Background: an optimization exercise with open tools, aiming at small area and a short achievable clock period. Do not read the settings as production practice.
The RTL was checked by simulation tests, not by an equivalence proof against the original design.
Some runs may be left out. An edit can pass the tests and still lose a function that they never use.
Power is estimated from default activity; no workload was simulated.

<file path="config.mk">
export PLATFORM = sky130hd
export DESIGN_NAME = arb_vrp_top
export DESIGN_NICKNAME = arb_vrp_top
export VERILOG_FILES = /design/flow/design.v
export SDC_FILE = /design/flow/constraint.sdc
export NUM_CORES = 4
export LEC_CHECK = 0
export CAP_MARGIN = 40
export CORE_MARGIN = 2
export CORE_UTILIZATION = 30
export SLEW_MARGIN = 40
</file>
<file path="constraint.sdc">
create_clock -name core_clock -period 7.0 [get_ports {clk}]
set_input_delay 1.4000 -clock core_clock [delete_from_list [all_inputs] [get_ports {clk}]]
set_output_delay 1.4000 -clock core_clock [all_outputs]
set_load 0.01 [all_outputs]
</file>
<file path="design.v">
module arb_fp #(
    parameter WIDTH=4
)(
    input  [WIDTH-1:0] v_vld,
    input  [WIDTH-1:0] v_priority,
    output [WIDTH-1:0] v_grant
);
    wire [WIDTH*2-1:0] double_vld;
    wire [WIDTH*2-1:0] double_priority;
    wire [WIDTH*2-1:0] double_grant;
    assign double_vld       = {v_vld, v_vld};
    assign double_priority  = double_vld - {{WIDTH{1'b0}},v_priority};
    assign double_grant     = double_vld & (~double_priority);
    assign v_grant          = double_grant[WIDTH*2-1:WIDTH] | double_grant[WIDTH-1:0];
endmodule 
module arb_rr #(
    parameter WIDTH=4
)(
    input               clk,
    input               rst_n,
    input   [WIDTH-1:0] v_vld,
    output  [WIDTH-1:0] v_grant
);
logic [WIDTH-1:0] prio_reg;
logic [WIDTH-1:0] mask_nxt_vld;
logic [WIDTH-1:0] vld_mask;
logic [WIDTH-1:0] mask_grant;
logic [WIDTH-1:0] unmask_nxt_vld;
logic [WIDTH-1:0] unmask_grant;
logic [WIDTH-1:0] unmask_grant_no_mask;
always @(posedge clk or negedge rst_n) begin
    if(~rst_n) begin
        prio_reg <= {WIDTH{1'b1}};
    end else if(|vld_mask) begin 
        prio_reg <= mask_nxt_vld;
    end else if(|v_vld) begin 
        prio_reg <= unmask_nxt_vld;
    end
end
assign vld_mask = v_vld & prio_reg;
assign mask_nxt_vld[0] = 1'b0; 
assign mask_nxt_vld[WIDTH-1:1] = mask_nxt_vld[WIDTH-2:0] | vld_mask[WIDTH-2:0];
assign mask_grant = (~mask_nxt_vld) & vld_mask;
assign unmask_nxt_vld[0] = 1'b0;
assign unmask_nxt_vld[WIDTH-1:1] = unmask_nxt_vld[WIDTH-2:0] |  v_vld[WIDTH-2:0];
assign unmask_grant = (~unmask_nxt_vld) & v_vld;
assign unmask_grant_no_mask = {WIDTH{~(|vld_mask)}} & unmask_grant;
assign v_grant = unmask_grant_no_mask | mask_grant;
endmodule
module tree_plru #(
    parameter WIDTH = 4,
    parameter DEPTH = $clog2(WIDTH)
)(
    input                     clk,
    input                     rst_n,
    input                     alloc_en,
    input        [WIDTH-1:0]  v_alloc,
    output logic [WIDTH-1:0][WIDTH-1:0]  vv_matrix 
);
logic [WIDTH-2:0] node;
genvar i,j;
generate
    for(i=0;i<DEPTH;i=i+1) begin: level_
        for(j=0;j<2**i;j=j+1) begin: offset_
            if(i==DEPTH-1) begin
                always @(posedge clk or negedge rst_n) 
                    if(~rst_n)        node[2**i+j-1] <= 1'b0;
                    else if(alloc_en) node[2**i+j-1] <= (node[2**i+j-1]||v_alloc[2*j])&&~v_alloc[2*j+1];
            end else begin
                always @(posedge clk or negedge rst_n) 
                    if(~rst_n)        node[2**i+j-1] <= 1'b0;    
                    else if(alloc_en) node[2**i+j-1] <= (node[2**i+j-1]||(|v_alloc[j*2**(DEPTH-i)+2**(DEPTH-i-1)-1:j*2**(DEPTH-i)]))&&~(|v_alloc[(j+1)*2**(DEPTH-i)-1:j*2**(DEPTH-i)+2**(DEPTH-i-1)]);
            end
        end 
    end 
endgenerate
genvar k,l;
generate
    for(l=0;l<$clog2(WIDTH);l=l+1) begin: level
        for(k=0;k<2**($clog2(WIDTH)-1-l);k=k+1) begin: offset
            for(i=0;i<2**l;i=i+1) begin: row
                for(j=0;j<2**l;j=j+1) begin: colunm
                        assign vv_matrix[i+k*2**(l+1)][j+2**l+k*2**(l+1)]=node[2**($clog2(WIDTH)-1-l)+k-1];
                end 
            end 
        end
    end
endgenerate
generate
    for(i=0;i<WIDTH;i=i+1) begin: row_ 
        for(j=0;j<WIDTH;j=j+1) begin: column_ 
            if(i>j) begin 
                assign vv_matrix[i][j] = ~vv_matrix[j][i];
            end else if(i==j) begin 
                assign vv_matrix[i][j] = 1'b0;
            end 
        end 
    end 
endgenerate
endmodule
module age_matrix #(
    parameter WIDTH = 4
)(
    input                     clk,
    input                     rst_n,
    input                     alloc_en,
    input        [WIDTH-1:0]  v_alloc,
    output logic [WIDTH-1:0][WIDTH-1:0]  vv_matrix 
);
logic [WIDTH-1:0][WIDTH-1:0] vv_matrix_tmp ;
genvar i,j;
generate
    for(i=0;i<WIDTH;i=i+1) begin: row
        for(j=0;j<WIDTH;j=j+1) begin: column 
            if(i==j) begin 
                assign vv_matrix_tmp[i][j]  = 1'b0;
            end else if(i<j) begin 
                assign vv_matrix_tmp[i][j]  = (v_alloc[j] && alloc_en) ? 1'b0 : ((v_alloc[i] && alloc_en) ? 1'b1 : vv_matrix[i][j]);
            end else begin 
                assign vv_matrix_tmp[i][j]  = ~vv_matrix_tmp[j][i];
            end 
        end
    end 
endgenerate
genvar k;
generate
    for(k=0;k<WIDTH;k=k+1) begin: row_ 
        always @(posedge clk or negedge rst_n) begin 
            if(~rst_n) vv_matrix[k] <= ~({WIDTH{1'b1}} << k);  
            else vv_matrix[k] <= vv_matrix_tmp[k];
        end 
    end 
endgenerate
endmodule
module arb_matrix #(
    parameter WIDTH=4
)(
    input   [WIDTH-1:0][WIDTH-1:0]   vv_matrix ,
    input   [WIDTH-1:0]   v_vld,
    output  [WIDTH-1:0]   v_grant
);
logic [WIDTH-1:0] select_onehot;
genvar i;
generate
    for(i=0;i<WIDTH;i=i+1) begin: select_onehot_
        assign select_onehot[i] =  (~|(v_vld&vv_matrix[i])) && v_vld[i]; 
    end 
endgenerate
assign v_grant = select_onehot;
endmodule
module real_mux_onehot #(
    parameter WIDTH     =4,
    parameter PLD_WIDTH =32
)(
    input  [WIDTH-1:0]       select_onehot,
    input  [WIDTH-1:0][PLD_WIDTH-1:0]   v_pld ,
    output [PLD_WIDTH-1:0]   select_pld
);
logic [PLD_WIDTH-1:0][WIDTH-1:0]       v_pld_rev         ;
logic [PLD_WIDTH-1:0][WIDTH-1:0]       v_pld_rev_select  ; 
logic [PLD_WIDTH-1:0]   pld_rev_select;
genvar i,j;
generate
    for(i=0;i<WIDTH;i=i+1) begin: row
        for(j=0;j<PLD_WIDTH;j=j+1) begin: col 
            assign v_pld_rev[j][i] = v_pld[i][j];
        end 
    end
endgenerate
genvar k;
generate
    for(k=0;k<PLD_WIDTH;k=k+1) begin: PLD_WIDTH_ 
        assign v_pld_rev_select[k] = v_pld_rev[k] & select_onehot;
    end
endgenerate
genvar l;
generate
    for(l=0;l<PLD_WIDTH;l=l+1) begin: select_
        assign pld_rev_select[l] = |v_pld_rev_select[l];
    end 
endgenerate
assign select_pld = pld_rev_select;
endmodule 
module arb_vrp #(
    parameter MODE      = 3,  
    parameter HSK_MODE  = 1,  
    parameter WIDTH     = 4,
    parameter PRIORITY  = {WIDTH{1'b0}},
    parameter PLD_WIDTH = 32
)(
    input                       clk,
    input                       rst_n,
    input   [WIDTH-1:0]         v_vld_s,
    output  [WIDTH-1:0]         v_rdy_s,
    input   [WIDTH-1:0][PLD_WIDTH-1:0]     v_pld_s   ,
    output                      vld_m,
    input                       rdy_m,
    output  [PLD_WIDTH-1:0]     pld_m
);
logic [WIDTH-1:0]       v_grant;
logic [WIDTH-1:0]       v_vld;
logic [WIDTH-1:0]       v_rdy;
logic [PLD_WIDTH-1:0]   m_pld;
logic                   m_vld;
assign v_vld = v_vld_s;
assign v_rdy_s = v_grant & {WIDTH{rdy_m}};
assign m_vld = |v_vld_s;
generate 
    if(HSK_MODE==0) begin
        assign vld_m   = m_vld;
        assign pld_m   = m_pld;
    end else if(HSK_MODE==1) begin 
        logic                   vld_m_r;
        logic [PLD_WIDTH-1:0]   pld_m_r;
        assign vld_m   = vld_m_r;
        assign pld_m   = pld_m_r;
        always @(posedge clk or negedge rst_n) begin 
            if(~rst_n) vld_m_r  <= 1'b0;
            else       vld_m_r  <= m_vld;
        end 
        always @(posedge clk or negedge rst_n) begin 
            if(~rst_n) pld_m_r  <= 1'b0;
            else       pld_m_r  <= m_pld;
        end 
    end else begin 
        assign vld_m   = m_vld;
        assign pld_m   = m_pld;
    end 
endgenerate
real_mux_onehot #(
    .WIDTH(WIDTH),
    .PLD_WIDTH(PLD_WIDTH)
) u_mux (
    .select_onehot(v_grant),
    .v_pld(v_pld_s),
    .select_pld(m_pld)
);
generate
    if(MODE==0) begin 
        arb_fp #(
            .WIDTH(WIDTH)
        ) u_arb (
            .v_vld      (v_vld),
            .v_priority (PRIORITY),
            .v_grant    (v_grant)
        );
    end else if(MODE==1) begin 
        arb_rr #(
            .WIDTH(WIDTH)
        ) u_arb (
            .clk        (clk),
            .rst_n      (rst_n),
            .v_vld      (v_vld),
            .v_grant    (v_grant)
        );
    end else if(MODE==2) begin 
        logic               alloc_en;
        logic [WIDTH-1:0]   v_alloc;
        logic [WIDTH-1:0][WIDTH-1:0]   vv_matrix ;
        assign alloc_en = rdy_m&&vld_m; 
        assign v_alloc  = v_grant;
        age_matrix #(
            .WIDTH(WIDTH)
        ) u_matrix (
            .clk        (clk),
            .rst_n      (rst_n),
            .alloc_en   (alloc_en),
            .v_alloc    (v_alloc),
            .vv_matrix  (vv_matrix)
        );
        arb_matrix #(
            .WIDTH(WIDTH)
        ) u_arb (
            .vv_matrix  (vv_matrix),
            .v_vld      (v_vld),
            .v_grant    (v_grant)
        );
    end else if(MODE==3) begin 
        logic               alloc_en;
        logic [WIDTH-1:0]   v_alloc;
        logic [WIDTH-1:0][WIDTH-1:0]   vv_matrix ;
        assign alloc_en = rdy_m&&vld_m; 
        assign v_alloc  = v_grant;
        tree_plru #(
            .WIDTH(WIDTH)
        ) u_matrix (
            .clk        (clk),
            .rst_n      (rst_n),
            .alloc_en   (alloc_en),
            .v_alloc    (v_alloc),
            .vv_matrix  (vv_matrix)
        );
        arb_matrix #(
            .WIDTH(WIDTH)
        ) u_arb (
            .vv_matrix  (vv_matrix),
            .v_vld      (v_vld),
            .v_grant    (v_grant)
        );
    end else begin 
        arb_rr #(
            .WIDTH(WIDTH)
        ) u_arb (
            .clk        (clk),
            .rst_n      (rst_n),
            .v_vld      (v_vld),
            .v_grant    (v_grant)
        );
    end
endgenerate
endmodule
module arb_vrp_top (
    input               clk,
    input               rst_n,
    input   [31:0]      v_vld_s,
    output  [31:0]      v_rdy_s,
    input   [1023:0]    v_pld_s,
    output              vld_m,
    input               rdy_m,
    output  [31:0]      pld_m
);
logic [31:0][31:0] v_pld_arr;
genvar i;
generate
    for(i=0;i<32;i=i+1) begin: pld_
        assign v_pld_arr[i] = v_pld_s[32*i+31:32*i];
    end
endgenerate
arb_vrp #(
    .MODE       (2),
    .HSK_MODE   (1),
    .WIDTH      (32),
    .PLD_WIDTH  (32)
) u_arb_vrp (
    .clk        (clk),
    .rst_n      (rst_n),
    .v_vld_s    (v_vld_s),
    .v_rdy_s    (v_rdy_s),
    .v_pld_s    (v_pld_arr),
    .vld_m      (vld_m),
    .rdy_m      (rdy_m),
    .pld_m      (pld_m)
);
endmodule
</file>
<file path="run.sh">
#!/bin/bash
# synth_recipe.tcl (not shown) runs the flow's synth.tcl, then flattens the netlist and writes it again
# the make line also repeats each setting of config.mk as NAME=value (left out here)
make -C /OpenROAD-flow-scripts/flow DESIGN_CONFIG=/design/flow/config.mk WORK_HOME=/design/flow/orfs CLKGATE_MAP_FILE= SYNTH_SCRIPT=/design/flow/synth_recipe.tcl finish
</file>
**Run 1: supply network**

Bar = 100 µm. Pins as bars on the die edge. Tap cells in gray.
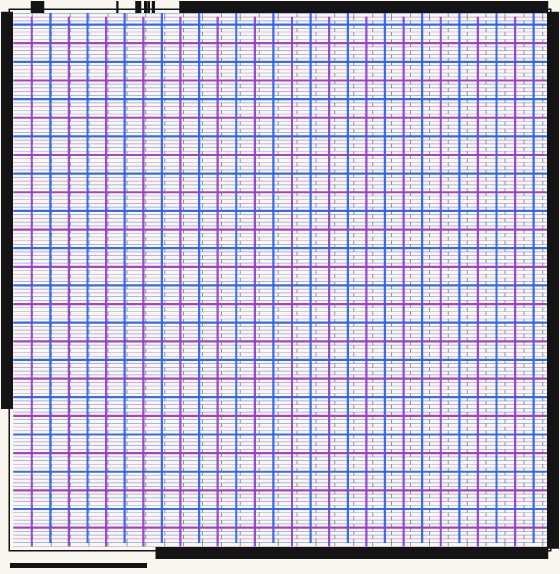
legend:
  purple:
    net: VSS
  blue:
    net: VDD
met1 rails: 144
met5 straps: 28
die height: 394 µm
Core ar.: 152000 µm²
die width: 394 µm
VDD IR max: 0.222 mV

**Run 1: placement by cell class**

Fill, decap, tap and diode cells in gray.
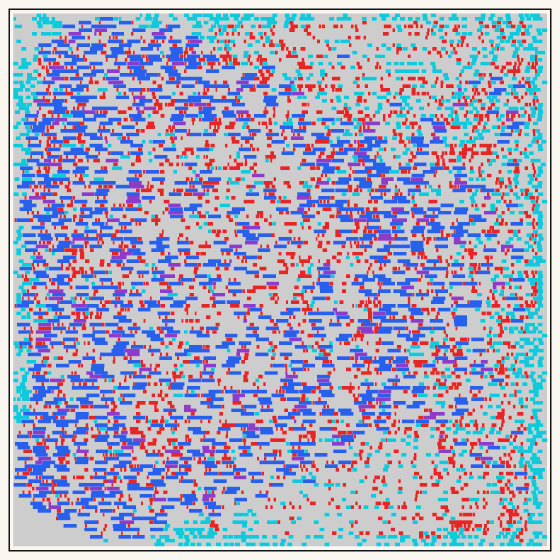
legend:
  cyan:
    class: other buffers and delay cells
    cells: 1441
  purple:
    class: clock drivers and dummy loads
    cells: 217
  red:
    class: all other logic
    cells: 2886
  blue:
    class: flip-flops
    cells: 1025

==> flow_summary.toml, run 1 <==
[run_status]
outcome = "complete, no violations"

[sta]
rsz0062_at_grt = "false"
min_period_ps = 6300
finalSetupTns_ps = 0
max_slew_margin_pct = 28.1
holdWs_ps = 421
period_share_pct = 89.9
finalSetupViolations = 0
report.final.slew_viol_count = 0
finalHoldViolCount = 0
clock.fmax_ghz = 0.159
fin_ws_ps = 705
worst_pin_slew_ps = 1050

[floorplanning]
start_util_pct = 30.1
rows = 143
die_area_um2 = 155000
io_pins = 1124

[logic_synthesis]
synth_top_area_share_pct = 29.0
synth_edf_count = 0
synth_ff_type = "dfrtp_1"
yosys.cell_count.top_type = "nand3_1"
syn-cell-area_um2 = 45700
synth_area_leaders = "dfrtp_1 29%, dfstp_2 29%, nand3_1 6.1%, a22o_1 4.9%, inv_1 3.9%"
syn_area_per_cell_um2 = 10.7
yosysSeqAreaShare_pct = 57.5
yosys.area.top_type = "dfrtp_1"
ys_async_sr_fraction_pct = 100
synth_cells = 4279
ys_warn_count = 2
yosysUniqueCellTypes = 41
syn_nets = 5338
yosys_register_bits = 1025
synth_commonest_cells = "553 x nand3_1, 529 x dfrtp_1, 496 x dfstp_2"

[critical_path]
critPathSlowestCell = "clkdlybuf4s50_1"
end_kind = "output pin"
critPathMostFrequentCell = "clkdlybuf4s50_1"
cp_cell_sequence = "clkdlybuf4s50_1 > buf_12 > a22oi_1 > nand2_1 > nor4_1 > and3_1 > clkdlybuf4s50_1"
cpPeakStageDelay_ps = 820
crit_required_ps = 5600
worst_path_dominant_cell_family = "buffers and inverters"
crit_path_start_kind = "input port"
worstSetupPathType = "in -> out"
critPathMaxFanout = 20
arrival_ps = 4900
crit_buf_inv = 3

[clock_network]
cts_num_sinks = 1025
htreeDepth = 3
cts_resized = 0
clk_path_buf_depth = 3
clk_pin_slew_ps = 60
ctsHoldBuffers = 0
cts_tree = "done"
cts_setup_buffers = 0
cts_buffers = 115
cts_root_buf = "clkbuf_16"

[drt]
dr.pass1.iters = 9
wl_per_cell_um = 59.0
route.detailed.drc = 0
wirelength_mm = 461
ant_nets = 0
vias = 52478
vias_per_cell = 6.72
drtIter0Drc = 10049

[grt]
gr-total-overflow = 0
antenna_found_initial = 251
grt_use_total_pct = 57.4
first_global_vias = 47570
grt_max_degree = 131
use_met3_pct = 40.6
grt_pass1_wl_mm = 564
grtUsageMet2_pct = 73.1
met1_usage_pct = 65.9
top_usage_layer = "met2"

[power_and_ir_drop]
p_per_area_nw_per_um2 = 308
p_leak_nw = 30.2
power_mw = 20.1

[placement]
portBuffers = 1123
gp_congestion = 1.15
place_ws_ps = 830
placed_area_um2 = 60500
dpl.hpwl_mm = 368
place_inst = 7379

[cells_and_area]
area_delta_synth_final_pct = 42.9
nets = 6528
layout-drive-gt1-share_pct = 21.7
finalCoreUtilization_pct = 43.1
fin_area_um2 = 65300
final_cell_count_no_fill = 7807

[worst_hold_path]
hold_class = "reg -> reg"

[flow_run]
drv_cap = 0
**Run 1: routed clock nets over the placement**

Bar = 100 µm.
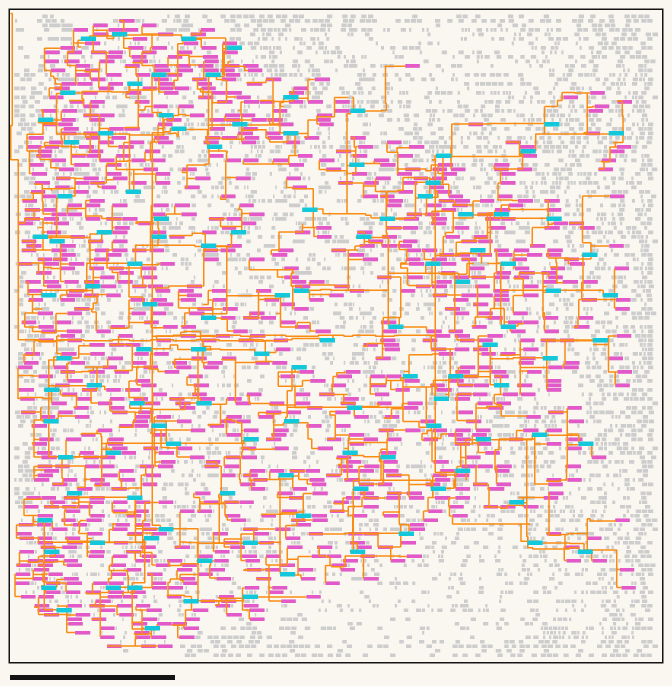
legend:
  cyan:
    item: cells driving clock nets
    count: 115
  orange:
    item: clock wires
    length: 14900 µm
  magenta:
    item: flip-flops
    count: 1025
routed clock nets: 116
flops lie: spread over the die
worst skew pair latency: 810 ps
Clk pwr share: 33.8%
skew final: 86.0 ps
P_clk: 6.79 mW

## run 1: flip-flops by register name (all words and copies together), names as in the netlist
| name | cells |
|---|---|
| u_arb_vrp.genblk2.genblk1.genblk1.u_matrix.vv_matrix | 992 |
| u_arb_vrp.genblk1.genblk1.vld_m_r | 1 |
| u_arb_vrp.genblk1.genblk1.pld_m_r | 32 |
## run 1: power breakdown
group / total (mW) / switching, mW / internal (mW)
Clock: 6.79 / 2.91 / 3.88
Sequential: 9.05 / 1.43 / 7.62
Combinational: 4.25 / 2.73 / 1.52
## run 1: cell type report
| type | count | area, µm² |
|---|---|---|
| fill | 14727 | 86300 |
| sequential | 1025 | 26300 |
| multi-input combinational | 2390 | 15800 |
| timing repair buffer | 1441 | 14100 |
| clock buffer | 160 | 3270 |
| tap | 2030 | 2540 |
| inverter | 496 | 1860 |
| clock inverter | 57 | 896 |
| antenna | 208 | 520 |
## run 1: cell families after synthesis
family | after synthesis | share of synthesized area (%)
compound gates | 1230 | 19.3
buf+inv | 864 | 8.69
flops | 1025 | 57.5
simple gates | 1160 | 14.5
## run 1: worst paths after layout
kind | startpoint | end | slack, ps | cells past startpoint
setup / recovery | v_vld_s[31] | v_rdy_s[1] | 700 | 7
hold / removal | flop | flop | 420 | 1
setup reg to reg | flop | flop | 3160 | 8
hold reg to reg | flop | flop | 420 | 1
min in group asynchronous | rst_n | asynchronous set/reset pin | 500 | 1
max in group asynchronous | rst_n | u_arb_vrp.genblk1.genblk1.pld_m_r[28] | 4470 | 4
## run 1: per-layer routing
| layer | up-vias | wire (µm) |
|---|---|---|
| met5 | - | 1160 |
| met4 | 84 | 39500 |
| met3 | 1231 | 83800 |
| met2 | 5572 | 171000 |
| met1 | 27292 | 165000 |
| li1 | 18299 | - |
## run 1: layout by cell type (no fill, tap or decap), drive strengths merged, types with 39 or more instances in the layout
cell,instances
clkdlybuf4s50,1113
nand3,561
dfrtp,529
inv,499
dfstp,496
o21ai,493
buf,328
a22o,254
a22oi,226
diode,208
and3,174
nand4,162
clkbuf,160
nand2,152
a221oi,127
a2111oi,126
nor4,39
==> run 2: changes to the inputs <==
--- a/design.v
+++ b/design.v
@@ -320,25 +320,64 @@
     output  [31:0]      pld_m
 );
-logic [31:0][31:0] v_pld_arr;
-genvar i;
+localparam N = 32;
+localparam L = 5;
+localparam W = 32;
+logic [N-1:0][L-1:0] ord_q;
+logic [N-1:0]        v;         
+logic [N-1:0]        ge;        
+logic [N-1:0]        first;     
+logic [L-1:0]        gid;       
+logic                any;
+logic [N-1:0]        grant;
+logic                alloc_en;
+logic                vld_m_r;
+logic [W-1:0]        pld_m_r;
+logic [W-1:0]        pld_nxt;
+genvar p;
 generate
-    for(i=0;i<32;i=i+1) begin: pld_
-        assign v_pld_arr[i] = v_pld_s[32*i+31:32*i];
+    for (p = 0; p < N; p = p + 1) begin: slot
+        assign v[p]  = v_vld_s[ord_q[p]];
+        assign ge[p] = |v[p:0];
+        if (p == 0) begin: f0
+            assign first[p] = v[p];
+        end else begin: fn
+            assign first[p] = v[p] & ~ge[p-1];
+        end
     end
 endgenerate
-arb_vrp #(
-    .MODE       (2),
-    .HSK_MODE   (1),
-    .WIDTH      (32),
-    .PLD_WIDTH  (32)
-) u_arb_vrp (
-    .clk        (clk),
-    .rst_n      (rst_n),
-    .v_vld_s    (v_vld_s),
-    .v_rdy_s    (v_rdy_s),
-    .v_pld_s    (v_pld_arr),
-    .vld_m      (vld_m),
-    .rdy_m      (rdy_m),
-    .pld_m      (pld_m)
-);
+always_comb begin
+    gid = '0;
+    for (int k = 0; k < N; k = k + 1)
+        gid = gid | (ord_q[k] & {L{first[k]}});
+end
+assign any      = |v_vld_s;
+assign grant    = {{(N-1){1'b0}}, any} << gid;
+assign v_rdy_s  = grant & {N{rdy_m}};
+assign alloc_en = rdy_m & vld_m_r & any;
+generate
+    for (p = 0; p < N; p = p + 1) begin: upd
+        always @(posedge clk or negedge rst_n) begin
+            if (~rst_n)
+                ord_q[p] <= L'(p);
+            else if (alloc_en & ge[p])
+                ord_q[p] <= (p == N-1) ? gid : ord_q[(p+1)%N];
+        end
+    end
+endgenerate
+always_comb begin
+    pld_nxt = '0;
+    for (int k = 0; k < N; k = k + 1)
+        pld_nxt = pld_nxt | (v_pld_s[W*k +: W] & {W{grant[k]}});
+end
+always @(posedge clk or negedge rst_n) begin
+    if (~rst_n) begin
+        vld_m_r <= 1'b0;
+        pld_m_r <= '0;
+    end else begin
+        vld_m_r <= any;
+        pld_m_r <= pld_nxt;
+    end
+end
+assign vld_m = vld_m_r;
+assign pld_m = pld_m_r;
 endmodule
==> run 2 against run 1 <==
  * The flow now stops in I/O pin placement (3_2_place_iop)
  * Synthesized cell count is 31% lower
  * Synthesized area is 43% lower
==> flow_summary.toml, run 2 <==
[logic_synthesis]
synth-adder-area-share_pct = 0
yosys.area_share.simple_pct = 19.0
synth_xor_area_share_pct = 0
syn-cell-area_um2 = 26000
synth_edf_count = 0
synth_commonest_cells = "321 x a22oi_1, 302 x mux2i_1, 203 x mux2_2"
synth_cells = 2959
yosys.area.top_type = "mux2i_1"
synth_area_leaders = "mux2i_1 12%, dfrtp_1 11%, mux4_2 10%, a22oi_1 9.3%, mux2_2 8.8%"
yosys_register_bits = 193
yosysUniqueCellTypes = 97
yosysSeqAreaShare_pct = 19.0
synth_top_area_share_pct = 11.6
synth_ff_type = "dfrtp_1"
syn_nets = 4018
synth_top_family_by_area = "multiplexers"
syn_area_per_cell_um2 = 8.77
ys_async_sr_fraction_pct = 100
yosys.cell_count.top_type = "a22oi_1"
synth_compound_area_share_pct = 24.8
ys_warn_count = 1
synthMuxAreaShare_pct = 30.6

[floorplanning]
die_h_um = 298
start_util_pct = 30.4
die_w_um = 298
rows = 107

[run_status]
error = "[ERROR PPL-0024] Number of IO pins (1124) exceeds maximum number of available positions (1074). Increase the die perimeter from 1192.78um to 1528.64um."
outcome = "stopped before the end"
failing_step = "I/O pin placement (3_2_place_iop)"
-- run 2: cell count changes after synthesis, moves of 115 or more --
cell / before / now
a22o_1: 254 / 83
dfrtp_1: 529 / 113
nand3_1: 553 / 151
dfstp_2: 496 / 80
mux2_2: 0 / 203
inv_1: 478 / 49
and3_1: 172 / 33
a2111oi_0: 126 / 8
o21ai_1: 169 / 10
mux4_2: 0 / 115
o21ai_0: 273 / 58
mux2i_1: 0 / 302
-- run 2: kinds of logic after synthesis --
family / after synthesis
AND/OR/NAND/NOR: 914
buffers and inverters: 390
multiplexers: 623
AO/OA/AOI/OAI: 839
flip-flops: 193
==> run 3: changes to the inputs <==
--- a/design.v
+++ b/design.v
@@ -321,48 +321,36 @@
 );
 localparam N = 32;
-localparam L = 5;
 localparam W = 32;
-logic [N-1:0][L-1:0] ord_q;
-logic [N-1:0]        v;         
-logic [N-1:0]        ge;        
-logic [N-1:0]        first;     
-logic [L-1:0]        gid;       
-logic                any;
+logic [N-1:0][N-1:0] blk;       
 logic [N-1:0]        grant;
-logic                alloc_en;
+logic [N-1:0]        alloc;
 logic                vld_m_r;
 logic [W-1:0]        pld_m_r;
 logic [W-1:0]        pld_nxt;
-genvar p;
+logic [N*(N-1)/2-1:0] age_q;    
+function automatic integer tri_idx(input integer a, input integer b);
+    tri_idx = a*N - a*(a+1)/2 + (b-a-1);
+endfunction
+genvar i, j;
 generate
-    for (p = 0; p < N; p = p + 1) begin: slot
-        assign v[p]  = v_vld_s[ord_q[p]];
-        assign ge[p] = |v[p:0];
-        if (p == 0) begin: f0
-            assign first[p] = v[p];
-        end else begin: fn
-            assign first[p] = v[p] & ~ge[p-1];
-        end
-    end
-endgenerate
-always_comb begin
-    gid = '0;
-    for (int k = 0; k < N; k = k + 1)
-        gid = gid | (ord_q[k] & {L{first[k]}});
-end
-assign any      = |v_vld_s;
-assign grant    = {{(N-1){1'b0}}, any} << gid;
-assign v_rdy_s  = grant & {N{rdy_m}};
-assign alloc_en = rdy_m & vld_m_r & any;
-generate
-    for (p = 0; p < N; p = p + 1) begin: upd
-        always @(posedge clk or negedge rst_n) begin
-            if (~rst_n)
-                ord_q[p] <= L'(p);
-            else if (alloc_en & ge[p])
-                ord_q[p] <= (p == N-1) ? gid : ord_q[(p+1)%N];
+    for (i = 0; i < N; i = i + 1) begin: row
+        for (j = 0; j < N; j = j + 1) begin: col
+            if (i == j) begin: d
+                assign blk[i][j] = 1'b0;
+            end else if (i < j) begin: u
+                always @(posedge clk or negedge rst_n) begin
+                    if (~rst_n) age_q[tri_idx(i,j)] <= 1'b0;
+                    else        age_q[tri_idx(i,j)] <= alloc[i] | (age_q[tri_idx(i,j)] & ~alloc[j]);
+                end
+                assign blk[i][j] = age_q[tri_idx(i,j)];
+            end else begin: l
+                assign blk[i][j] = ~age_q[tri_idx(j,i)];
+            end
         end
+        assign grant[i] = v_vld_s[i] & ~|(v_vld_s & blk[i]);
     end
 endgenerate
+assign v_rdy_s = grant & {N{rdy_m}};
+assign alloc   = v_rdy_s & {N{vld_m_r}};
 always_comb begin
     pld_nxt = '0;
@@ -375,5 +363,5 @@
         pld_m_r <= '0;
     end else begin
-        vld_m_r <= any;
+        vld_m_r <= |v_vld_s;
         pld_m_r <= pld_nxt;
     end
==> flow/run.sh (new file) <==
#!/bin/bash
# Standard ORFS layout with two changes: ports are buffered with buf_1 instead
# of the delay buffer that buffer_ports picks by default, and CTS inserts no
# dummy loads. Make's output goes to flow_make.log; each ORFS step keeps its
# own log under orfs/logs/.
set -uo pipefail
bash standard.sh \
    "BUFFER_PORTS_ARGS=-buffer_cell sky130_fd_sc_hd__buf_1" \
    "CTS_ARGS=-sink_clustering_enable -repair_clock_nets -dont_use_dummy_load" \
    finish > flow_make.log 2>&1
==> standard.sh (new file) <==
#!/bin/bash
# synth_recipe.tcl (not shown) runs the flow's synth.tcl, then flattens the netlist and writes it again
# the make line also repeats each setting of config.mk as NAME=value (left out here)
make -C /OpenROAD-flow-scripts/flow DESIGN_CONFIG=/design/flow/config.mk WORK_HOME=/design/flow/orfs CLKGATE_MAP_FILE= SYNTH_SCRIPT=/design/flow/synth_recipe.tcl "${@:-finish}"
--- a/config.mk
+++ b/config.mk
@@ -7,5 +7,5 @@
 export LEC_CHECK = 0
 export CAP_MARGIN = 40
-export CORE_MARGIN = 2
-export CORE_UTILIZATION = 30
+export CORE_AREA = 5 5 395 395
+export DIE_AREA = 0 0 400 400
 export SLEW_MARGIN = 40
removed: run.sh
**Run 3: wiring by layer**

Two of the layers only.
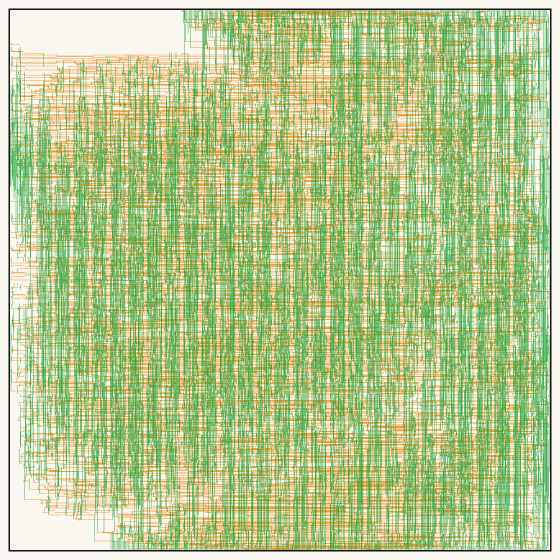
legend:
  orange:
    layer: met1
    wire_length: 163 mm
  green:
    layer: met2
    wire_length: 169 mm

**Run 3: routed clock nets over the placement**

Bar = 100 µm.
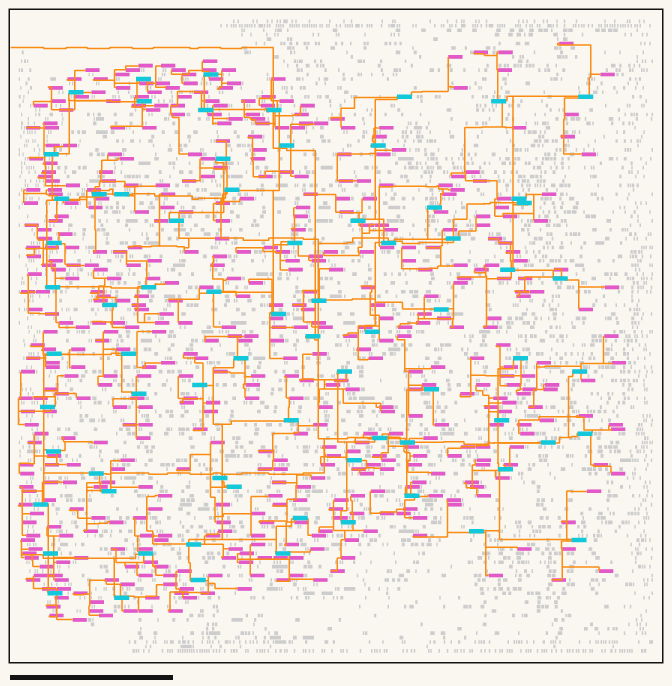
legend:
  magenta:
    item: flip-flops
    count: 529
  cyan:
    item: cells driving clock nets
    count: 73
  orange:
    item: clock wires
    length: 10400 µm
routed clock nets: 74

==> run 3 against run 2 <==
  * The run now finishes clean
  * Synthesized cell count is 34% higher
  * Synthesized area increased by 25%
==> flow_summary.toml, run 3 <==
[critical_path]
cpPeakStageDelay_ps = 770
r2r_end = "pld_m_r[7]"
worstSetupPathType = "in -> out"
reg2reg_depth = 9
rrSetupSlack_ps = 2960
crit_required_ps = 5600
critPathSlowestCell = "inv_2"
crit_path_start_kind = "input port"
critPathMaxFanout = 18
r2r_start = "age_q[8]"
cp_cell_sequence = "clkbuf_2 > inv_2 > o2111ai_1 > nor4_4 > and3_1 > buf_1"
end_kind = "output pin"
arrival_ps = 4430

[drt]
vias_per_cell = 6.46
wirelength_mm = 438
route.detailed.drc = 0
drtIter0Drc = 8216
dr.pass1.iters = 8
wl_per_cell_um = 60.8
ant_nets = 0

[logic_synthesis]
syn_nets = 5032
yosys_register_bits = 529
synth_ff_type = "dfrtp_1"
syn_area_per_cell_um2 = 8.16
yosysUniqueCellTypes = 41
yosys.area.top_type = "dfrtp_1"
yosysSeqAreaShare_pct = 40.8
synth_area_leaders = "dfrtp_1 41%, nand2_1 14%, nand3_1 7.0%, nand2b_1 5.0%, a22o_1 4.8%"
ys_async_sr_fraction_pct = 100
ys_warn_count = 1
synth_top_area_share_pct = 40.8
synth_commonest_cells = "1249 x nand2_1, 529 x dfrtp_1, 452 x nand3_1"
yosys.cell_count.top_type = "nand2_1"
synth_edf_count = 0
synth_cells = 3973
syn-cell-area_um2 = 32400

[sta]
rsz0062_at_grt = "false"
period_share_pct = 83.3
worst_pin_slew_ps = 1010
holdWs_ps = 496
clock.fmax_ghz = 0.171
finalHoldViolCount = 0
max_slew_margin_pct = 32.3
min_period_ps = 5830
finalSetupViolations = 0
report.final.slew_viol_count = 0
finalSetupTns_ps = 0
fin_ws_ps = 1170

[cells_and_area]
layout-drive-gt1-share_pct = 8.33
fin_area_um2 = 41800
final_cell_mix = "1233 x nand2_1, 1089 x buf_1, 529 x dfrtp_1"
nets = 6081
area_delta_synth_final_pct = 29.0
finalCoreUtilization_pct = 27.6
mostFrequentLayoutCell = "nand2_1"
largest_reg_flops = 496
reg.largest.list = "age_q (496), pld_m_r (32), vld_m_r (1)"
top_register = "age_q"

[clock_network]
cts_setup_buffers = 0
clk_path_buf_depth = 3
cts_tree = "done"
ctsHoldBuffers = 0
htreeDepth = 3
cts_resized = 0
clk_pin_slew_ps = 60
cts_root_buf = "clkbuf_16"

[grt]
grt_max_degree = 112
gr-total-overflow = 0
grt_use_total_pct = 52.8
grt_pass1_wl_mm = 529
antenna_found_initial = 232
first_global_vias = 41069

[flow_run]
drv_cap = 0

[worst_hold_path]
min_from = "age_q[475]"
hold_path_depth = 2
hold_class = "reg -> reg"
min_to = "age_q[475]"

[floorplanning]
die_h_um = 400
die_area_um2 = 160000
core_um2 = 152000
die_w_um = 400
rows = 143
io_pins = 1124
start_util_pct = 21.4

[power_and_ir_drop]
switching_power_mw = 5.06
pwr-share-seq_pct = 41.3
combPwrFrac_pct = 29.1
irDropWorstVdd_mv = 0.186
p_leak_nw = 19.2
swShare_pct = 44.0
internal_power_mw = 6.45
clock_power_share_pct = 29.5
p_per_area_nw_per_um2 = 275

[run_status]
outcome = "complete, no violations"

[placement]
gp_congestion = 1.12
portBuffers = 1123
dpl.hpwl_mm = 356
place_ws_ps = 1420
placed_area_um2 = 39500
**Run 3: clock routing**

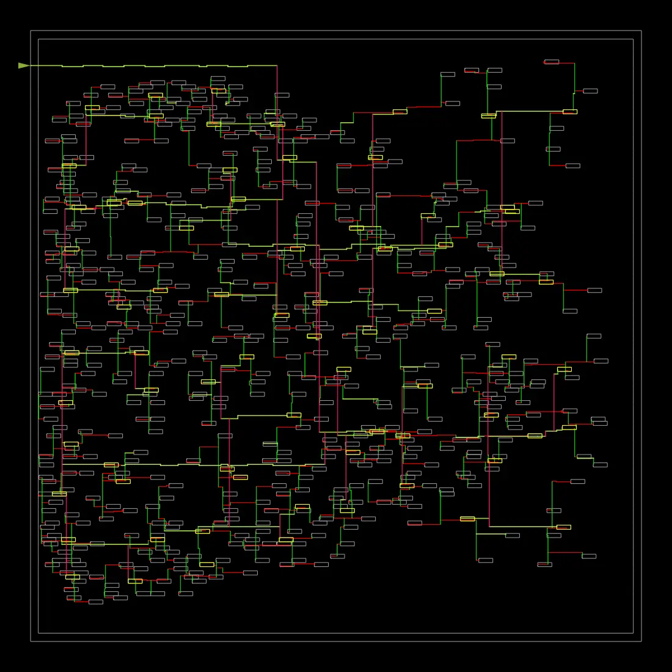
CTS sink count: 529
skew final: 81.7 ps
worst skew pair latency: 710 ps
clock buffers: 73
Num CTS Buffers: 73

## run 3: cell type report
| cell class | count | area, µm² |
|---|---|---|
| well taps | 2030 | 2540 |
| repair buffers | 1324 | 6110 |
| diodes | 154 | 385 |
| fillers | 17039 | 110000 |
| inverters | 18 | 67.6 |
| clock buffers | 73 | 1830 |
| flip-flops and latches | 529 | 13200 |
| multi-input cells | 3076 | 17700 |
## run 3: per-stage QoR
step,cells,power (mW)
finish,7204,11.5
global route,7105,11.5
CTS,7049,11.2
detailed placement,6976,7.84
global placement,6970,7.84
floorplan,3973,5.49
## run 3: power by group through the flow
stage | Combinational, mW | Sequential (mW) | Clock, mW
global placement | 3.12 | 4.72 | 0
CTS | 3.14 | 4.67 | 3.37
detailed placement | 3.13 | 4.71 | 0
floorplan | 1.39 | 4.10 | 0
finish | 3.35 | 4.76 | 3.40
global route | 3.36 | 4.72 | 3.44
## run 3: critical path: cells and delay by family
kind | cells | cell delay, ps
and+or+nand+nor | 2 | 1020
AOI/OAI and AO/OA | 1 | 590
buffers and inverters | 3 | 1380
## run 3: how the worst max path moves through the flow
stage,from,to,slack (ps),cells after the start
after floorplan,v_vld_s[6],v_rdy_s[26],2540,8
after global placement,v_vld_s[21],pld_m_r[29],980,10
after detailed placement,v_vld_s[2],v_rdy_s[8],1420,6
after CTS,v_vld_s[2],v_rdy_s[8],1450,6
after global routing,v_vld_s[2],v_rdy_s[8],1410,6
final,v_vld_s[2],v_rdy_s[8],1170,6
## run 3: routing by layer
metal / GRT usage [%] / share of wire, % / vias up
met5: 0 / 0.11 / -
met4: 34.9 / 8.3 / 56
met3: 32.6 / 16 / 1060
met2: 70.1 / 39 / 4623
met1: 62.5 / 37 / 24291
li1: - / - / 16509
## run 3: logic make-up (layout without fill, tap and decap cells)
family	Yosys count	count (layout)	synth area share [%]
and+or+nand+nor	2453	2453	36.9
DFF	529	529	40.8
buffers and inverters	368	1415	5.99
other	0	154	0
AOI/OAI and AO/OA	623	623	16.3
==> run 4: changes to the inputs <==
--- a/design.v
+++ b/design.v
@@ -322,14 +322,22 @@
 localparam N = 32;
 localparam W = 32;
-logic [N-1:0][N-1:0] blk;       
-logic [N-1:0]        grant;
-logic [N-1:0]        alloc;
-logic                vld_m_r;
-logic [W-1:0]        pld_m_r;
-logic [W-1:0]        pld_nxt;
-logic [N*(N-1)/2-1:0] age_q;    
+logic [N-1:0][N-1:0]  blk;       
+logic [N-1:0]         blocked;   
+logic [N-1:0]         lower_vld; 
+logic [N-1:0]         grant;
+logic [N-1:0]         alloc;
+logic [N-1:0]         keep;      
+logic                 init_q;
+logic                 vld_m_r;
+logic [W-1:0]         pld_m_r;
+logic [W-1:0]         pld_nxt;
+logic [N*(N-1)/2-1:0] age_q;     
 function automatic integer tri_idx(input integer a, input integer b);
     tri_idx = a*N - a*(a+1)/2 + (b-a-1);
 endfunction
+always @(posedge clk or negedge rst_n) begin
+    if (~rst_n) init_q <= 1'b1;
+    else        init_q <= 1'b0;
+end
 genvar i, j;
 generate
@@ -339,8 +347,6 @@
                 assign blk[i][j] = 1'b0;
             end else if (i < j) begin: u
-                always @(posedge clk or negedge rst_n) begin
-                    if (~rst_n) age_q[tri_idx(i,j)] <= 1'b0;
-                    else        age_q[tri_idx(i,j)] <= alloc[i] | (age_q[tri_idx(i,j)] & ~alloc[j]);
-                end
+                always @(posedge clk)
+                    age_q[tri_idx(i,j)] <= alloc[i] | (age_q[tri_idx(i,j)] & keep[j]);
                 assign blk[i][j] = age_q[tri_idx(i,j)];
             end else begin: l
@@ -348,9 +354,16 @@
             end
         end
-        assign grant[i] = v_vld_s[i] & ~|(v_vld_s & blk[i]);
+        assign blocked[i]   = |(v_vld_s & blk[i]);
+        if (i == 0) begin: l0
+            assign lower_vld[i] = 1'b0;
+        end else begin: ln
+            assign lower_vld[i] = |v_vld_s[i-1:0];
+        end
+        assign grant[i] = v_vld_s[i] & (init_q ? ~lower_vld[i] : ~blocked[i]);
     end
 endgenerate
 assign v_rdy_s = grant & {N{rdy_m}};
 assign alloc   = v_rdy_s & {N{vld_m_r}};
+assign keep    = ~(alloc | {N{init_q}});
 always_comb begin
     pld_nxt = '0;
--- a/config.mk
+++ b/config.mk
@@ -9,3 +9,4 @@
 export CORE_AREA = 5 5 395 395
 export DIE_AREA = 0 0 400 400
+export SETUP_SLACK_MARGIN = 2.5
 export SLEW_MARGIN = 40
**Run 4: placement by cell class**

Fill, decap, tap and diode cells in gray.
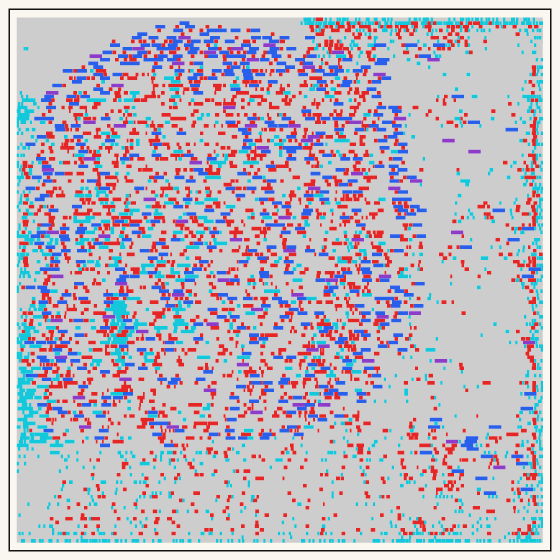
legend:
  red:
    class: all other logic
    cells: 2343
  purple:
    class: cells driving clock nets
    cells: 73
  cyan:
    class: other buffers and delay cells
    cells: 1687
  blue:
    class: flip-flops
    cells: 530
Rows: 143
Seq area share: 24.1%
final design utilization: 29.5%

**Run 4: clock routing**

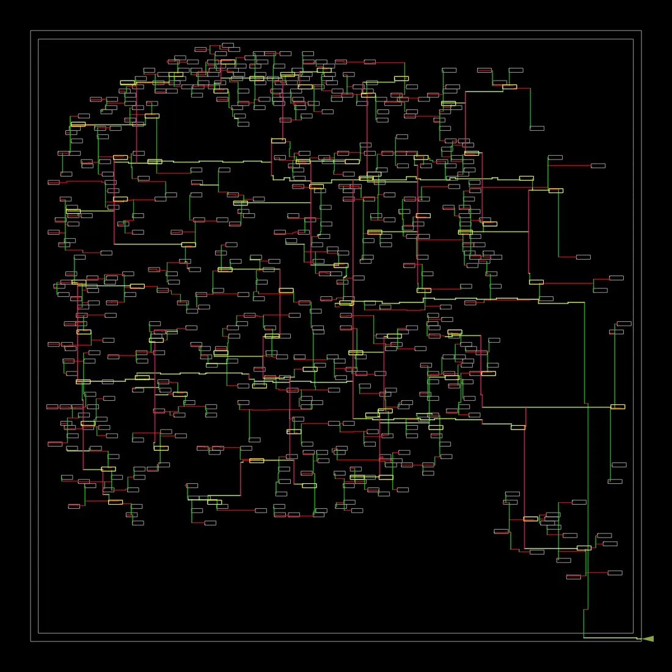
num sequential: 530
CTS sink count: 530
worst skew pair latency: 740 ps
P_clk: 3.37 mW

==> run 4 against run 3 <==
  * First-iteration DRC count down 0.95%
  * Synthesized cell count down 20%
  * Via count down 5.5%
  * Final area up 6.9%
  * Sequential power down 31%
  * Global-route usage down 1.9 points
  * Count of clock-buffer cells in the layout unchanged
  * Hold slack worse by 38 ps
  * Combinational power down 39%
  * Critical path depth up 3
  * Sequential share of layout area down 7.5 points
  * Largest cell class unchanged
==> flow_summary.toml, run 4 <==
[power_and_ir_drop]
p_leak_nw = 19.9
swShare_pct = 35.6
internal_power_mw = 5.59
switching_power_mw = 3.09
combPwrFrac_pct = 23.4
irDropWorstVdd_mv = 0.171
clock_power_share_pct = 38.8
pwr-share-seq_pct = 37.7
p_per_area_nw_per_um2 = 194

[floorplanning]
io_pins = 1124
die_h_um = 400
core_um2 = 152000
die_area_um2 = 160000
start_util_pct = 19.0
die_w_um = 400

[logic_synthesis]
synth_ff_type = "dfxtp_1"
synth_edf_count = 0
syn-cell-area_um2 = 28800
synth_commonest_cells = "496 x dfxtp_1, 441 x a21o_1, 374 x a22oi_1"
syn_nets = 4254
yosys.cell_count.top_type = "dfxtp_1"
yosysSeqAreaShare_pct = 37.4
yosys_register_bits = 530
ys_warn_count = 1
synth_area_leaders = "dfxtp_1 34%, a21o_1 11%, a22oi_1 9.7%, nand2_1 4.4%, nand2b_1 4.4%"
synth_cells = 3195
synth_top_area_share_pct = 34.4
yosys.area.top_type = "dfxtp_1"
ys_async_sr_fraction_pct = 6.42
syn_area_per_cell_um2 = 9.03
yosysUniqueCellTypes = 75

[sta]
skew_ps = 88.4
period_share_pct = 76.1
min_period_ps = 5330
report.final.slew_viol_count = 0
worst_pin_slew_ps = 1000
finalHoldViolCount = 0
rsz0062_at_grt = "true"
max_slew_margin_pct = 33.1
finalSetupTns_ps = 0
clock.fmax_ghz = 0.188
finalSetupViolations = 0

[grt]
antenna_found_initial = 228
gr-total-overflow = 0
first_global_vias = 38339
grt_use_total_pct = 50.8
grt_max_degree = 36
grt_pass1_wl_mm = 505

[critical_path]
r2r_end = "pld_m_r[26]"
cp-endpoint = "v_rdy_s[15]"
rrSetupSlack_ps = 2410
critPathMaxFanout = 4
worstSetupPathType = "in -> out"
end_kind = "output pin"
crit_path_start_kind = "input port"
reg2reg_depth = 15
r2r_start = "init_q"
arrival_ps = 3930
cp-startpoint = "v_vld_s[23]"
crit_required_ps = 5600

[cells_and_area]
top_register = "age_q"
final_cell_mix = "1058 x buf_1, 496 x dfxtp_1, 441 x a21o_1"
layout-drive-gt1-share_pct = 23.2
fin_area_um2 = 44700
reg.largest.list = "age_q (496), pld_m_r (32)"
largest_reg_flops = 496
area_delta_synth_final_pct = 55.1
mostFrequentLayoutCell = "buf_1"
nets = 5694

[clock_network]
cts_root_buf = "clkbuf_16"
clk_path_buf_depth = 3
htreeDepth = 3
clk_pin_slew_ps = 60
cts_buffers = 73
cts_tree = "done"
ctsHoldBuffers = 0

[flow_run]
drv_cap = 0

[drt]
ant_nets = 0
dr.pass1.iters = 12
vias_per_cell = 6.44
route.detailed.drc = 0
wirelength_mm = 429
vias = 43983
drtIter0Drc = 8138
wl_per_cell_um = 62.7

[worst_hold_path]
min_to = "age_q[246]"
min_from = "age_q[246]"
hold_path_depth = 1
hold_class = "reg -> reg"

[placement]
portBuffers = 1123
gp_congestion = 1.11
placed_area_um2 = 36700
dpl.hpwl_mm = 339

[run_status]
outcome = "complete, no violations"
**Run 4: supply network**

Bar = 100 µm. Pins as bars on the die edge. Tap cells in gray.
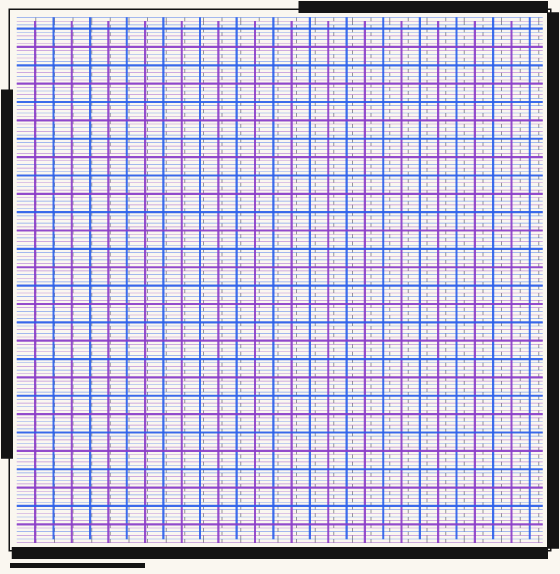
legend:
  blue:
    net: VDD
  purple:
    net: VSS
met5 straps: 28
met1 rails: 144

-- run 4: cell types whose count changed in the layout (fill, tap and decap cells not counted), moves of 60 or more --
cell       previous run  this run
dfrtp_1             529        33
a21o_1                0       441
a221oi_1             16        86
buf_4               174       363
a22oi_1             185       328
a22o_1              179       119
and3_1              144         7
nand3_1             447        38
buf_6                 2       102
nand2_1            1233       315
o2111ai_1           140        22
buf_12               22        89
nand2b_1            261       177
dfxtp_1               0       496
-- run 4: stage by stage --
| step | setup WS, ps | hold slack, ps | power (mW) | util [%] | cells |
|---|---|---|---|---|---|
| 2_1_floorplan | 2430 | 426 | 3.72 | - | 3195 |
| 3_3_place_gp | 212 | 437 | 4.86 | 24.1 | 6306 |
| 3_5_place_dp | 825 | 445 | 4.86 | 24.2 | 6324 |
| 4_1_cts | 1990 | 457 | 8.44 | 28.6 | 6625 |
| 5_1_grt | 1820 | 482 | 8.65 | 29.3 | 6733 |
| 6_report | 1670 | 459 | 8.68 | 29.5 | 6831 |
-- run 4: power by group through the flow --
stage	clock (mW)	combinational (mW)	sequential, mW
6_report	3.37	2.03	3.28
5_1_grt	3.43	1.96	3.27
4_1_cts	3.34	1.84	3.26
3_5_place_dp	0	1.53	3.33
3_3_place_gp	0	1.53	3.33
2_1_floorplan	0	0.472	3.25
-- run 4: cells by family after synthesis --
kind of cell    count (synthesis)  synth area share, %
flops                         530                 37.4
simple gates                  926                 16.8
compound gates               1384                 38.5
buf+inv                       354                 7.32
other cells                     1               0.0130
-- run 4: repair_timing --
action,CTS,global route
cloned,16,1
pin swaps,144,100
gates resized for setup,561,139
buffers inserted,212,36
setup endpoints to repair,279,42
-- run 4: per-layer routing --
layer / GRT usage [%] / vias up / part of all wire [%]
met4: 39.0 / 64 / 9.6
met1: 60.0 / 22538 / 37
met3: 28.2 / 1230 / 15
met5: 0 / - / 0.17
met2: 67.4 / 4687 / 38
li1: - / 15464 / -
-- run 4: final cells by class --
type	instances	area, µm²
Multi-Input combinational cell	2313	17900
Clock buffer	73	1830
Antenna cell	168	420
Inverter	30	240
Sequential cell	530	10800
Tap cell	2030	2540
Timing Repair Buffer	1687	11000
Fill cell	16527	107000
-- run 4: worst max-delay path: stages --
cell and delay (ps):
buf_12 110, buf_12 140, a22oi_2 550, o211ai_1 240, nor3_1 210, nand4_1 530, a21oi_4 450, and2_4 190
buf_6 100
==> run 5: changes to the inputs <==
--- a/design.v
+++ b/design.v
@@ -310,4 +310,100 @@
 endgenerate
 endmodule
+module arb_free_u #(parameter K = 8) (
+    input  [K-1:0] nv,       
+    input  [K-1:0] b,        
+    output         y
+);
+assign y = ~|(~nv & ~b);
+endmodule
+module arb_blk_l #(parameter K = 8) (
+    input  [K-1:0] v,        
+    input  [K-1:0] b,        
+    output         y
+);
+assign y = |(v & b);
+endmodule
+module arb_row_fin #(parameter NF = 1, parameter NB = 1) (
+    input  [NF-1:0] fr,      
+    input  [NB-1:0] bl,      
+    input           v,
+    input           en,
+    output          y
+);
+assign y = en & v & &fr & ~|bl;
+endmodule
+module arb_row_fin_g #(parameter NF = 1, parameter NB = 1) (
+    input  [NF-1:0] fr,
+    input  [NB-1:0] bl,
+    input           v,
+    output          y
+);
+assign y = v & &fr & ~|bl;
+endmodule
+module arb_row_fin_f #(parameter NF = 1) (
+    input  [NF-1:0] fr,
+    input           v,
+    input           en,
+    output          y
+);
+assign y = en & v & &fr;
+endmodule
+module arb_row_fin_gf #(parameter NF = 1) (
+    input  [NF-1:0] fr,
+    input           v,
+    output          y
+);
+assign y = v & &fr;
+endmodule
+module arb_row_fin_b #(parameter NB = 1) (
+    input  [NB-1:0] bl,
+    input           v,
+    input           en,
+    output          y
+);
+assign y = en & v & ~|bl;
+endmodule
+module arb_row_fin_gb #(parameter NB = 1) (
+    input  [NB-1:0] bl,
+    input           v,
+    output          y
+);
+assign y = v & ~|bl;
+endmodule
+module arb_ao3n (
+    input  [2:0] s,
+    input  [2:0] d,
+    output       yn
+);
+assign yn = ~|(s & d);
+endmodule
+module arb_ao2n (
+    input  [1:0] s,
+    input  [1:0] d,
+    output       yn
+);
+assign yn = ~|(s & d);
+endmodule
+module arb_nand_n #(parameter K = 11) (
+    input  [K-1:0] xn,
+    output         y
+);
+assign y = ~&xn;
+endmodule
+module arb_mux_bit (
+    input  [31:0] s,
+    input  [31:0] d,
+    output        y
+);
+logic [10:0] gn;
+genvar g;
+generate
+    for (g = 0; g < 10; g = g + 1) begin: g3
+        arb_ao3n u (.s(s[3*g +: 3]), .d(d[3*g +: 3]), .yn(gn[g]));
+    end
+endgenerate
+arb_ao2n u_last (.s(s[31:30]), .d(d[31:30]), .yn(gn[10]));
+arb_nand_n #(.K(11)) u_or (.xn(gn), .y(y));
+endmodule
 module arb_vrp_top (
     input               clk,
@@ -322,53 +418,87 @@
 localparam N = 32;
 localparam W = 32;
-logic [N-1:0][N-1:0]  blk;       
-logic [N-1:0]         blocked;   
-logic [N-1:0]         lower_vld; 
+localparam G = 8;                
+localparam T = N*(N-1)/2;
 logic [N-1:0]         grant;
 logic [N-1:0]         alloc;
-logic [N-1:0]         keep;      
-logic                 init_q;
+logic [N-1:0]         nv;        
+logic                 alloc_en;
+logic                 run_q;
 logic                 vld_m_r;
 logic [W-1:0]         pld_m_r;
 logic [W-1:0]         pld_nxt;
-logic [N*(N-1)/2-1:0] age_q;     
+logic [T-1:0]         age_q;     
+logic [T-1:0]         blk_n;     
 function automatic integer tri_idx(input integer a, input integer b);
     tri_idx = a*N - a*(a+1)/2 + (b-a-1);
 endfunction
 always @(posedge clk or negedge rst_n) begin
-    if (~rst_n) init_q <= 1'b1;
-    else        init_q <= 1'b0;
+    if (~rst_n) run_q <= 1'b0;
+    else        run_q <= 1'b1;
 end
-genvar i, j;
+assign nv       = ~v_vld_s;
+assign blk_n    = ~(age_q & {T{run_q}});
+assign alloc_en = rdy_m & vld_m_r;
+assign alloc    = grant & {N{alloc_en}};
+genvar i, j, g;
 generate
     for (i = 0; i < N; i = i + 1) begin: row
-        for (j = 0; j < N; j = j + 1) begin: col
-            if (i == j) begin: d
-                assign blk[i][j] = 1'b0;
-            end else if (i < j) begin: u
-                always @(posedge clk)
-                    age_q[tri_idx(i,j)] <= alloc[i] | (age_q[tri_idx(i,j)] & keep[j]);
-                assign blk[i][j] = age_q[tri_idx(i,j)];
-            end else begin: l
-                assign blk[i][j] = ~age_q[tri_idx(j,i)];
-            end
-        end
-        assign blocked[i]   = |(v_vld_s & blk[i]);
-        if (i == 0) begin: l0
-            assign lower_vld[i] = 1'b0;
-        end else begin: ln
-            assign lower_vld[i] = |v_vld_s[i-1:0];
+        localparam integer NUT = N-1-i;              
+        localparam integer NLT = i;                  
+        localparam integer NUG = (NUT + G - 1) / G;
+        localparam integer NLG = (NLT + G - 1) / G;
+        for (j = i + 1; j < N; j = j + 1) begin: col
+            always @(posedge clk)
+                age_q[tri_idx(i,j)] <= alloc[i] | (~blk_n[tri_idx(i,j)] & ~alloc[j]);
+        end
+        logic [NUT:0] ua, ub;    
+        logic [NLT:0] la, lb;
+        for (j = i + 1; j < N; j = j + 1) begin: ut
+            assign ua[j-i-1] = nv[j];
+            assign ub[j-i-1] = blk_n[tri_idx(i,j)];
+        end
+        for (j = 0; j < i; j = j + 1) begin: lt
+            assign la[j] = v_vld_s[j];
+            assign lb[j] = blk_n[tri_idx(j,i)];
+        end
+        assign ua[NUT] = 1'b1;
+        assign ub[NUT] = 1'b1;
+        assign la[NLT] = 1'b0;
+        assign lb[NLT] = 1'b0;
+        logic [NUG:0] fr;
+        logic [NLG:0] bl;
+        for (g = 0; g < NUG; g = g + 1) begin: ug
+            localparam integer K = (NUT - G*g < G) ? NUT - G*g : G;
+            arb_free_u #(.K(K)) u (.nv(ua[G*g +: K]), .b(ub[G*g +: K]), .y(fr[g]));
+        end
+        for (g = 0; g < NLG; g = g + 1) begin: lg
+            localparam integer K = (NLT - G*g < G) ? NLT - G*g : G;
+            arb_blk_l #(.K(K)) u (.v(la[G*g +: K]), .b(lb[G*g +: K]), .y(bl[g]));
+        end
+        assign fr[NUG] = 1'b1;
+        assign bl[NLG] = 1'b0;
+        if (i == 0) begin: f0
+            arb_row_fin_gf #(.NF(NUG)) u_g (.fr(fr[NUG-1:0]), .v(v_vld_s[i]), .y(grant[i]));
+            arb_row_fin_f  #(.NF(NUG)) u_r (.fr(fr[NUG-1:0]), .v(v_vld_s[i]), .en(rdy_m), .y(v_rdy_s[i]));
+        end else if (i == N-1) begin: fl
+            arb_row_fin_gb #(.NB(NLG)) u_g (.bl(bl[NLG-1:0]), .v(v_vld_s[i]), .y(grant[i]));
+            arb_row_fin_b  #(.NB(NLG)) u_r (.bl(bl[NLG-1:0]), .v(v_vld_s[i]), .en(rdy_m), .y(v_rdy_s[i]));
+        end else begin: fm
+            arb_row_fin_g #(.NF(NUG), .NB(NLG)) u_g (.fr(fr[NUG-1:0]), .bl(bl[NLG-1:0]),
+                                                     .v(v_vld_s[i]), .y(grant[i]));
+            arb_row_fin   #(.NF(NUG), .NB(NLG)) u_r (.fr(fr[NUG-1:0]), .bl(bl[NLG-1:0]),
+                                                     .v(v_vld_s[i]), .en(rdy_m), .y(v_rdy_s[i]));
         end
-        assign grant[i] = v_vld_s[i] & (init_q ? ~lower_vld[i] : ~blocked[i]);
     end
 endgenerate
-assign v_rdy_s = grant & {N{rdy_m}};
-assign alloc   = v_rdy_s & {N{vld_m_r}};
-assign keep    = ~(alloc | {N{init_q}});
-always_comb begin
-    pld_nxt = '0;
-    for (int k = 0; k < N; k = k + 1)
-        pld_nxt = pld_nxt | (v_pld_s[W*k +: W] & {W{grant[k]}});
-end
+generate
+    for (g = 0; g < W; g = g + 1) begin: mux
+        logic [N-1:0] d;
+        for (j = 0; j < N; j = j + 1) begin: in
+            assign d[j] = v_pld_s[W*j + g];
+        end
+        arb_mux_bit u (.s(grant), .d(d), .y(pld_nxt[g]));
+    end
+endgenerate
 always @(posedge clk or negedge rst_n) begin
     if (~rst_n) begin
--- a/config.mk
+++ b/config.mk
@@ -9,4 +9,6 @@
 export CORE_AREA = 5 5 395 395
 export DIE_AREA = 0 0 400 400
-export SETUP_SLACK_MARGIN = 2.5
+export SETUP_SLACK_MARGIN = 2.0
 export SLEW_MARGIN = 40
+export SYNTH_HIERARCHICAL = 1
+export SYNTH_MINIMUM_KEEP_SIZE = 0
**Run 5: wiring by layer**

Two of the layers only.
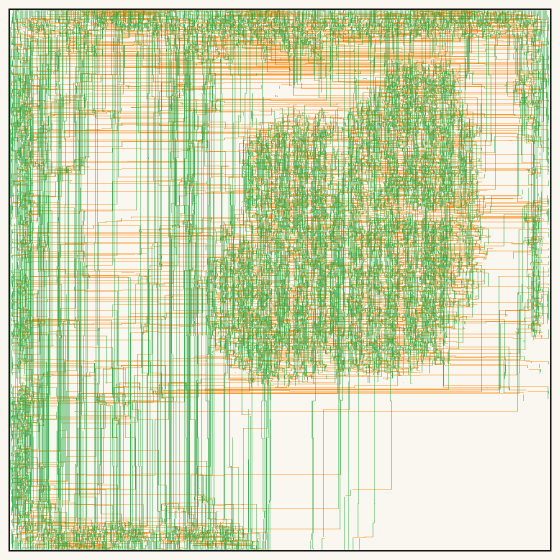
legend:
  green:
    layer: met2
    wire_length: 109 mm
  orange:
    layer: met1
    wire_length: 90.5 mm

**Run 5: placement by cell class**

Fill, decap, tap and diode cells in gray.
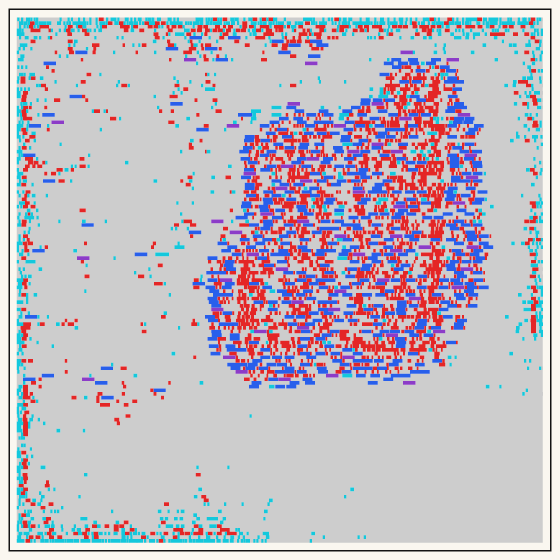
legend:
  red:
    class: all other logic
    cells: 2376
  cyan:
    class: other buffers and delay cells
    cells: 1414
  blue:
    class: flip-flops
    cells: 530
  purple:
    class: cells driving clock nets
    cells: 57
Seq area share: 29.2%
final design utilization: 24.4%

==> run 5 against run 4 <==
  * Largest cell class unchanged
  * Sequential cell count is the same
  * Sequential share of layout area rose by 5.1 points
  * Register-to-register slack got worse by 80 ps
  * Critical path type unchanged
  * Count of clock-buffer cells in the layout is 16 lower
  * Routed wire length fell by 40%
  * Cell count decreased by 5.3%
  * Non-clock buffer count is 273 lower
  * Combinational power is 11% lower
==> flow_summary.toml, run 5 <==
[sta]
skew_ps = 82.4
rsz0062_at_grt = "true"
report.final.slew_viol_count = 0
max_slew_margin_pct = 34.1
clock.fmax_ghz = 0.195
min_period_ps = 5130
finalHoldViolCount = 0
finalSetupViolations = 0
finalSetupTns_ps = 0
fin_ws_ps = 1870
worst_pin_slew_ps = 989
period_share_pct = 73.3

[logic_synthesis]
synth_edf_count = 0
syn_nets = 4111
synth_ff_type = "dfxtp_1"
syn_area_per_cell_um2 = 8.71
yosysUniqueCellTypes = 44
yosys.cell_count.top_type = "nand2_1"
yosysSeqAreaShare_pct = 40.5
yosys.area.top_type = "dfxtp_1"
synth_top_area_share_pct = 37.3
synth_area_leaders = "dfxtp_1 37%, a222oi_1 12%, o21ai_0 9.0%, nand2_1 7.8%, a22oi_1 6.3%"
ys_warn_count = 7
ys_async_sr_fraction_pct = 6.42
yosys_register_bits = 530
synth_commonest_cells = "553 x nand2_1, 496 x dfxtp_1, 480 x o21ai_0"
synth_cells = 3052
syn-cell-area_um2 = 26600

[cells_and_area]
top_register = "age_q"
reg.largest.list = "age_q (496), pld_m_r (32)"
mostFrequentLayoutCell = "buf_1"
nets = 5438
regArea_um2 = 10800
fin_area_um2 = 37000
multiInputGateArea_um2 = 15300
final.fill_count = 16826
area_delta_synth_final_pct = 39.0
layout-drive-gt1-share_pct = 13.1
largest_reg_flops = 496
final_cell_mix = "1107 x buf_1, 552 x nand2_1, 496 x dfxtp_1"

[clock_network]
cts_num_sinks = 530
cts_root_buf = "clkbuf_16"
clk_path_buf_depth = 3
ctsHoldBuffers = 0
clk_pin_slew_ps = 60
cts_tree = "done"
clk_latency_ps = 670
htreeDepth = 2
cts_buffers = 57

[power_and_ir_drop]
p_per_area_nw_per_um2 = 214
p_leak_nw = 12.7

[placement]
placed_area_um2 = 34600
dpl.hpwl_mm = 209
portBuffers = 1123
place_ws_ps = 1320
gp_congestion = 1.22

[grt]
gr-total-overflow = 0
grt_use_total_pct = 30.0
grt_max_degree = 120
first_global_vias = 34160
antenna_found_initial = 119
grt_pass1_wl_mm = 324

[critical_path]
cp.depth = 7
arrival_ps = 3730
cpPeakStageDelay_ps = 690
crit_required_ps = 5600
critPathSlowestCell = "or4b_1"
r2r_start = "run_q"
worst_path_dominant_cell_family = "simple AND/OR/NAND/NOR gates"
critPathMostFrequentCell = "buf_2"
critPathMaxFanout = 20
reg2reg_depth = 10
cp-startpoint = "v_vld_s[5]"
crit_buf_inv = 3
cp_cell_sequence = "buf_2 > buf_6 > a22oi_1 > nand4_1 > or4b_1 > nor3_4 > buf_2"
crit_path_start_kind = "input port"
worstSetupPathType = "in -> out"
cp-endpoint = "v_rdy_s[27]"
rrSetupSlack_ps = 2330
r2r_end = "age_q[170]"
end_kind = "output pin"

[floorplanning]
core_um2 = 152000
die_area_um2 = 160000
start_util_pct = 17.5
rows = 143
io_pins = 1124
die_w_um = 400

[drt]
route.detailed.drc = 0
dr.pass1.iters = 17
wl_per_cell_um = 40.0
wirelength_mm = 259
vias = 39074
drtIter0Drc = 8604
ant_nets = 0
vias_per_cell = 6.04

[run_status]
outcome = "complete, no violations"

[worst_hold_path]
hold_class = "reg -> reg"

[flow_run]
drv_cap = 0
**Run 5: supply network**

Bar = 100 µm. Pins as bars on the die edge. Tap cells in gray.
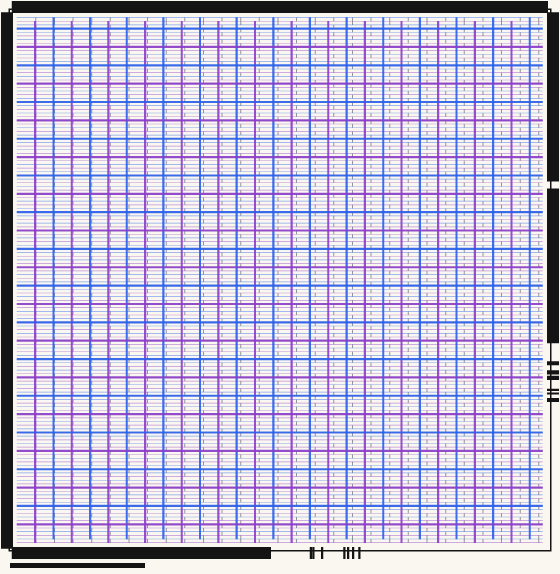
legend:
  purple:
    net: VSS
  blue:
    net: VDD
signal pins: 1124
met5 straps: 28
die height: 400 µm
VDD IR max: 0.199 mV

## run 5: modules after synthesis (local to each module, per instance), a selection
module | cell area (µm²) | cells inside
arb_vrp_top | 16500 | 1772
arb_ao2n | 12.5 | 1
arb_ao3n | 10.0 | 1
## run 5: tightest hold or removal path, stage by stage, from the launching register on
cell,delay (ps)
dfxtp_1,290
nand2_1,90
o21ai_0,70
## run 5: power breakdown
| group | leakage [nW] | internal [mW] | switching, mW |
|---|---|---|---|
| Clock | 0.703 | 1.41 | 1.27 |
| Combinational | 7.56 | 0.590 | 1.22 |
| Sequential | 4.45 | 3.29 | 0.130 |
## run 5: metal layers
| layer | part of all wire, % | global-route usage [%] | up-vias |
|---|---|---|---|
| li1 | - | - | 15319 |
| met1 | 35 | 35.4 | 18980 |
| met2 | 42 | 45.0 | 3922 |
| met3 | 16 | 15.5 | 787 |
| met4 | 6.2 | 13.9 | 66 |
| met5 | 0.29 | 1.69 | - |
## run 5: timing repair
action | CTS | global route
resized for setup | 57 | 24
endpoints found under the setup margin | 34 | 28
pin swaps | 5 | 7
cloned | 0 | 0
buffers inserted | 22 | 15
## run 5: metrics by stage
| stage | total power [mW] | hold WS (ps) | cells |
|---|---|---|---|
| floorplan | 4.13 | 473 | 3052 |
| global placement | 5.17 | 490 | 6257 |
| detailed placement | 5.18 | 504 | 6301 |
| CTS | 7.83 | 511 | 6380 |
| global route | 8.09 | 544 | 6429 |
| finish | 7.91 | 510 | 6467 |
## run 5: worst min path at each step
stage	start	endpoint	slack [ps]	depth (start not counted)
floorplan	age_q[89]	age_q[89]	470	2
global placement	age_q[0]	age_q[0]	490	1
global route	age_q[328]	age_q[328]	540	2
CTS	age_q[88]	age_q[88]	510	2
finish	age_q[88]	age_q[88]	510	2
detailed placement	age_q[0]	age_q[0]	500	1
## run 5: cells by family (layout without fill, tap and decap cells)
kind of cell | after synthesis | in the layout | share of synthesized area [%]
AOI/OAI and AO/OA | 1328 | 1328 | 35.5
buffers and inverters | 181 | 1506 | 3.42
DFF | 530 | 530 | 40.5
other | 1 | 61 | 0.0141
and+or+nand+nor | 1012 | 1012 | 20.5
## run 5: area by class of cell
type	instances	share of cell area [%]
timing repair buffer	1414	17.8
multi-input combinational	2341	41.4
inverter	35	0.542
sequential	530	29.2
antenna	60	0.406
tap	2030	6.87
clock buffer	57	3.86
==> run 6: changes to the inputs <==
==> flow/run.sh (replaced) <==
#!/bin/bash
# Standard ORFS layout with these changes: ports are buffered with buf_1
# instead of the delay buffer that buffer_ports picks by default, and CTS uses
# clkbuf_8 and inserts no dummy loads. Make's output goes to flow_make.log;
# each ORFS step keeps its own log under orfs/logs/.
set -uo pipefail
bash standard.sh \
    "BUFFER_PORTS_ARGS=-buffer_cell sky130_fd_sc_hd__buf_1" \
    "CTS_ARGS=-sink_clustering_enable -repair_clock_nets -dont_use_dummy_load -buf_list sky130_fd_sc_hd__clkbuf_8" \
    finish > flow_make.log 2>&1
**Run 6: clock routing**

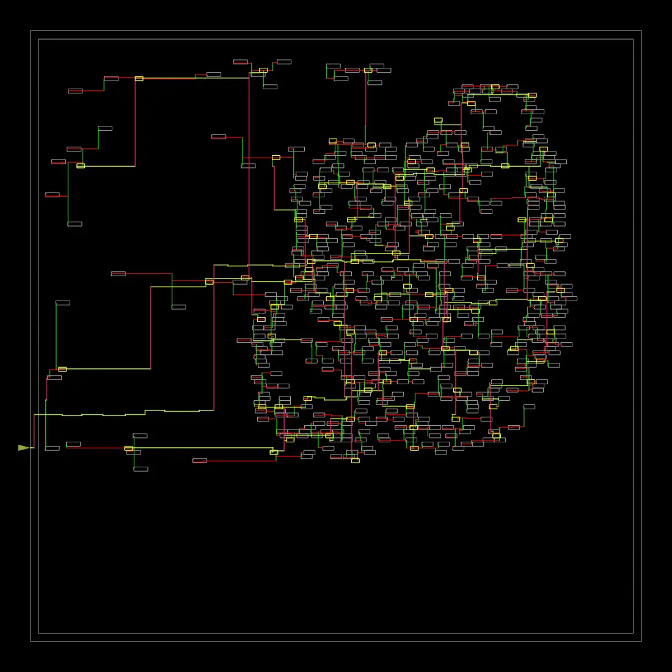
Num CTS Buffers: 89
skew final: 107 ps
clock buffers: 89
P_clk: 2.39 mW

**Run 6: wiring by layer**

Two of the layers only.
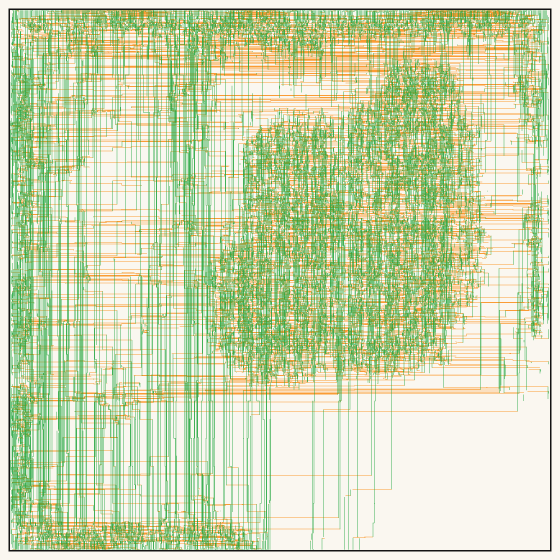
legend:
  orange:
    layer: met1
    wire_length: 91.8 mm
  green:
    layer: met2
    wire_length: 109 mm

==> run 6 against run 5 <==
  * Synthesized area is the same
  * Utilization shrank 0.12 points
  * Routed wire length grew 0.28%
  * Critical path type unchanged
  * Non-clock buffer count shrank 3
==> flow_summary.toml, run 6 <==
[clock_network]
cts_num_sinks = 530
cts_tree = "done"
cts_root_buf = "clkbuf_8"
clk_path_buf_depth = 3
htreeDepth = 3
clk_pin_slew_ps = 60
clk_latency_ps = 740
ctsHoldBuffers = 0

[logic_synthesis]
yosys_register_bits = 530
ys_async_sr_fraction_pct = 6.42
syn_area_per_cell_um2 = 8.71
synth_top_area_share_pct = 37.3
synth_area_leaders = "dfxtp_1 37%, a222oi_1 12%, o21ai_0 9.0%, nand2_1 7.8%, a22oi_1 6.3%"
synth_edf_count = 0
yosys.area.top_type = "dfxtp_1"
yosysSeqAreaShare_pct = 40.5
ys_warn_count = 7
synth_ff_type = "dfxtp_1"
syn-cell-area_um2 = 26600
yosys.cell_count.top_type = "nand2_1"
synth_cells = 3052
synth_commonest_cells = "553 x nand2_1, 496 x dfxtp_1, 480 x o21ai_0"
syn_nets = 4111

[drt]
vias = 39259
wirelength_mm = 260
ant_nets = 0
wl_per_cell_um = 39.8
dr.pass1.iters = 14
vias_per_cell = 6.02
route.detailed.drc = 0
wl_met2_mm = 109
route.met3.wl_mm = 41.6
drtIter0Drc = 8825

[floorplanning]
io_pins = 1124
rows = 143
die_area_um2 = 160000
die_h_um = 400
start_util_pct = 17.5

[placement]
portBuffers = 1123
place_ws_ps = 1320
dpl.hpwl_mm = 209
gp_congestion = 1.22
place_inst = 6301

[sta]
rsz0062_at_grt = "true"
finalSetupTns_ps = 0
period_share_pct = 74.2
min_period_ps = 5190
holdWs_ps = 510
fin_ws_ps = 1810
worst_pin_slew_ps = 949
finalHoldViolCount = 0
max_slew_margin_pct = 36.7
report.final.slew_viol_count = 0
finalSetupViolations = 0

[flow_run]
drv_cap = 0

[grt]
antenna_found_initial = 128
grt_max_degree = 120
gr-total-overflow = 0
first_global_vias = 34455
grt_pass1_wl_mm = 325
grt_use_total_pct = 30.1

[power_and_ir_drop]
internal_power_mw = 5.00
irDropWorstVdd_mv = 0.116
swShare_pct = 34.5
combPwrFrac_pct = 23.7
pwr-share-seq_pct = 44.9
switching_power_mw = 2.63
p_per_area_nw_per_um2 = 207
p_leak_nw = 12.6

[critical_path]
arrival_ps = 3790
critPathMaxFanout = 15
end_kind = "output pin"
crit_path_start_kind = "input port"
cpPeakStageDelay_ps = 670
worstSetupPathType = "in -> out"
cp_cell_sequence = "clkdlybuf4s15_2 > a22oi_1 > nand4_1 > or4b_4 > nor3_4 > buf_2"

[cells_and_area]
area_delta_synth_final_pct = 38.3
top_register = "age_q"
nets = 5467
mostFrequentLayoutCell = "buf_1"
final_cell_count_no_fill = 6517
reg.largest.list = "age_q (496), pld_m_r (32)"

[run_status]
outcome = "complete, no violations"
**Run 6: placement by cell class**

Fill, decap, tap and diode cells in gray.
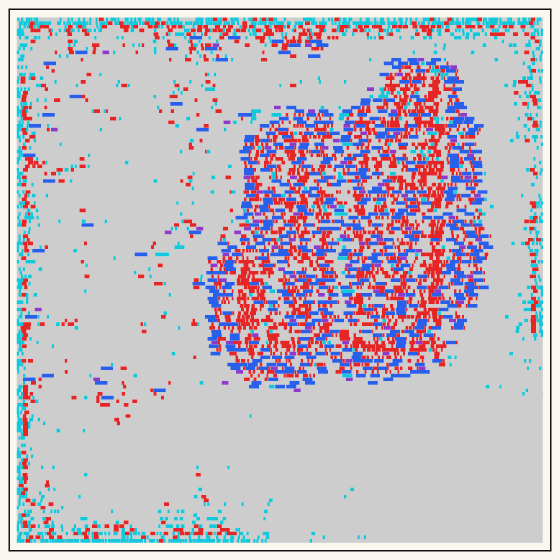
legend:
  cyan:
    class: other buffers and delay cells
    cells: 1411
  blue:
    class: flip-flops
    cells: 530
  red:
    class: all other logic
    cells: 2376
  purple:
    class: cells driving clock nets
    cells: 89
cell area after layout: 36800 µm²
Seq area share: 29.3%
final design utilization: 24.3%

[run 6: cell counts after synthesis]
Identical to the previous run, type by type.
[run 6: worst max-delay path: cells and delay by family]
kind	cells	cell delay, ps
compound gates	1	390
buf+inv	2	610
simple gates	3	1370
[run 6: cells by family (layout without fill, tap and decap cells)]
family          Yosys count  count (layout)  synth area share (%)
buf+inv                 181            1535                  3.42
compound gates         1328            1328                  35.5
other cells               1              82                0.0141
simple gates           1012            1012                  20.5
flops                   530             530                  40.5
[run 6: per-stage QoR]
stage | instance area (µm²) | total power, mW | util [%]
finish | 36800 | 7.63 | 24.3
global route | 36700 | 7.82 | 24.2
CTS | 36300 | 7.56 | 23.9
detailed placement | 34600 | 5.18 | 22.8
global placement | 34300 | 5.17 | 22.6
floorplan | 26600 | 4.13 | -
[run 6: area by class of cell]
class	count	area, µm²
antenna	81	203
sequential	530	10800
tap	2030	2540
inverter	35	200
clock buffer	89	1220
multi-input combinational	2341	15300
timing repair buffer	1411	6550
fill	16869	115000
[run 6: final timing paths]
path	startpoint	to	slack, ps	cells after the start
worst max-delay path	v_vld_s[7]	v_rdy_s[29]	1810	6
worst min-delay path	age_q[88]	age_q[88]	510	2
worst max register to register	run_q	age_q[117]	2310	10
worst min register to register	age_q[88]	age_q[88]	510	2
max in group asynchronous	rst_n	run_q	5490	2
min in group asynchronous	rst_n	pld_m_r[23]	830	2
[run 6: what timing repair did]
action	CTS	global route
hold endpoints to repair	0	0
resized for setup	58	16
buffers inserted	21	11
pin swaps	5	5
setup endpoints to repair	32	25
[run 6: power by group through the flow]
stage               registers, mW  logic [mW]  clock network [mW]
finish                       3.43        1.81                2.39
CTS                          3.42        1.74                2.39
global route                 3.45        1.87                2.50
global placement             3.49        1.68                   0
detailed placement           3.49        1.70                   0
floorplan                    3.46       0.666                   0
[run 6: routing by layer]
layer | GRT usage, % | vias to the layer above
met5 | 3.94 | -
met4 | 13.7 | 70
met3 | 15.3 | 807
met2 | 45.1 | 4109
met1 | 35.7 | 18908
li1 | - | 15365
[run 6: per-module statistics from Yosys (local to each module, per instance), excerpt]
module / cells / cell area [µm²] / flops+latches
arb_ao2n: 1 / 12.5 / 0
arb_ao3n: 1 / 10.0 / 0
arb_vrp_top: 1772 / 16500 / 530
==> run 7: too many edits to list; what changed since run 6 <==
design.v: 514 -> 1273 lines; modules unchanged: 11
  arb_g_o22ai: new, 3 lines
  arb_g_a22oi: new, 3 lines
  arb_g_nor: new, 3 lines
  arb_g_nand: new, 3 lines
  arb_g_and: new, 3 lines
  arb_vrp_top: edited, 107 -> 912 lines
  removed: arb_free_u, arb_blk_l, arb_row_fin, arb_row_fin_g, arb_row_fin_f, arb_row_fin_gf, arb_row_fin_b, arb_row_fin_gb
==> module arb_g_nor as of run 7 <==
module arb_g_nor #(parameter K = 2) (input [K-1:0] x, output y);
assign y = ~|x;
endmodule
==> module arb_g_a22oi as of run 7 <==
module arb_g_a22oi (input a1, input a2, input b1, input b2, output y);
assign y = ~((a1 & a2) | (b1 & b2));
endmodule
==> module arb_g_and as of run 7 <==
module arb_g_and #(parameter K = 2) (input [K-1:0] x, output y);
assign y = &x;
endmodule
==> module arb_g_nand as of run 7 <==
module arb_g_nand #(parameter K = 2) (input [K-1:0] x, output y);
assign y = ~&x;
endmodule
==> module arb_g_o22ai as of run 7 <==
module arb_g_o22ai (input a1, input a2, input b1, input b2, output y);
assign y = ~((a1 | a2) & (b1 | b2));
endmodule
==> flow/run.sh (replaced) <==
#!/bin/bash
# Standard ORFS layout with two changes: ports are buffered with buf_1 instead
# of the delay buffer that buffer_ports picks by default, and CTS inserts no
# dummy loads. Make's output goes to flow_make.log; each ORFS step keeps its
# own log under orfs/logs/.
set -uo pipefail
bash standard.sh \
    "BUFFER_PORTS_ARGS=-buffer_cell sky130_fd_sc_hd__buf_1" \
    "CTS_ARGS=-sink_clustering_enable -repair_clock_nets -dont_use_dummy_load" \
    finish > flow_make.log 2>&1
**Run 7: clock routing**

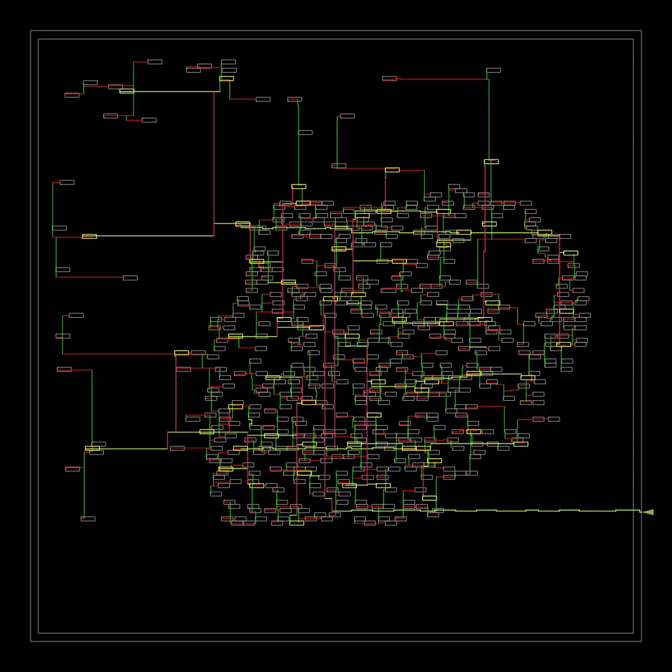
Num CTS Buffers: 60
P_clk: 2.78 mW
worst skew pair latency: 710 ps
skew final: 93.4 ps

**Run 7: wiring by layer**

Two of the layers only.
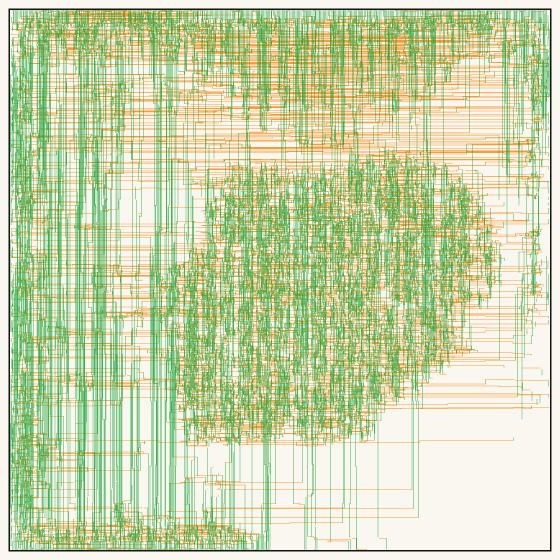
legend:
  green:
    layer: met2
    wire_length: 115 mm
  orange:
    layer: met1
    wire_length: 101 mm

==> run 7 against run 6 <==
  * Hold slack is essentially flat
  * Clock power increased by 16%
  * Routed wire length is 2.1% higher
  * Sequential power about the same
  * First-iteration DRC count is 20% lower
  * Die area is the same
  * Maximum frequency up 2.3%
  * Largest power group unchanged
==> flow_summary.toml, run 7 <==
[cells_and_area]
mostFrequentLayoutCell = "buf_1"
fin_area_um2 = 37800
nets = 5409
finalCoreUtilization_pct = 24.9
area_delta_synth_final_pct = 36.9
final_cell_count_no_fill = 6456
reg.largest.list = "age_q (496), pld_m_r (32)"
top_register = "age_q"
final.fill_count = 16861

[grt]
grt_max_degree = 112
grt_use_total_pct = 31.0
grt_pass1_wl_mm = 330
gr-total-overflow = 0
antenna_found_initial = 132
first_global_vias = 33777

[logic_synthesis]
synth_edf_count = 0
synth_area_leaders = "dfxtp_1 36%, a22oi_2 12%, a222oi_1 12%, o21ai_0 8.7%, nand2_1 7.3%"
yosys.cell_count.top_type = "nand2_1"
syn-cell-area_um2 = 27600
ys_async_sr_fraction_pct = 6.42
yosys_register_bits = 530
ys_warn_count = 7
syn_nets = 4127
synth_cells = 3068
yosysUniqueCellTypes = 33
yosys.area.top_type = "dfxtp_1"
synth_top_area_share_pct = 36.0
synth_commonest_cells = "535 x nand2_1, 496 x dfxtp_1, 480 x o21ai_0"
syn_area_per_cell_um2 = 8.99
yosysSeqAreaShare_pct = 39.1
synth_ff_type = "dfxtp_1"

[drt]
vias_per_cell = 5.78
drtIter0Drc = 7029
wirelength_mm = 265
dr.pass1.iters = 10
ant_nets = 0
vias = 37325
wl_per_cell_um = 41.1
route.detailed.drc = 0

[sta]
finalSetupViolations = 0
worst_pin_slew_ps = 1070
holdWs_ps = 510
finalHoldViolCount = 0
report.final.slew_viol_count = 0
rsz0062_at_grt = "true"
period_share_pct = 72.6
max_slew_margin_pct = 28.6
min_period_ps = 5080
finalSetupTns_ps = 0

[worst_hold_path]
hold_path_depth = 1
min_from = "age_q[0]"
hold_class = "reg -> reg"
min_to = "age_q[0]"

[floorplanning]
start_util_pct = 18.2
die_area_um2 = 160000
core_um2 = 152000
rows = 143
io_pins = 1124
die_w_um = 400
die_h_um = 400

[clock_network]
cts_tree = "done"
clk_path_buf_depth = 3
ctsHoldBuffers = 0
clk_pin_slew_ps = 60
htreeDepth = 2
cts_root_buf = "clkbuf_16"
cts_num_sinks = 530

[critical_path]
worstSetupPathType = "reg -> out"
arrival_ps = 3680
cp-startpoint = "run_q"
critPathMaxFanout = 101
reg2reg_depth = 12
rrSetupSlack_ps = 2350
crit_required_ps = 5600
end_kind = "output pin"
r2r_end = "pld_m_r[24]"
r2r_start = "run_q"
crit_path_start_kind = "flop"

[power_and_ir_drop]
irDropWorstVdd_mv = 0.199
p_per_area_nw_per_um2 = 214
p_leak_nw = 12.7

[placement]
dpl.hpwl_mm = 220
place_inst = 6304
gp_congestion = 1.03
portBuffers = 1123
placed_area_um2 = 35700

[run_status]
outcome = "complete, no violations"

[flow_run]
drv_cap = 0
**Run 7: routed clock nets over the placement**

Bar = 100 µm.
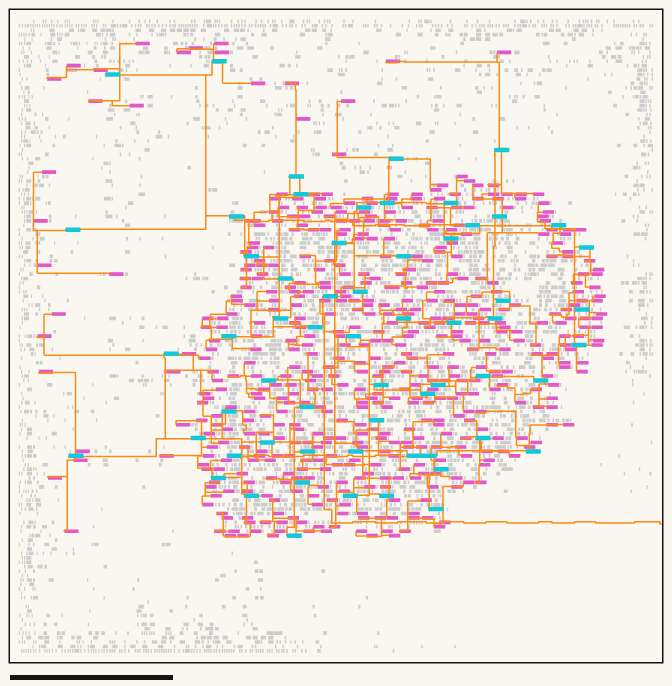
legend:
  cyan:
    item: cells driving clock nets
    count: 60
  orange:
    item: clock wires
    length: 8090 µm
  magenta:
    item: flip-flops
    count: 530
routed clock nets: 61
Clk pwr share: 34.4%

-- run 7: Yosys stat by module (local to each module, per instance), a selection --
module,cells inside,times used,cell area [µm²],flip-flops and latches
arb_vrp_top,1772,1,16500,530
arb_ao2n,1,32,12.5,0
arb_g_a22oi,1,240,12.5,0
arb_ao3n,1,320,10.0,0
arb_g_o22ai,1,240,6.26,0
-- run 7: worst max-delay path by stage --
stage               cells past startpoint           to
floorplan                               8   age_q[116]
global placement                       11  pld_m_r[24]
detailed placement                     12  pld_m_r[24]
CTS                                     8  v_rdy_s[28]
global route                            8  v_rdy_s[18]
finish                                  8  v_rdy_s[18]
-- run 7: routing by layer --
metal  part of all wire [%]  track usage [%]
met1                     38             37.5
met2                     44             46.8
met3                     13             13.3
met4                    5.3             15.2
met5                   0.28             2.80
-- run 7: logic make-up after synthesis --
logic type | after synthesis | synth area share [%]
buffers and inverters | 185 | 3.35
AOI/OAI and AO/OA | 1328 | 38.4
DFF | 530 | 39.1
other | 1 | 0.0136
and+or+nand+nor | 1024 | 19.2
-- run 7: power breakdown --
part           total, mW  internal (mW)  switching [mW]
logic               1.87          0.620            1.25
registers           3.42           3.29           0.124
clock network       2.78           1.49            1.29
total               8.07           5.40            2.67
-- run 7: area by class of cell --
class,instances,area [µm²],area share [%]
Inverter,39,208,0.550
Antenna cell,78,195,0.517
Sequential cell,530,10800,28.6
Clock buffer,60,1500,3.98
Tap cell,2030,2540,6.73
Timing Repair Buffer,1364,6300,16.7
Timing Repair inverter,2,10.0,0.0265
Multi-Input combinational cell,2353,16200,43.0
-- run 7: critical path: stages, from the launching register on --
cell and delay (ps):
dfrtp_4 610, buf_12 300, buf_16 360, nand2_1 180
a22oi_2 220, and4_1 440, nand3_1 290, nor2_1 310
buf_1 220
-- run 7: metrics by stage --
step	total power [mW]	worst slack (ps)
finish	8.07	1920
global route	8.27	1950
CTS	8.04	2000
detailed placement	5.26	1460
global placement	5.24	1010
floorplan	4.17	2280
-- run 7: what timing repair did --
| action | in CTS | in global routing |
|---|---|---|
| pin swaps | 0 | 1 |
| cloned | 1 | 1 |
| setup endpoints to repair | 31 | 24 |
| gates resized for setup | 37 | 13 |
| setup buffers | 6 | 3 |
==> run 8: changes to the inputs <==
--- a/config.mk
+++ b/config.mk
@@ -9,5 +9,5 @@
 export CORE_AREA = 5 5 395 395
 export DIE_AREA = 0 0 400 400
-export SETUP_SLACK_MARGIN = 2.0
+export SETUP_SLACK_MARGIN = 2.6
 export SLEW_MARGIN = 40
 export SYNTH_HIERARCHICAL = 1
**Run 8: routed clock nets over the placement**

Bar = 100 µm.
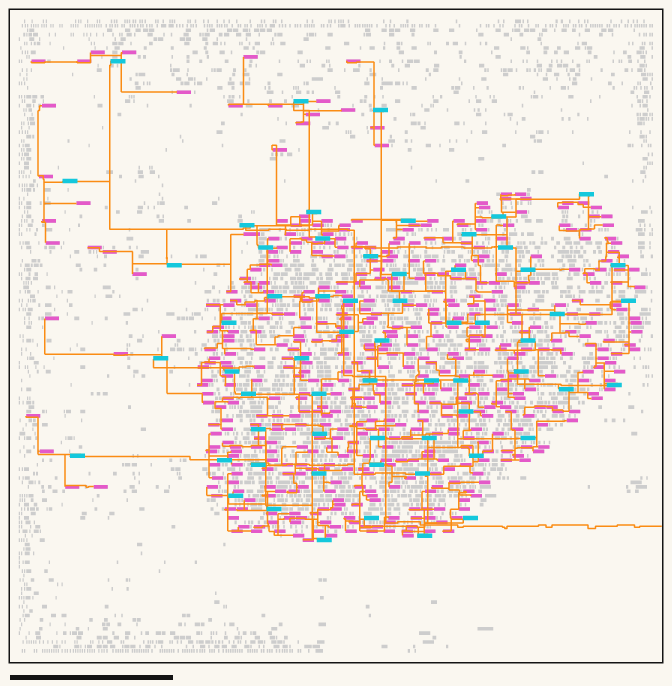
legend:
  orange:
    item: clock wires
    length: 8200 µm
  cyan:
    item: cells driving clock nets
    count: 61
  magenta:
    item: flip-flops
    count: 530
routed clock nets: 62

**Run 8: wiring by layer**

Two of the layers only.
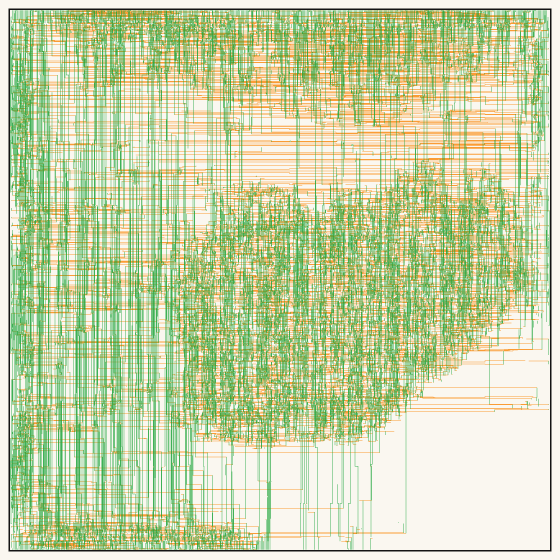
legend:
  orange:
    layer: met1
    wire_length: 108 mm
  green:
    layer: met2
    wire_length: 120 mm
DRT Wirelength: 279 mm
Routed WL per cell: 42.3 µm
GRT Total Usage: 32.6%
Via Count: 39171

==> run 8 against run 7 <==
  * Combinational power increased by 14%
  * Hold slack lost 3.6 ps
  * Non-clock buffer count up 146
  * Maximum frequency up 13%
  * Final area rose by 7.1%
  * Sequential share of layout area is 1.9 points lower
  * Via count is 4.9% higher
  * Largest cell class unchanged
  * Largest power group unchanged
==> flow_summary.toml, run 8 <==
[logic_synthesis]
synth_top_family_by_area = "compound AO/OA/AOI/OAI gates"
ys_async_sr_fraction_pct = 6.42
synth_xor_area_share_pct = 0
yosysSeqAreaShare_pct = 39.1
synth_edf_count = 0
synthMuxAreaShare_pct = 0
yosys.area.top_type = "dfxtp_1"
synth-adder-area-share_pct = 0
yosys_register_bits = 530
yosys.area_share.simple_pct = 19.2
synth_area_leaders = "dfxtp_1 36%, a22oi_2 12%, a222oi_1 12%, o21ai_0 8.7%, nand2_1 7.3%"
ys_warn_count = 7
synth_cells = 3068
yosys.cell_count.top_type = "nand2_1"
yosysUniqueCellTypes = 33
synth_top_area_share_pct = 36.0
synth_commonest_cells = "535 x nand2_1, 496 x dfxtp_1, 480 x o21ai_0"
syn_nets = 4127
syn_area_per_cell_um2 = 8.99
synth_ff_type = "dfxtp_1"
synth_compound_area_share_pct = 38.4
syn-cell-area_um2 = 27600

[sta]
clock.fmax_ghz = 0.222
finalHoldViolCount = 0
report.final.slew_viol_count = 0
finalSetupTns_ps = 0
rsz0062_at_grt = "true"
finalSetupViolations = 0
skew_ps = 116
min_period_ps = 4510
worst_pin_slew_ps = 1040
max_slew_margin_pct = 30.7
period_share_pct = 64.4

[grt]
gr-total-overflow = 0
grt_pass1_wl_mm = 347
grtUsageMet2_pct = 49.5
antenna_found_initial = 133
met1_usage_pct = 41.0
top_usage_layer = "met2"
first_global_vias = 34996
grt_max_degree = 78
use_met3_pct = 12.9

[critical_path]
r2r_end = "pld_m_r[8]"
reg2reg_depth = 14
crit_path_start_kind = "input port"
arrival_ps = 3110
critPathMaxFanout = 5
worstSetupPathType = "in -> out"
r2r_start = "run_q"
crit_required_ps = 5600
rrSetupSlack_ps = 2640
end_kind = "output pin"

[power_and_ir_drop]
p_leak_nw = 14.0
power_mw = 8.37
p_per_area_nw_per_um2 = 207

[cells_and_area]
final_cell_mix = "1061 x buf_1, 510 x nand2_1, 496 x dfxtp_1"
largest_reg_flops = 496
top_register = "age_q"
mostFrequentLayoutCell = "buf_1"
area_delta_synth_final_pct = 46.6
reg.largest.list = "age_q (496), pld_m_r (32)"
layout-drive-gt1-share_pct = 23.1
nets = 5561
finalCoreUtilization_pct = 26.7

[clock_network]
htreeDepth = 2
clk_latency_ps = 740
clk_pin_slew_ps = 50
cts_root_buf = "clkbuf_16"
cts_buffers = 61
cts_num_sinks = 530
clk_path_buf_depth = 3
cts_tree = "done"

[floorplanning]
die_area_um2 = 160000
io_pins = 1124
core_um2 = 152000
rows = 143
start_util_pct = 18.2

[flow_run]
drv_cap = 0

[worst_hold_path]
hold_class = "reg -> reg"
min_to = "age_q[0]"
hold_path_depth = 1
min_from = "age_q[0]"

[drt]
drtIter0Drc = 7875
m1WireLength_mm = 108
ant_nets = 0
dr.pass1.iters = 10
vias_per_cell = 5.93
highest-signal-layer = "met5"
route.detailed.drc = 0
wl_met2_mm = 120
route.met3.wl_mm = 36.3

[run_status]
outcome = "complete, no violations"

[placement]
dpl.hpwl_mm = 227
gp_congestion = 1.07
portBuffers = 1123
**Run 8: supply network**

Bar = 100 µm. Pins as bars on the die edge. Tap cells in gray.
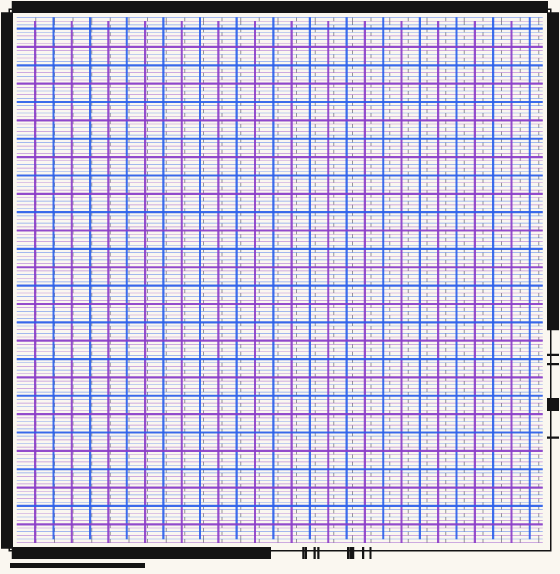
legend:
  blue:
    net: VDD
  purple:
    net: VSS
rows: 143
signal pins: 1124
tap cells: 2030
met1 rails: 144
met4 straps: 28
VDD IR max: 0.199 mV
die width: 400 µm

## run 8: cell counts after synthesis
No cell type changed its count.
## run 8: final cells by class
cell class              instances  area [µm²]
multi-input cells            2353       16900
fillers                     16595      111000
clock buffers                  61        1530
repair inverters                7        48.8
diodes                         79         198
flip-flops and latches        530       10800
repair buffers               1510        8220
well taps                    2030        2540
inverters                      39         264
## run 8: per-module statistics from Yosys (local to each module, per instance), a selection
module	cells inside	flops+latches	cell area [µm²]	copies in the design
arb_ao3n	1	0	10.0	320
arb_g_a22oi	1	0	12.5	240
arb_vrp_top	1772	530	16500	1
arb_g_o22ai	1	0	6.26	240
arb_ao2n	1	0	12.5	32
## run 8: what timing repair did
action | in CTS | in global routing
hold buffers | 0 | 0
resized for setup | 298 | 90
endpoints found under the setup margin | 149 | 31
cloned | 14 | 2
buffers inserted | 99 | 29
pin swaps | 61 | 56
## run 8: critical path, cell delays in order
cell and delay, ps:
buf_6 100, buf_12 130, clkinvlp_4 130, buf_6 120, buf_4 90, o22ai_1 130
nor4_4 400, nand3_2 200, nor2_4 260, buf_6 140
## run 8: power breakdown
part / switching, mW / internal, mW
combinational: 1.40 / 0.744
sequential: 0.116 / 3.29
clock: 1.31 / 1.51
## run 8: cells by family (layout without fill, tap and decap cells)
| group | count (synthesis) | in the layout |
|---|---|---|
| AO/OA/AOI/OAI | 1328 | 1328 |
| AND/OR/NAND/NOR | 1024 | 1024 |
| flip-flops | 530 | 530 |
| buffers and inverters | 185 | 1617 |
| other | 1 | 80 |
## run 8: worst max path at each step
stage	start	endpoint	slack (ps)	cells past startpoint
after CTS	v_vld_s[13]	v_rdy_s[10]	2570	9
after floorplan	v_vld_s[31]	age_q[279]	2710	9
after global placement	v_vld_s[24]	pld_m_r[4]	730	10
after detailed placement	v_vld_s[0]	pld_m_r[15]	1390	10
final	v_vld_s[20]	v_rdy_s[1]	2490	10
after global routing	v_vld_s[15]	v_rdy_s[5]	2550	10
## run 8: metrics by stage
| stage | area (µm²) | cells | hold WS (ps) | worst slack [ps] |
|---|---|---|---|---|
| after floorplan | 27600 | 3068 | 477 | 2710 |
| after global placement | 35200 | 6248 | 490 | 726 |
| after detailed placement | 35800 | 6318 | 496 | 1390 |
| after CTS | 39600 | 6492 | 509 | 2570 |
| after global routing | 40300 | 6556 | 547 | 2550 |
| final | 40400 | 6609 | 507 | 2490 |
--- run 9: outline of the changes from run 8 ---
design.v: 1273 -> 1279 lines; modules unchanged: 16
  arb_vrp_top: edited, 912 -> 918 lines
**Run 9: placement by cell class**

Fill, decap, tap and diode cells in gray.
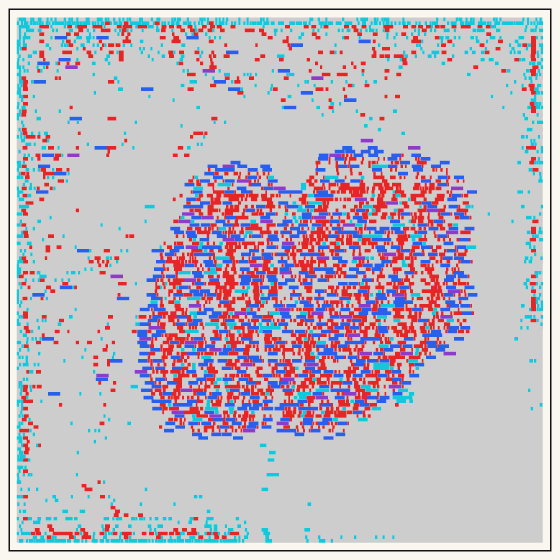
legend:
  purple:
    class: cells driving clock nets
    cells: 61
  blue:
    class: flip-flops
    cells: 530
  cyan:
    class: other buffers and delay cells
    cells: 1455
  red:
    class: all other logic
    cells: 2408
cell area after layout: 39800 µm²
Seq area share: 27.1%
final design utilization: 26.3%

**Run 9: supply network**

Bar = 100 µm. Pins as bars on the die edge. Tap cells in gray.
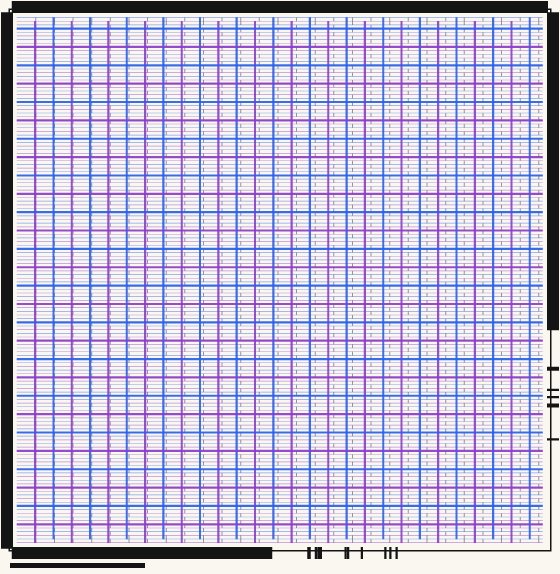
legend:
  purple:
    net: VSS
  blue:
    net: VDD
tap cells: 2030
met1 rails: 144

==> run 9 against run 8 <==
  * Synthesized cell count up 0.20%
  * Combinational power down 2%
  * Maximum frequency about the same
  * Register-to-register slack better by 130 ps
  * Synthesized area about the same
  * Critical path type is now in -> reg
  * Worst setup slack better by 3.7 ps
  * First-iteration DRC count up 1.1%
==> flow_summary.toml, run 9 <==
[power_and_ir_drop]
power_mw = 8.31
p_per_area_nw_per_um2 = 209
irDropWorstVdd_mv = 0.207
p_leak_nw = 13.7

[sta]
skew_ps = 80.2
holdWs_ps = 510
worst_pin_slew_ps = 1120
fin_ws_ps = 2490
period_share_pct = 64.4
min_period_ps = 4510
finalHoldViolCount = 0
finalSetupViolations = 0
rsz0062_at_grt = "true"
clock.fmax_ghz = 0.222
max_slew_margin_pct = 25.4
report.final.slew_viol_count = 0
finalSetupTns_ps = 0

[worst_hold_path]
min_from = "age_q[0]"
hold_class = "reg -> reg"
hold_path_depth = 1
min_to = "age_q[0]"

[clock_network]
cts_buffers = 61
cts_tree = "done"
htreeDepth = 2
cts_root_buf = "clkbuf_16"
clk_pin_slew_ps = 50
clk_latency_ps = 680
ctsHoldBuffers = 0
clk_path_buf_depth = 3
cts_num_sinks = 530

[floorplanning]
rows = 143
io_pins = 1124
die_area_um2 = 160000
start_util_pct = 18.2
die_w_um = 400
die_h_um = 400
core_um2 = 152000

[critical_path]
rrSetupSlack_ps = 2770
crit_path_start_kind = "input port"
r2r_start = "run_q"
critPathMostFrequentCell = "buf_4"
r2r_end = "pld_m_r[1]"
crit_required_ps = 7510
arrival_ps = 5010
reg2reg_depth = 13
worstSetupPathType = "in -> reg"
end_kind = "flop"
cp_cell_sequence = "buf_1 > buf_6 > clkinvlp_4 > buf_4 > o22ai_1 > nor3_2 > nand3_2 > buf_4 > nor2_4 > a222oi_1 > nand4_1 > or3_1"
critPathMaxFanout = 14
cpPeakStageDelay_ps = 990
critPathSlowestCell = "a222oi_1"

[placement]
gp_congestion = 1.07
placed_area_um2 = 36000
portBuffers = 1123
place_inst = 6328
place_ws_ps = 1330
dpl.hpwl_mm = 221

[logic_synthesis]
yosysUniqueCellTypes = 33
yosys.area.top_type = "dfxtp_1"
yosys.cell_count.top_type = "nand2_1"
synth_cells = 3074
syn_nets = 4133
ys_warn_count = 7
synth_edf_count = 0
ys_async_sr_fraction_pct = 6.42
syn_area_per_cell_um2 = 8.98
synth_ff_type = "dfxtp_1"
yosysSeqAreaShare_pct = 39.0
yosys_register_bits = 530
synth_commonest_cells = "535 x nand2_1, 496 x dfxtp_1, 480 x o21ai_0"
synth_area_leaders = "dfxtp_1 36%, a22oi_2 12%, a222oi_1 12%, o21ai_0 8.7%, nand2_1 7.3%"
syn-cell-area_um2 = 27600
synth_top_area_share_pct = 36.0

[cells_and_area]
area_delta_synth_final_pct = 44.2
largest_reg_flops = 496
final_cell_count_no_fill = 6603
top_register = "age_q"
reg.largest.list = "age_q (496), pld_m_r (32)"
mostFrequentLayoutCell = "buf_1"
layout-drive-gt1-share_pct = 21.6
final_cell_mix = "1072 x buf_1, 528 x nand2_1, 496 x dfxtp_1"
nets = 5515

[grt]
gr-total-overflow = 0
antenna_found_initial = 125
grt_max_degree = 54
grt_pass1_wl_mm = 336
grt_use_total_pct = 31.5
first_global_vias = 34771

[drt]
ant_nets = 0
vias = 38998
vias_per_cell = 5.91
wirelength_mm = 270
route.detailed.drc = 0
dr.pass1.iters = 10
wl_per_cell_um = 40.9
drtIter0Drc = 7960

[flow_run]
drv_cap = 0

[run_status]
outcome = "complete, no violations"
**Run 9: wiring by layer**

Two of the layers only.
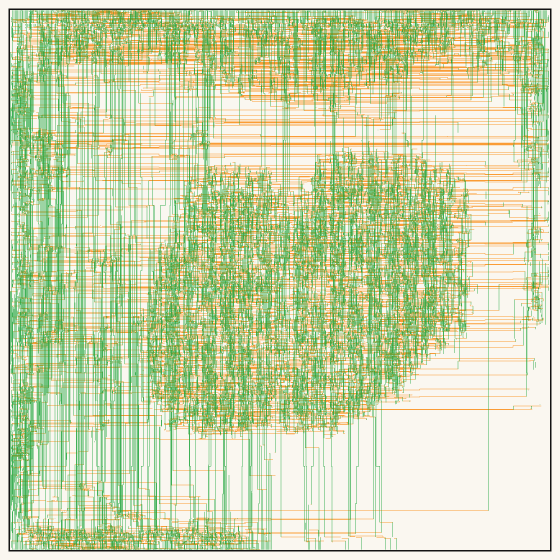
legend:
  green:
    layer: met2
    wire_length: 111 mm
  orange:
    layer: met1
    wire_length: 99.3 mm

-- run 9: metal layers --
metal  global-route usage [%]  vias to the layer above  wire [µm]
met3                     16.3                      578      40300
li1                         -                    15466          -
met5                     5.76                        -        500
met1                     37.2                    19308      99300
met4                     17.7                       44      18900
met2                     45.3                     3602     111000
-- run 9: final cells by class --
cell class / count / area, µm²
diodes: 119 / 298
repair inverters: 10 / 67.6
flip-flops and latches: 530 / 10800
multi-input cells: 2365 / 16700
inverters: 33 / 254
repair buffers: 1455 / 7690
clock buffers: 61 / 1530
well taps: 2030 / 2540
fillers: 16694 / 112000
-- run 9: Yosys stat by module (local to each module, per instance), a selection --
module	cells inside	flip-flops and latches
arb_ao3n	1	0
arb_g_a22oi	1	0
arb_g_o22ai	1	0
arb_vrp_top	1772	530
arb_ao2n	1	0
-- run 9: cells by family after synthesis --
family	after synthesis	synth area share [%]
AOI/OAI and AO/OA	1328	38.4
buffers and inverters	179	3.26
DFF	530	39.0
other	1	0.0136
and+or+nand+nor	1036	19.3
-- run 9: repair_timing --
item	4_1_cts	5_1_grt
setup buffers	58	16
endpoints found under the setup margin	42	31
resized for setup	260	63
cloned	14	3
endpoints found under the hold margin	0	0
pin swaps	61	39
-- run 9: worst max-delay path by stage --
stage	start	end
after floorplan	v_vld_s[31]	age_q[279]
after global placement	v_vld_s[24]	pld_m_r[16]
after detailed placement	v_vld_s[3]	pld_m_r[1]
after CTS	v_vld_s[14]	v_rdy_s[28]
after global routing	run_q	v_rdy_s[29]
final	v_vld_s[22]	pld_m_r[23]
-- run 9: where the power goes --
| part | internal [mW] | total [mW] | switching, mW |
|---|---|---|---|
| registers | 3.29 | 3.41 | 0.118 |
| clock network | 1.51 | 2.80 | 1.29 |
| logic | 0.740 | 2.10 | 1.36 |
-- run 9: worst max-delay path, delay by kind of cell --
family	cells	cell delay (ps)
compound gates	2	1190
buf+inv	5	1070
simple gates	5	1330
==> run 10: changes to the inputs <==
==> flow/run.sh (replaced) <==
#!/bin/bash
# Standard ORFS layout with these changes: ports are buffered with buf_1
# instead of the delay buffer that buffer_ports picks by default, and CTS uses
# clkbuf_8 and inserts no dummy loads. Make's output goes to flow_make.log;
# each ORFS step keeps its own log under orfs/logs/.
set -uo pipefail
bash standard.sh \
    "BUFFER_PORTS_ARGS=-buffer_cell sky130_fd_sc_hd__buf_1" \
    "CTS_ARGS=-sink_clustering_enable -repair_clock_nets -dont_use_dummy_load -buf_list sky130_fd_sc_hd__clkbuf_8" \
    finish > flow_make.log 2>&1
--- a/config.mk
+++ b/config.mk
@@ -9,5 +9,5 @@
 export CORE_AREA = 5 5 395 395
 export DIE_AREA = 0 0 400 400
-export SETUP_SLACK_MARGIN = 2.6
+export SETUP_SLACK_MARGIN = 2.5
 export SLEW_MARGIN = 40
 export SYNTH_HIERARCHICAL = 1
**Run 10: clock routing**

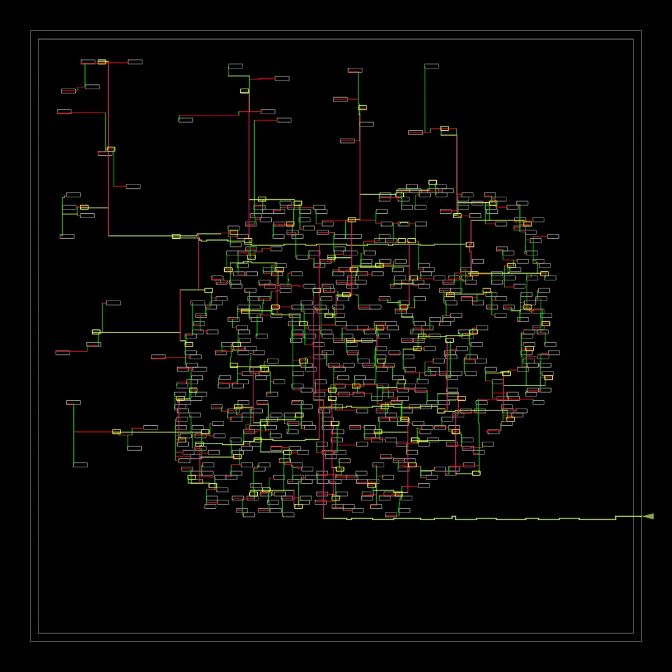
worst skew pair latency: 750 ps
P_clk: 2.48 mW
clock buffers: 95
skew final: 132 ps
Num CTS Buffers: 95

**Run 10: routed clock nets over the placement**

Bar = 100 µm.
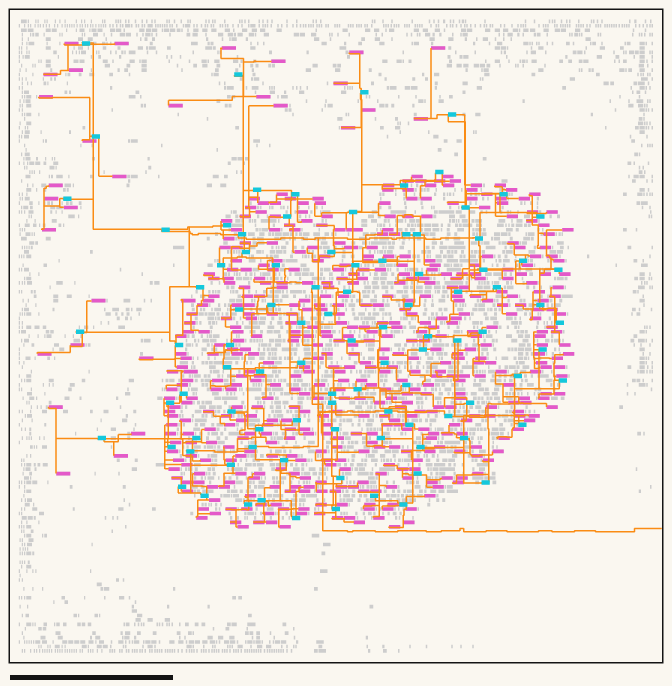
legend:
  magenta:
    item: flip-flops
    count: 530
  orange:
    item: clock wires
    length: 8500 µm
  cyan:
    item: cells driving clock nets
    count: 95
routed clock nets: 96

==> run 10 against run 9 <==
  * Highest routed layer unchanged
  * Clock power shrank 11%
  * Final area shrank 1.1%
  * Utilization shrank 0.28 points
  * Combinational power is essentially flat
  * Power shrank 4.2%
  * Sequential share of layout area grew 0.29 points
  * Still clean
  * Die area is the same
  * Worst setup slack lost 210 ps
==> flow_summary.toml, run 10 <==
[placement]
place_inst = 6328
dpl.hpwl_mm = 221
gp_congestion = 1.07
portBuffers = 1123

[sta]
finalSetupTns_ps = 0
max_slew_margin_pct = 27.5
min_period_ps = 4720
rsz0062_at_grt = "true"
period_share_pct = 67.4
finalSetupViolations = 0
worst_pin_slew_ps = 1090
clock.fmax_ghz = 0.212
finalHoldViolCount = 0
report.final.slew_viol_count = 0

[critical_path]
arrival_ps = 5250
crit_path_start_kind = "input port"
critPathMaxFanout = 19
cpPeakStageDelay_ps = 880
reg2reg_depth = 13
worstSetupPathType = "in -> reg"
end_kind = "flop"
r2r_end = "pld_m_r[1]"
crit_required_ps = 7530
rrSetupSlack_ps = 2600
cp_cell_sequence = "buf_1 > buf_4 > clkinvlp_4 > o22ai_1 > nor3_2 > nand3_2 > nor2_4 > buf_16 > buf_8 > buf_4 > a222oi_1 > nand4_1 > or3_1"
critPathSlowestCell = "a222oi_1"
r2r_start = "run_q"
critPathMostFrequentCell = "buf_4"

[clock_network]
cts_tree = "done"
htreeDepth = 3
cts_root_buf = "clkbuf_8"
ctsHoldBuffers = 0
clk_path_buf_depth = 3
cts_resized = 193
cts_num_sinks = 530
cts_setup_buffers = 35
clk_pin_slew_ps = 60

[grt]
first_global_vias = 34776
antenna_found_initial = 126
grt_pass1_wl_mm = 335
grt_use_total_pct = 31.5
gr-total-overflow = 0
grt_max_degree = 48

[floorplanning]
start_util_pct = 18.2
io_pins = 1124
core_um2 = 152000
rows = 143
die_area_um2 = 160000
die_w_um = 400
die_h_um = 400

[logic_synthesis]
yosys.area.top_type = "dfxtp_1"
syn-cell-area_um2 = 27600
yosysUniqueCellTypes = 33
ys_async_sr_fraction_pct = 6.42
ys_warn_count = 7
synth_edf_count = 0
syn_nets = 4133
synth_top_area_share_pct = 36.0
synth_ff_type = "dfxtp_1"
synth_area_leaders = "dfxtp_1 36%, a22oi_2 12%, a222oi_1 12%, o21ai_0 8.7%, nand2_1 7.3%"
yosys.cell_count.top_type = "nand2_1"
synth_commonest_cells = "535 x nand2_1, 496 x dfxtp_1, 480 x o21ai_0"
yosysSeqAreaShare_pct = 39.0
synth_cells = 3074
syn_area_per_cell_um2 = 8.98
yosys_register_bits = 530

[flow_run]
drv_cap = 0

[cells_and_area]
final_cell_count_no_fill = 6641
top_register = "age_q"
reg.largest.list = "age_q (496), pld_m_r (32)"
mostFrequentLayoutCell = "buf_1"
largest_reg_flops = 496
final_cell_mix = "1084 x buf_1, 519 x nand2_1, 496 x dfxtp_1"
layout-drive-gt1-share_pct = 21.9
nets = 5538
area_delta_synth_final_pct = 42.7

[worst_hold_path]
hold_path_depth = 1
min_from = "age_q[0]"
hold_class = "reg -> reg"
min_to = "age_q[0]"

[drt]
drtIter0Drc = 7940
vias_per_cell = 5.85
dr.pass1.iters = 12
ant_nets = 0
route.detailed.drc = 0

[power_and_ir_drop]
p_leak_nw = 13.5
irDropWorstVdd_mv = 0.122
p_per_area_nw_per_um2 = 202

[run_status]
outcome = "complete, no violations"
**Run 10: wiring by layer**

Two of the layers only.
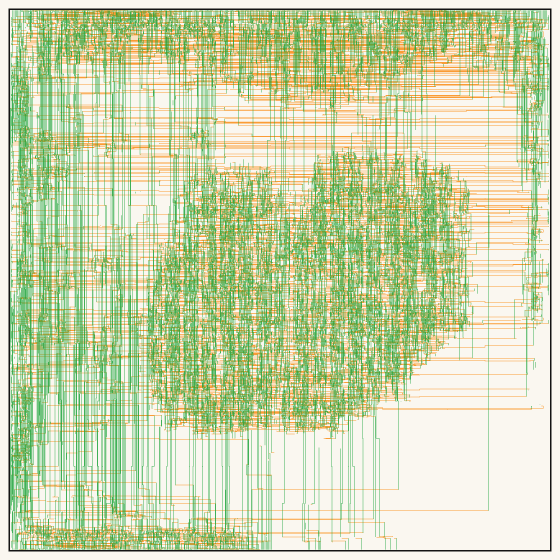
legend:
  green:
    layer: met2
    wire_length: 109 mm
  orange:
    layer: met1
    wire_length: 99.7 mm
Routed WL per cell: 40.7 µm
DRT Wirelength: 270 mm
Via Count: 38856

[run 10: cell counts after synthesis]
Identical to the previous run, type by type.
[run 10: cells by family (layout without fill, tap and decap cells)]
kind of cell           Yosys count  after routing  synth area share (%)
AO/OA/AOI/OAI                 1328           1328                  38.4
flip-flops                     530            530                  39.0
other                            1            135                0.0136
buffers and inverters          179           1582                  3.26
AND/OR/NAND/NOR               1036           1036                  19.3
[run 10: how the worst max path moves through the flow]
stage,startpoint,to,slack [ps]
final,v_vld_s[20],pld_m_r[1],2280
after global placement,v_vld_s[24],pld_m_r[16],1020
after floorplan,v_vld_s[31],age_q[279],2710
after global routing,run_q,v_rdy_s[17],2420
after CTS,run_q,v_rdy_s[27],2450
after detailed placement,v_vld_s[3],pld_m_r[1],1330
[run 10: layout make-up]
type | count | area (µm²)
Antenna cell | 134 | 335
Tap cell | 2030 | 2540
Multi-Input combinational cell | 2365 | 16700
Sequential cell | 530 | 10800
Fill cell | 16741 | 112000
Inverter | 33 | 264
Timing Repair Buffer | 1445 | 7440
Clock buffer | 95 | 1310
Timing Repair inverter | 9 | 62.6
[run 10: layer usage]
metal	global-route usage, %	wire (µm)
met1	36.6	99700
met3	17.0	40000
met2	44.4	109000
met5	7.30	519
met4	19.1	20700
[run 10: per-module statistics from Yosys (local to each module, per instance), a selection]
module	flip-flops and latches	cell area [µm²]	cells inside
arb_ao3n	0	10.0	1
arb_ao2n	0	12.5	1
arb_vrp_top	530	16500	1772
arb_g_a22oi	0	12.5	1
arb_g_o22ai	0	6.26	1
[run 10: where the power goes]
group	internal [mW]	switching [mW]
clock network	1.19	1.30
logic	0.722	1.35
registers	3.30	0.118
total	5.20	2.76
[run 10: stage by stage]
stage | area (µm²) | worst slack [ps] | utilization [%] | hold slack, ps | total power, mW
2_1_floorplan | 27600 | 2710 | - | 477 | 4.17
3_3_place_gp | 35300 | 1020 | 23.3 | 491 | 5.27
3_5_place_dp | 36000 | 1330 | 23.7 | 500 | 5.32
4_1_cts | 38500 | 2450 | 25.4 | 509 | 7.88
5_1_grt | 39300 | 2420 | 25.9 | 532 | 8.18
6_report | 39400 | 2280 | 26.0 | 506 | 7.97
[run 10: critical path: cells and delay by family]
family	cells	cell delay [ps]
AOI/OAI and AO/OA	2	1190
buffers and inverters	6	1380
and+or+nand+nor	5	1220
==> run 11: changes to the inputs <==
--- a/config.mk
+++ b/config.mk
@@ -6,9 +6,9 @@
 export NUM_CORES = 4
 export LEC_CHECK = 0
-export CAP_MARGIN = 40
+export CAP_MARGIN = 20
 export CORE_AREA = 5 5 395 395
 export DIE_AREA = 0 0 400 400
-export SETUP_SLACK_MARGIN = 2.5
-export SLEW_MARGIN = 40
+export SETUP_SLACK_MARGIN = 2.6
+export SLEW_MARGIN = 20
 export SYNTH_HIERARCHICAL = 1
 export SYNTH_MINIMUM_KEEP_SIZE = 0
**Run 11: wiring by layer**

Two of the layers only.
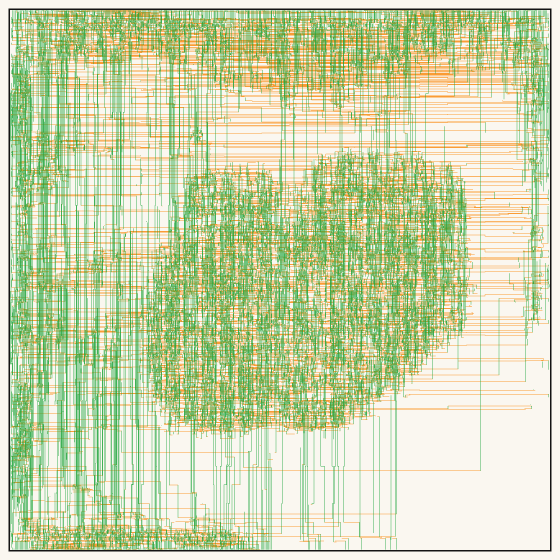
legend:
  orange:
    layer: met1
    wire_length: 100 mm
  green:
    layer: met2
    wire_length: 110 mm

**Run 11: placement by cell class**

Fill, decap, tap and diode cells in gray.
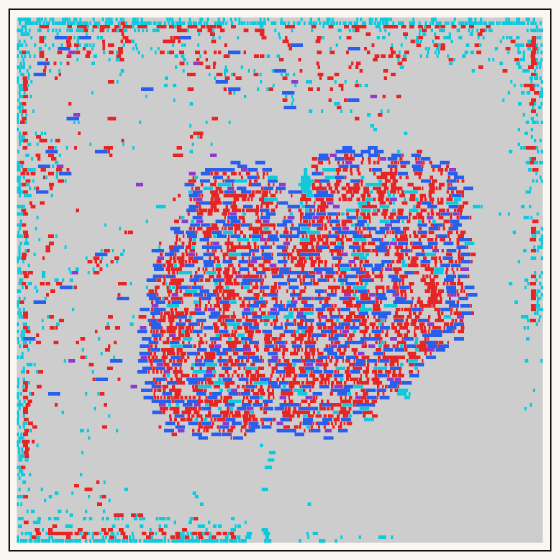
legend:
  red:
    class: all other logic
    cells: 2410
  purple:
    class: cells driving clock nets
    cells: 97
  blue:
    class: flip-flops
    cells: 530
  cyan:
    class: other buffers and delay cells
    cells: 1425
Seq area share: 26.9%
cell area after layout: 40100 µm²
final design utilization: 26.4%

==> run 11 against run 10 <==
  * Highest routed layer unchanged
  * Synthesized cell count unchanged
  * Worst setup slack improved by 99 ps
  * Still clean
  * Power increased by 1.5%
==> flow_summary.toml, run 11 <==
[placement]
dpl.hpwl_mm = 219
placed_area_um2 = 35400
gp_congestion = 1.07
portBuffers = 1123
place_inst = 6275

[power_and_ir_drop]
p_leak_nw = 13.8
irDropWorstVdd_mv = 0.128
p_per_area_nw_per_um2 = 202

[grt]
grt_max_degree = 48
grt_use_total_pct = 31.7
grt_pass1_wl_mm = 338
antenna_found_initial = 131
first_global_vias = 34980

[critical_path]
crit_required_ps = 7560
crit_path_start_kind = "input port"
r2r_start = "run_q"
cp-startpoint = "v_vld_s[14]"
r2r_end = "pld_m_r[1]"
cp_cell_sequence = "buf_1 > buf_6 > clkinvlp_4 > buf_4 > o22ai_1 > nor3_2 > nand3_2 > buf_4 > nor2_4 > buf_4 > a222oi_1 > nand4_1 > or3_1"
end_kind = "flop"
rrSetupSlack_ps = 2680
cpPeakStageDelay_ps = 900
critPathMaxFanout = 22
cp-endpoint = "pld_m_r[1]"
arrival_ps = 5180
worstSetupPathType = "in -> reg"

[logic_synthesis]
synth_commonest_cells = "535 x nand2_1, 496 x dfxtp_1, 480 x o21ai_0"
syn_area_per_cell_um2 = 8.98
synth_top_area_share_pct = 36.0
ys_async_sr_fraction_pct = 6.42
synth_top_family_by_area = "compound AO/OA/AOI/OAI gates"
synth_compound_area_share_pct = 38.4
yosysUniqueCellTypes = 33
synth_ff_type = "dfxtp_1"
yosysSeqAreaShare_pct = 39.0
synth_cells = 3074
yosys.area.top_type = "dfxtp_1"
synthMuxAreaShare_pct = 0
synth_area_leaders = "dfxtp_1 36%, a22oi_2 12%, a222oi_1 12%, o21ai_0 8.7%, nand2_1 7.3%"
syn-cell-area_um2 = 27600
synth-adder-area-share_pct = 0
yosys.area_share.simple_pct = 19.3
yosys.cell_count.top_type = "nand2_1"

[clock_network]
clk_latency_ps = 770
ctsHoldBuffers = 0
cts_num_sinks = 530
clk_pin_slew_ps = 60
cts_root_buf = "clkbuf_8"
htreeDepth = 3
cts_buffers = 97
clk_path_buf_depth = 3

[sta]
finalSetupViolations = 0
fin_ws_ps = 2380
period_share_pct = 66.0
max_slew_margin_pct = 4.27
finalHoldViolCount = 0
rsz0062_at_grt = "true"
finalSetupTns_ps = 0
min_period_ps = 4620
worst_pin_slew_ps = 1440
skew_ps = 99.5
holdWs_ps = 508
clock.fmax_ghz = 0.216

[drt]
route.detailed.drc = 0
vias_per_cell = 5.98
wl_per_cell_um = 41.4
wirelength_mm = 273
ant_nets = 0
drtIter0Drc = 8165

[run_status]
outcome = "complete, no violations"

[worst_hold_path]
hold_class = "reg -> reg"
min_from = "age_q[0]"

[cells_and_area]
layout-drive-gt1-share_pct = 24.1
top_register = "age_q"
mostFrequentLayoutCell = "buf_1"
area_delta_synth_final_pct = 45.1
largest_reg_flops = 496
final_cell_mix = "1067 x buf_1, 496 x dfxtp_1, 480 x o21ai_0"

[floorplanning]
io_pins = 1124
die_w_um = 400
die_area_um2 = 160000
die_h_um = 400

[flow_run]
drv_cap = 0
**Run 11: routed clock nets over the placement**

Bar = 100 µm.
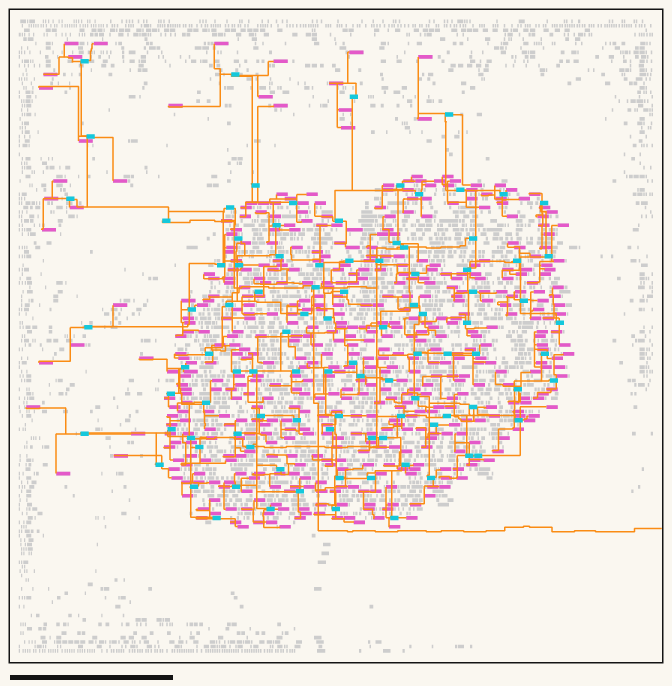
legend:
  cyan:
    item: cells driving clock nets
    count: 97
  magenta:
    item: flip-flops
    count: 530
  orange:
    item: clock wires
    length: 8540 µm
routed clock nets: 98

## run 11: metrics by stage
step / power (mW) / utilization [%]
2_1_floorplan: 4.17 / -
3_5_place_dp: 5.28 / 23.4
6_report: 8.09 / 26.4
4_1_cts: 7.95 / 25.6
5_1_grt: 8.27 / 26.3
3_3_place_gp: 5.27 / 23.3
## run 11: routing by layer
metal / global-route usage [%] / vias up / part of all wire, %
li1: - / 15470 / -
met2: 45.0 / 3836 / 40
met4: 18.7 / 46 / 7.7
met5: 3.82 / - / 0.31
met1: 37.9 / 19412 / 37
met3: 16.0 / 683 / 15
## run 11: power breakdown
| group | total, mW | switching, mW | internal, mW |
|---|---|---|---|
| clock | 2.51 | 1.30 | 1.21 |
| sequential | 3.43 | 0.130 | 3.30 |
| combinational | 2.15 | 1.39 | 0.753 |
| total | 8.09 | 2.83 | 5.26 |
## run 11: worst min-delay path by stage
stage | end | slack, ps | cells past startpoint
finish | age_q[0] | 510 | 1
global route | age_q[0] | 530 | 1
CTS | age_q[0] | 500 | 1
detailed placement | age_q[0] | 500 | 1
global placement | age_q[0] | 490 | 1
floorplan | age_q[0] | 480 | 1
## run 11: what timing repair did
item                                    CTS  global route
gates cloned                             20            13
gates resized for setup                 332           144
endpoints found under the setup margin  263            31
pin swaps                                75            70
buffers inserted                         69            13
## run 11: per-module statistics from Yosys (local to each module, per instance), a selection
module	times used	flip-flops and latches	cells inside
arb_g_o22ai	240	0	1
arb_ao2n	32	0	1
arb_g_a22oi	240	0	1
arb_vrp_top	1	530	1772
arb_ao3n	320	0	1
## run 11: area by class of cell
cell class	instances	area, µm²	area share [%]
multi-input cells	2365	17000	42.5
inverters	33	229	0.571
flip-flops and latches	530	10800	26.9
repair buffers	1425	7800	19.5
diodes	105	263	0.656
clock buffers	97	1340	3.33
well taps	2030	2540	6.34
repair inverters	12	88.8	0.222
## run 11: critical path: cells and delay by family
| kind | cells | cell delay [ps] |
|---|---|---|
| AND/OR/NAND/NOR | 5 | 1240 |
| AO/OA/AOI/OAI | 2 | 1120 |
| buffers and inverters | 6 | 1350 |
## run 11: cell families after synthesis
logic type | after synthesis
AOI/OAI and AO/OA | 1328
DFF | 530
and+or+nand+nor | 1036
other | 1
buffers and inverters | 179

-- port drivers added, routing unchanged --
No port has a modelled driver above. Below, the same layouts with a new extraction and two added sets of constraints.
Step 1: set_driving_cell puts a clkbuf_16 on clk and a buf_2 on each other input, an assumption about the parent block.
Step 2 adds t to the input delays and takes it off the output delays; t is the mean of the earliest and latest rising clock arrival at the registers after step 1. Input paths then give back, and output paths get back, about the clock's delay inside the block.
Slacks: ideal / step 1 / step 2; pairs: ideal / step 1.
| run | t (ns) | setup WS [ns] | slew at the worst register clock pin (ns) |
|---|---|---|---|
| run 1 | 0.860 | 0.705 / 0.682 / 0.682 | 0.08 / 0.08 |
| run 3 | 0.751 | 1.166 / 1.139 / 1.139 | 0.06 / 0.06 |
| run 4 | 0.787 | 1.670 / 1.616 / 1.504 | 0.07 / 0.07 |
| run 5 | 0.704 | 1.868 / 1.796 / 1.173 | 0.07 / 0.07 |
| run 6 | 0.759 | 1.805 / 1.737 / 1.358 | 0.07 / 0.07 |
| run 7 | 0.736 | 1.920 / 1.842 / 1.202 | 0.07 / 0.07 |
| run 8 | 0.759 | 2.490 / 2.453 / 1.854 | 0.07 / 0.07 |
| run 9 | 0.722 | 2.494 / 2.420 / 1.813 | 0.07 / 0.07 |
| run 10 | 0.759 | 2.280 / 2.278 / 1.519 | 0.07 / 0.07 |
| run 11 | 0.788 | 2.379 / 2.355 / 1.566 | 0.07 / 0.07 |
After both steps setup and hold are still met in every run listed. For run 11, which loses most, drivers alone change the setup slack by -0.024 ns; drivers and shift together by -0.813 ns.
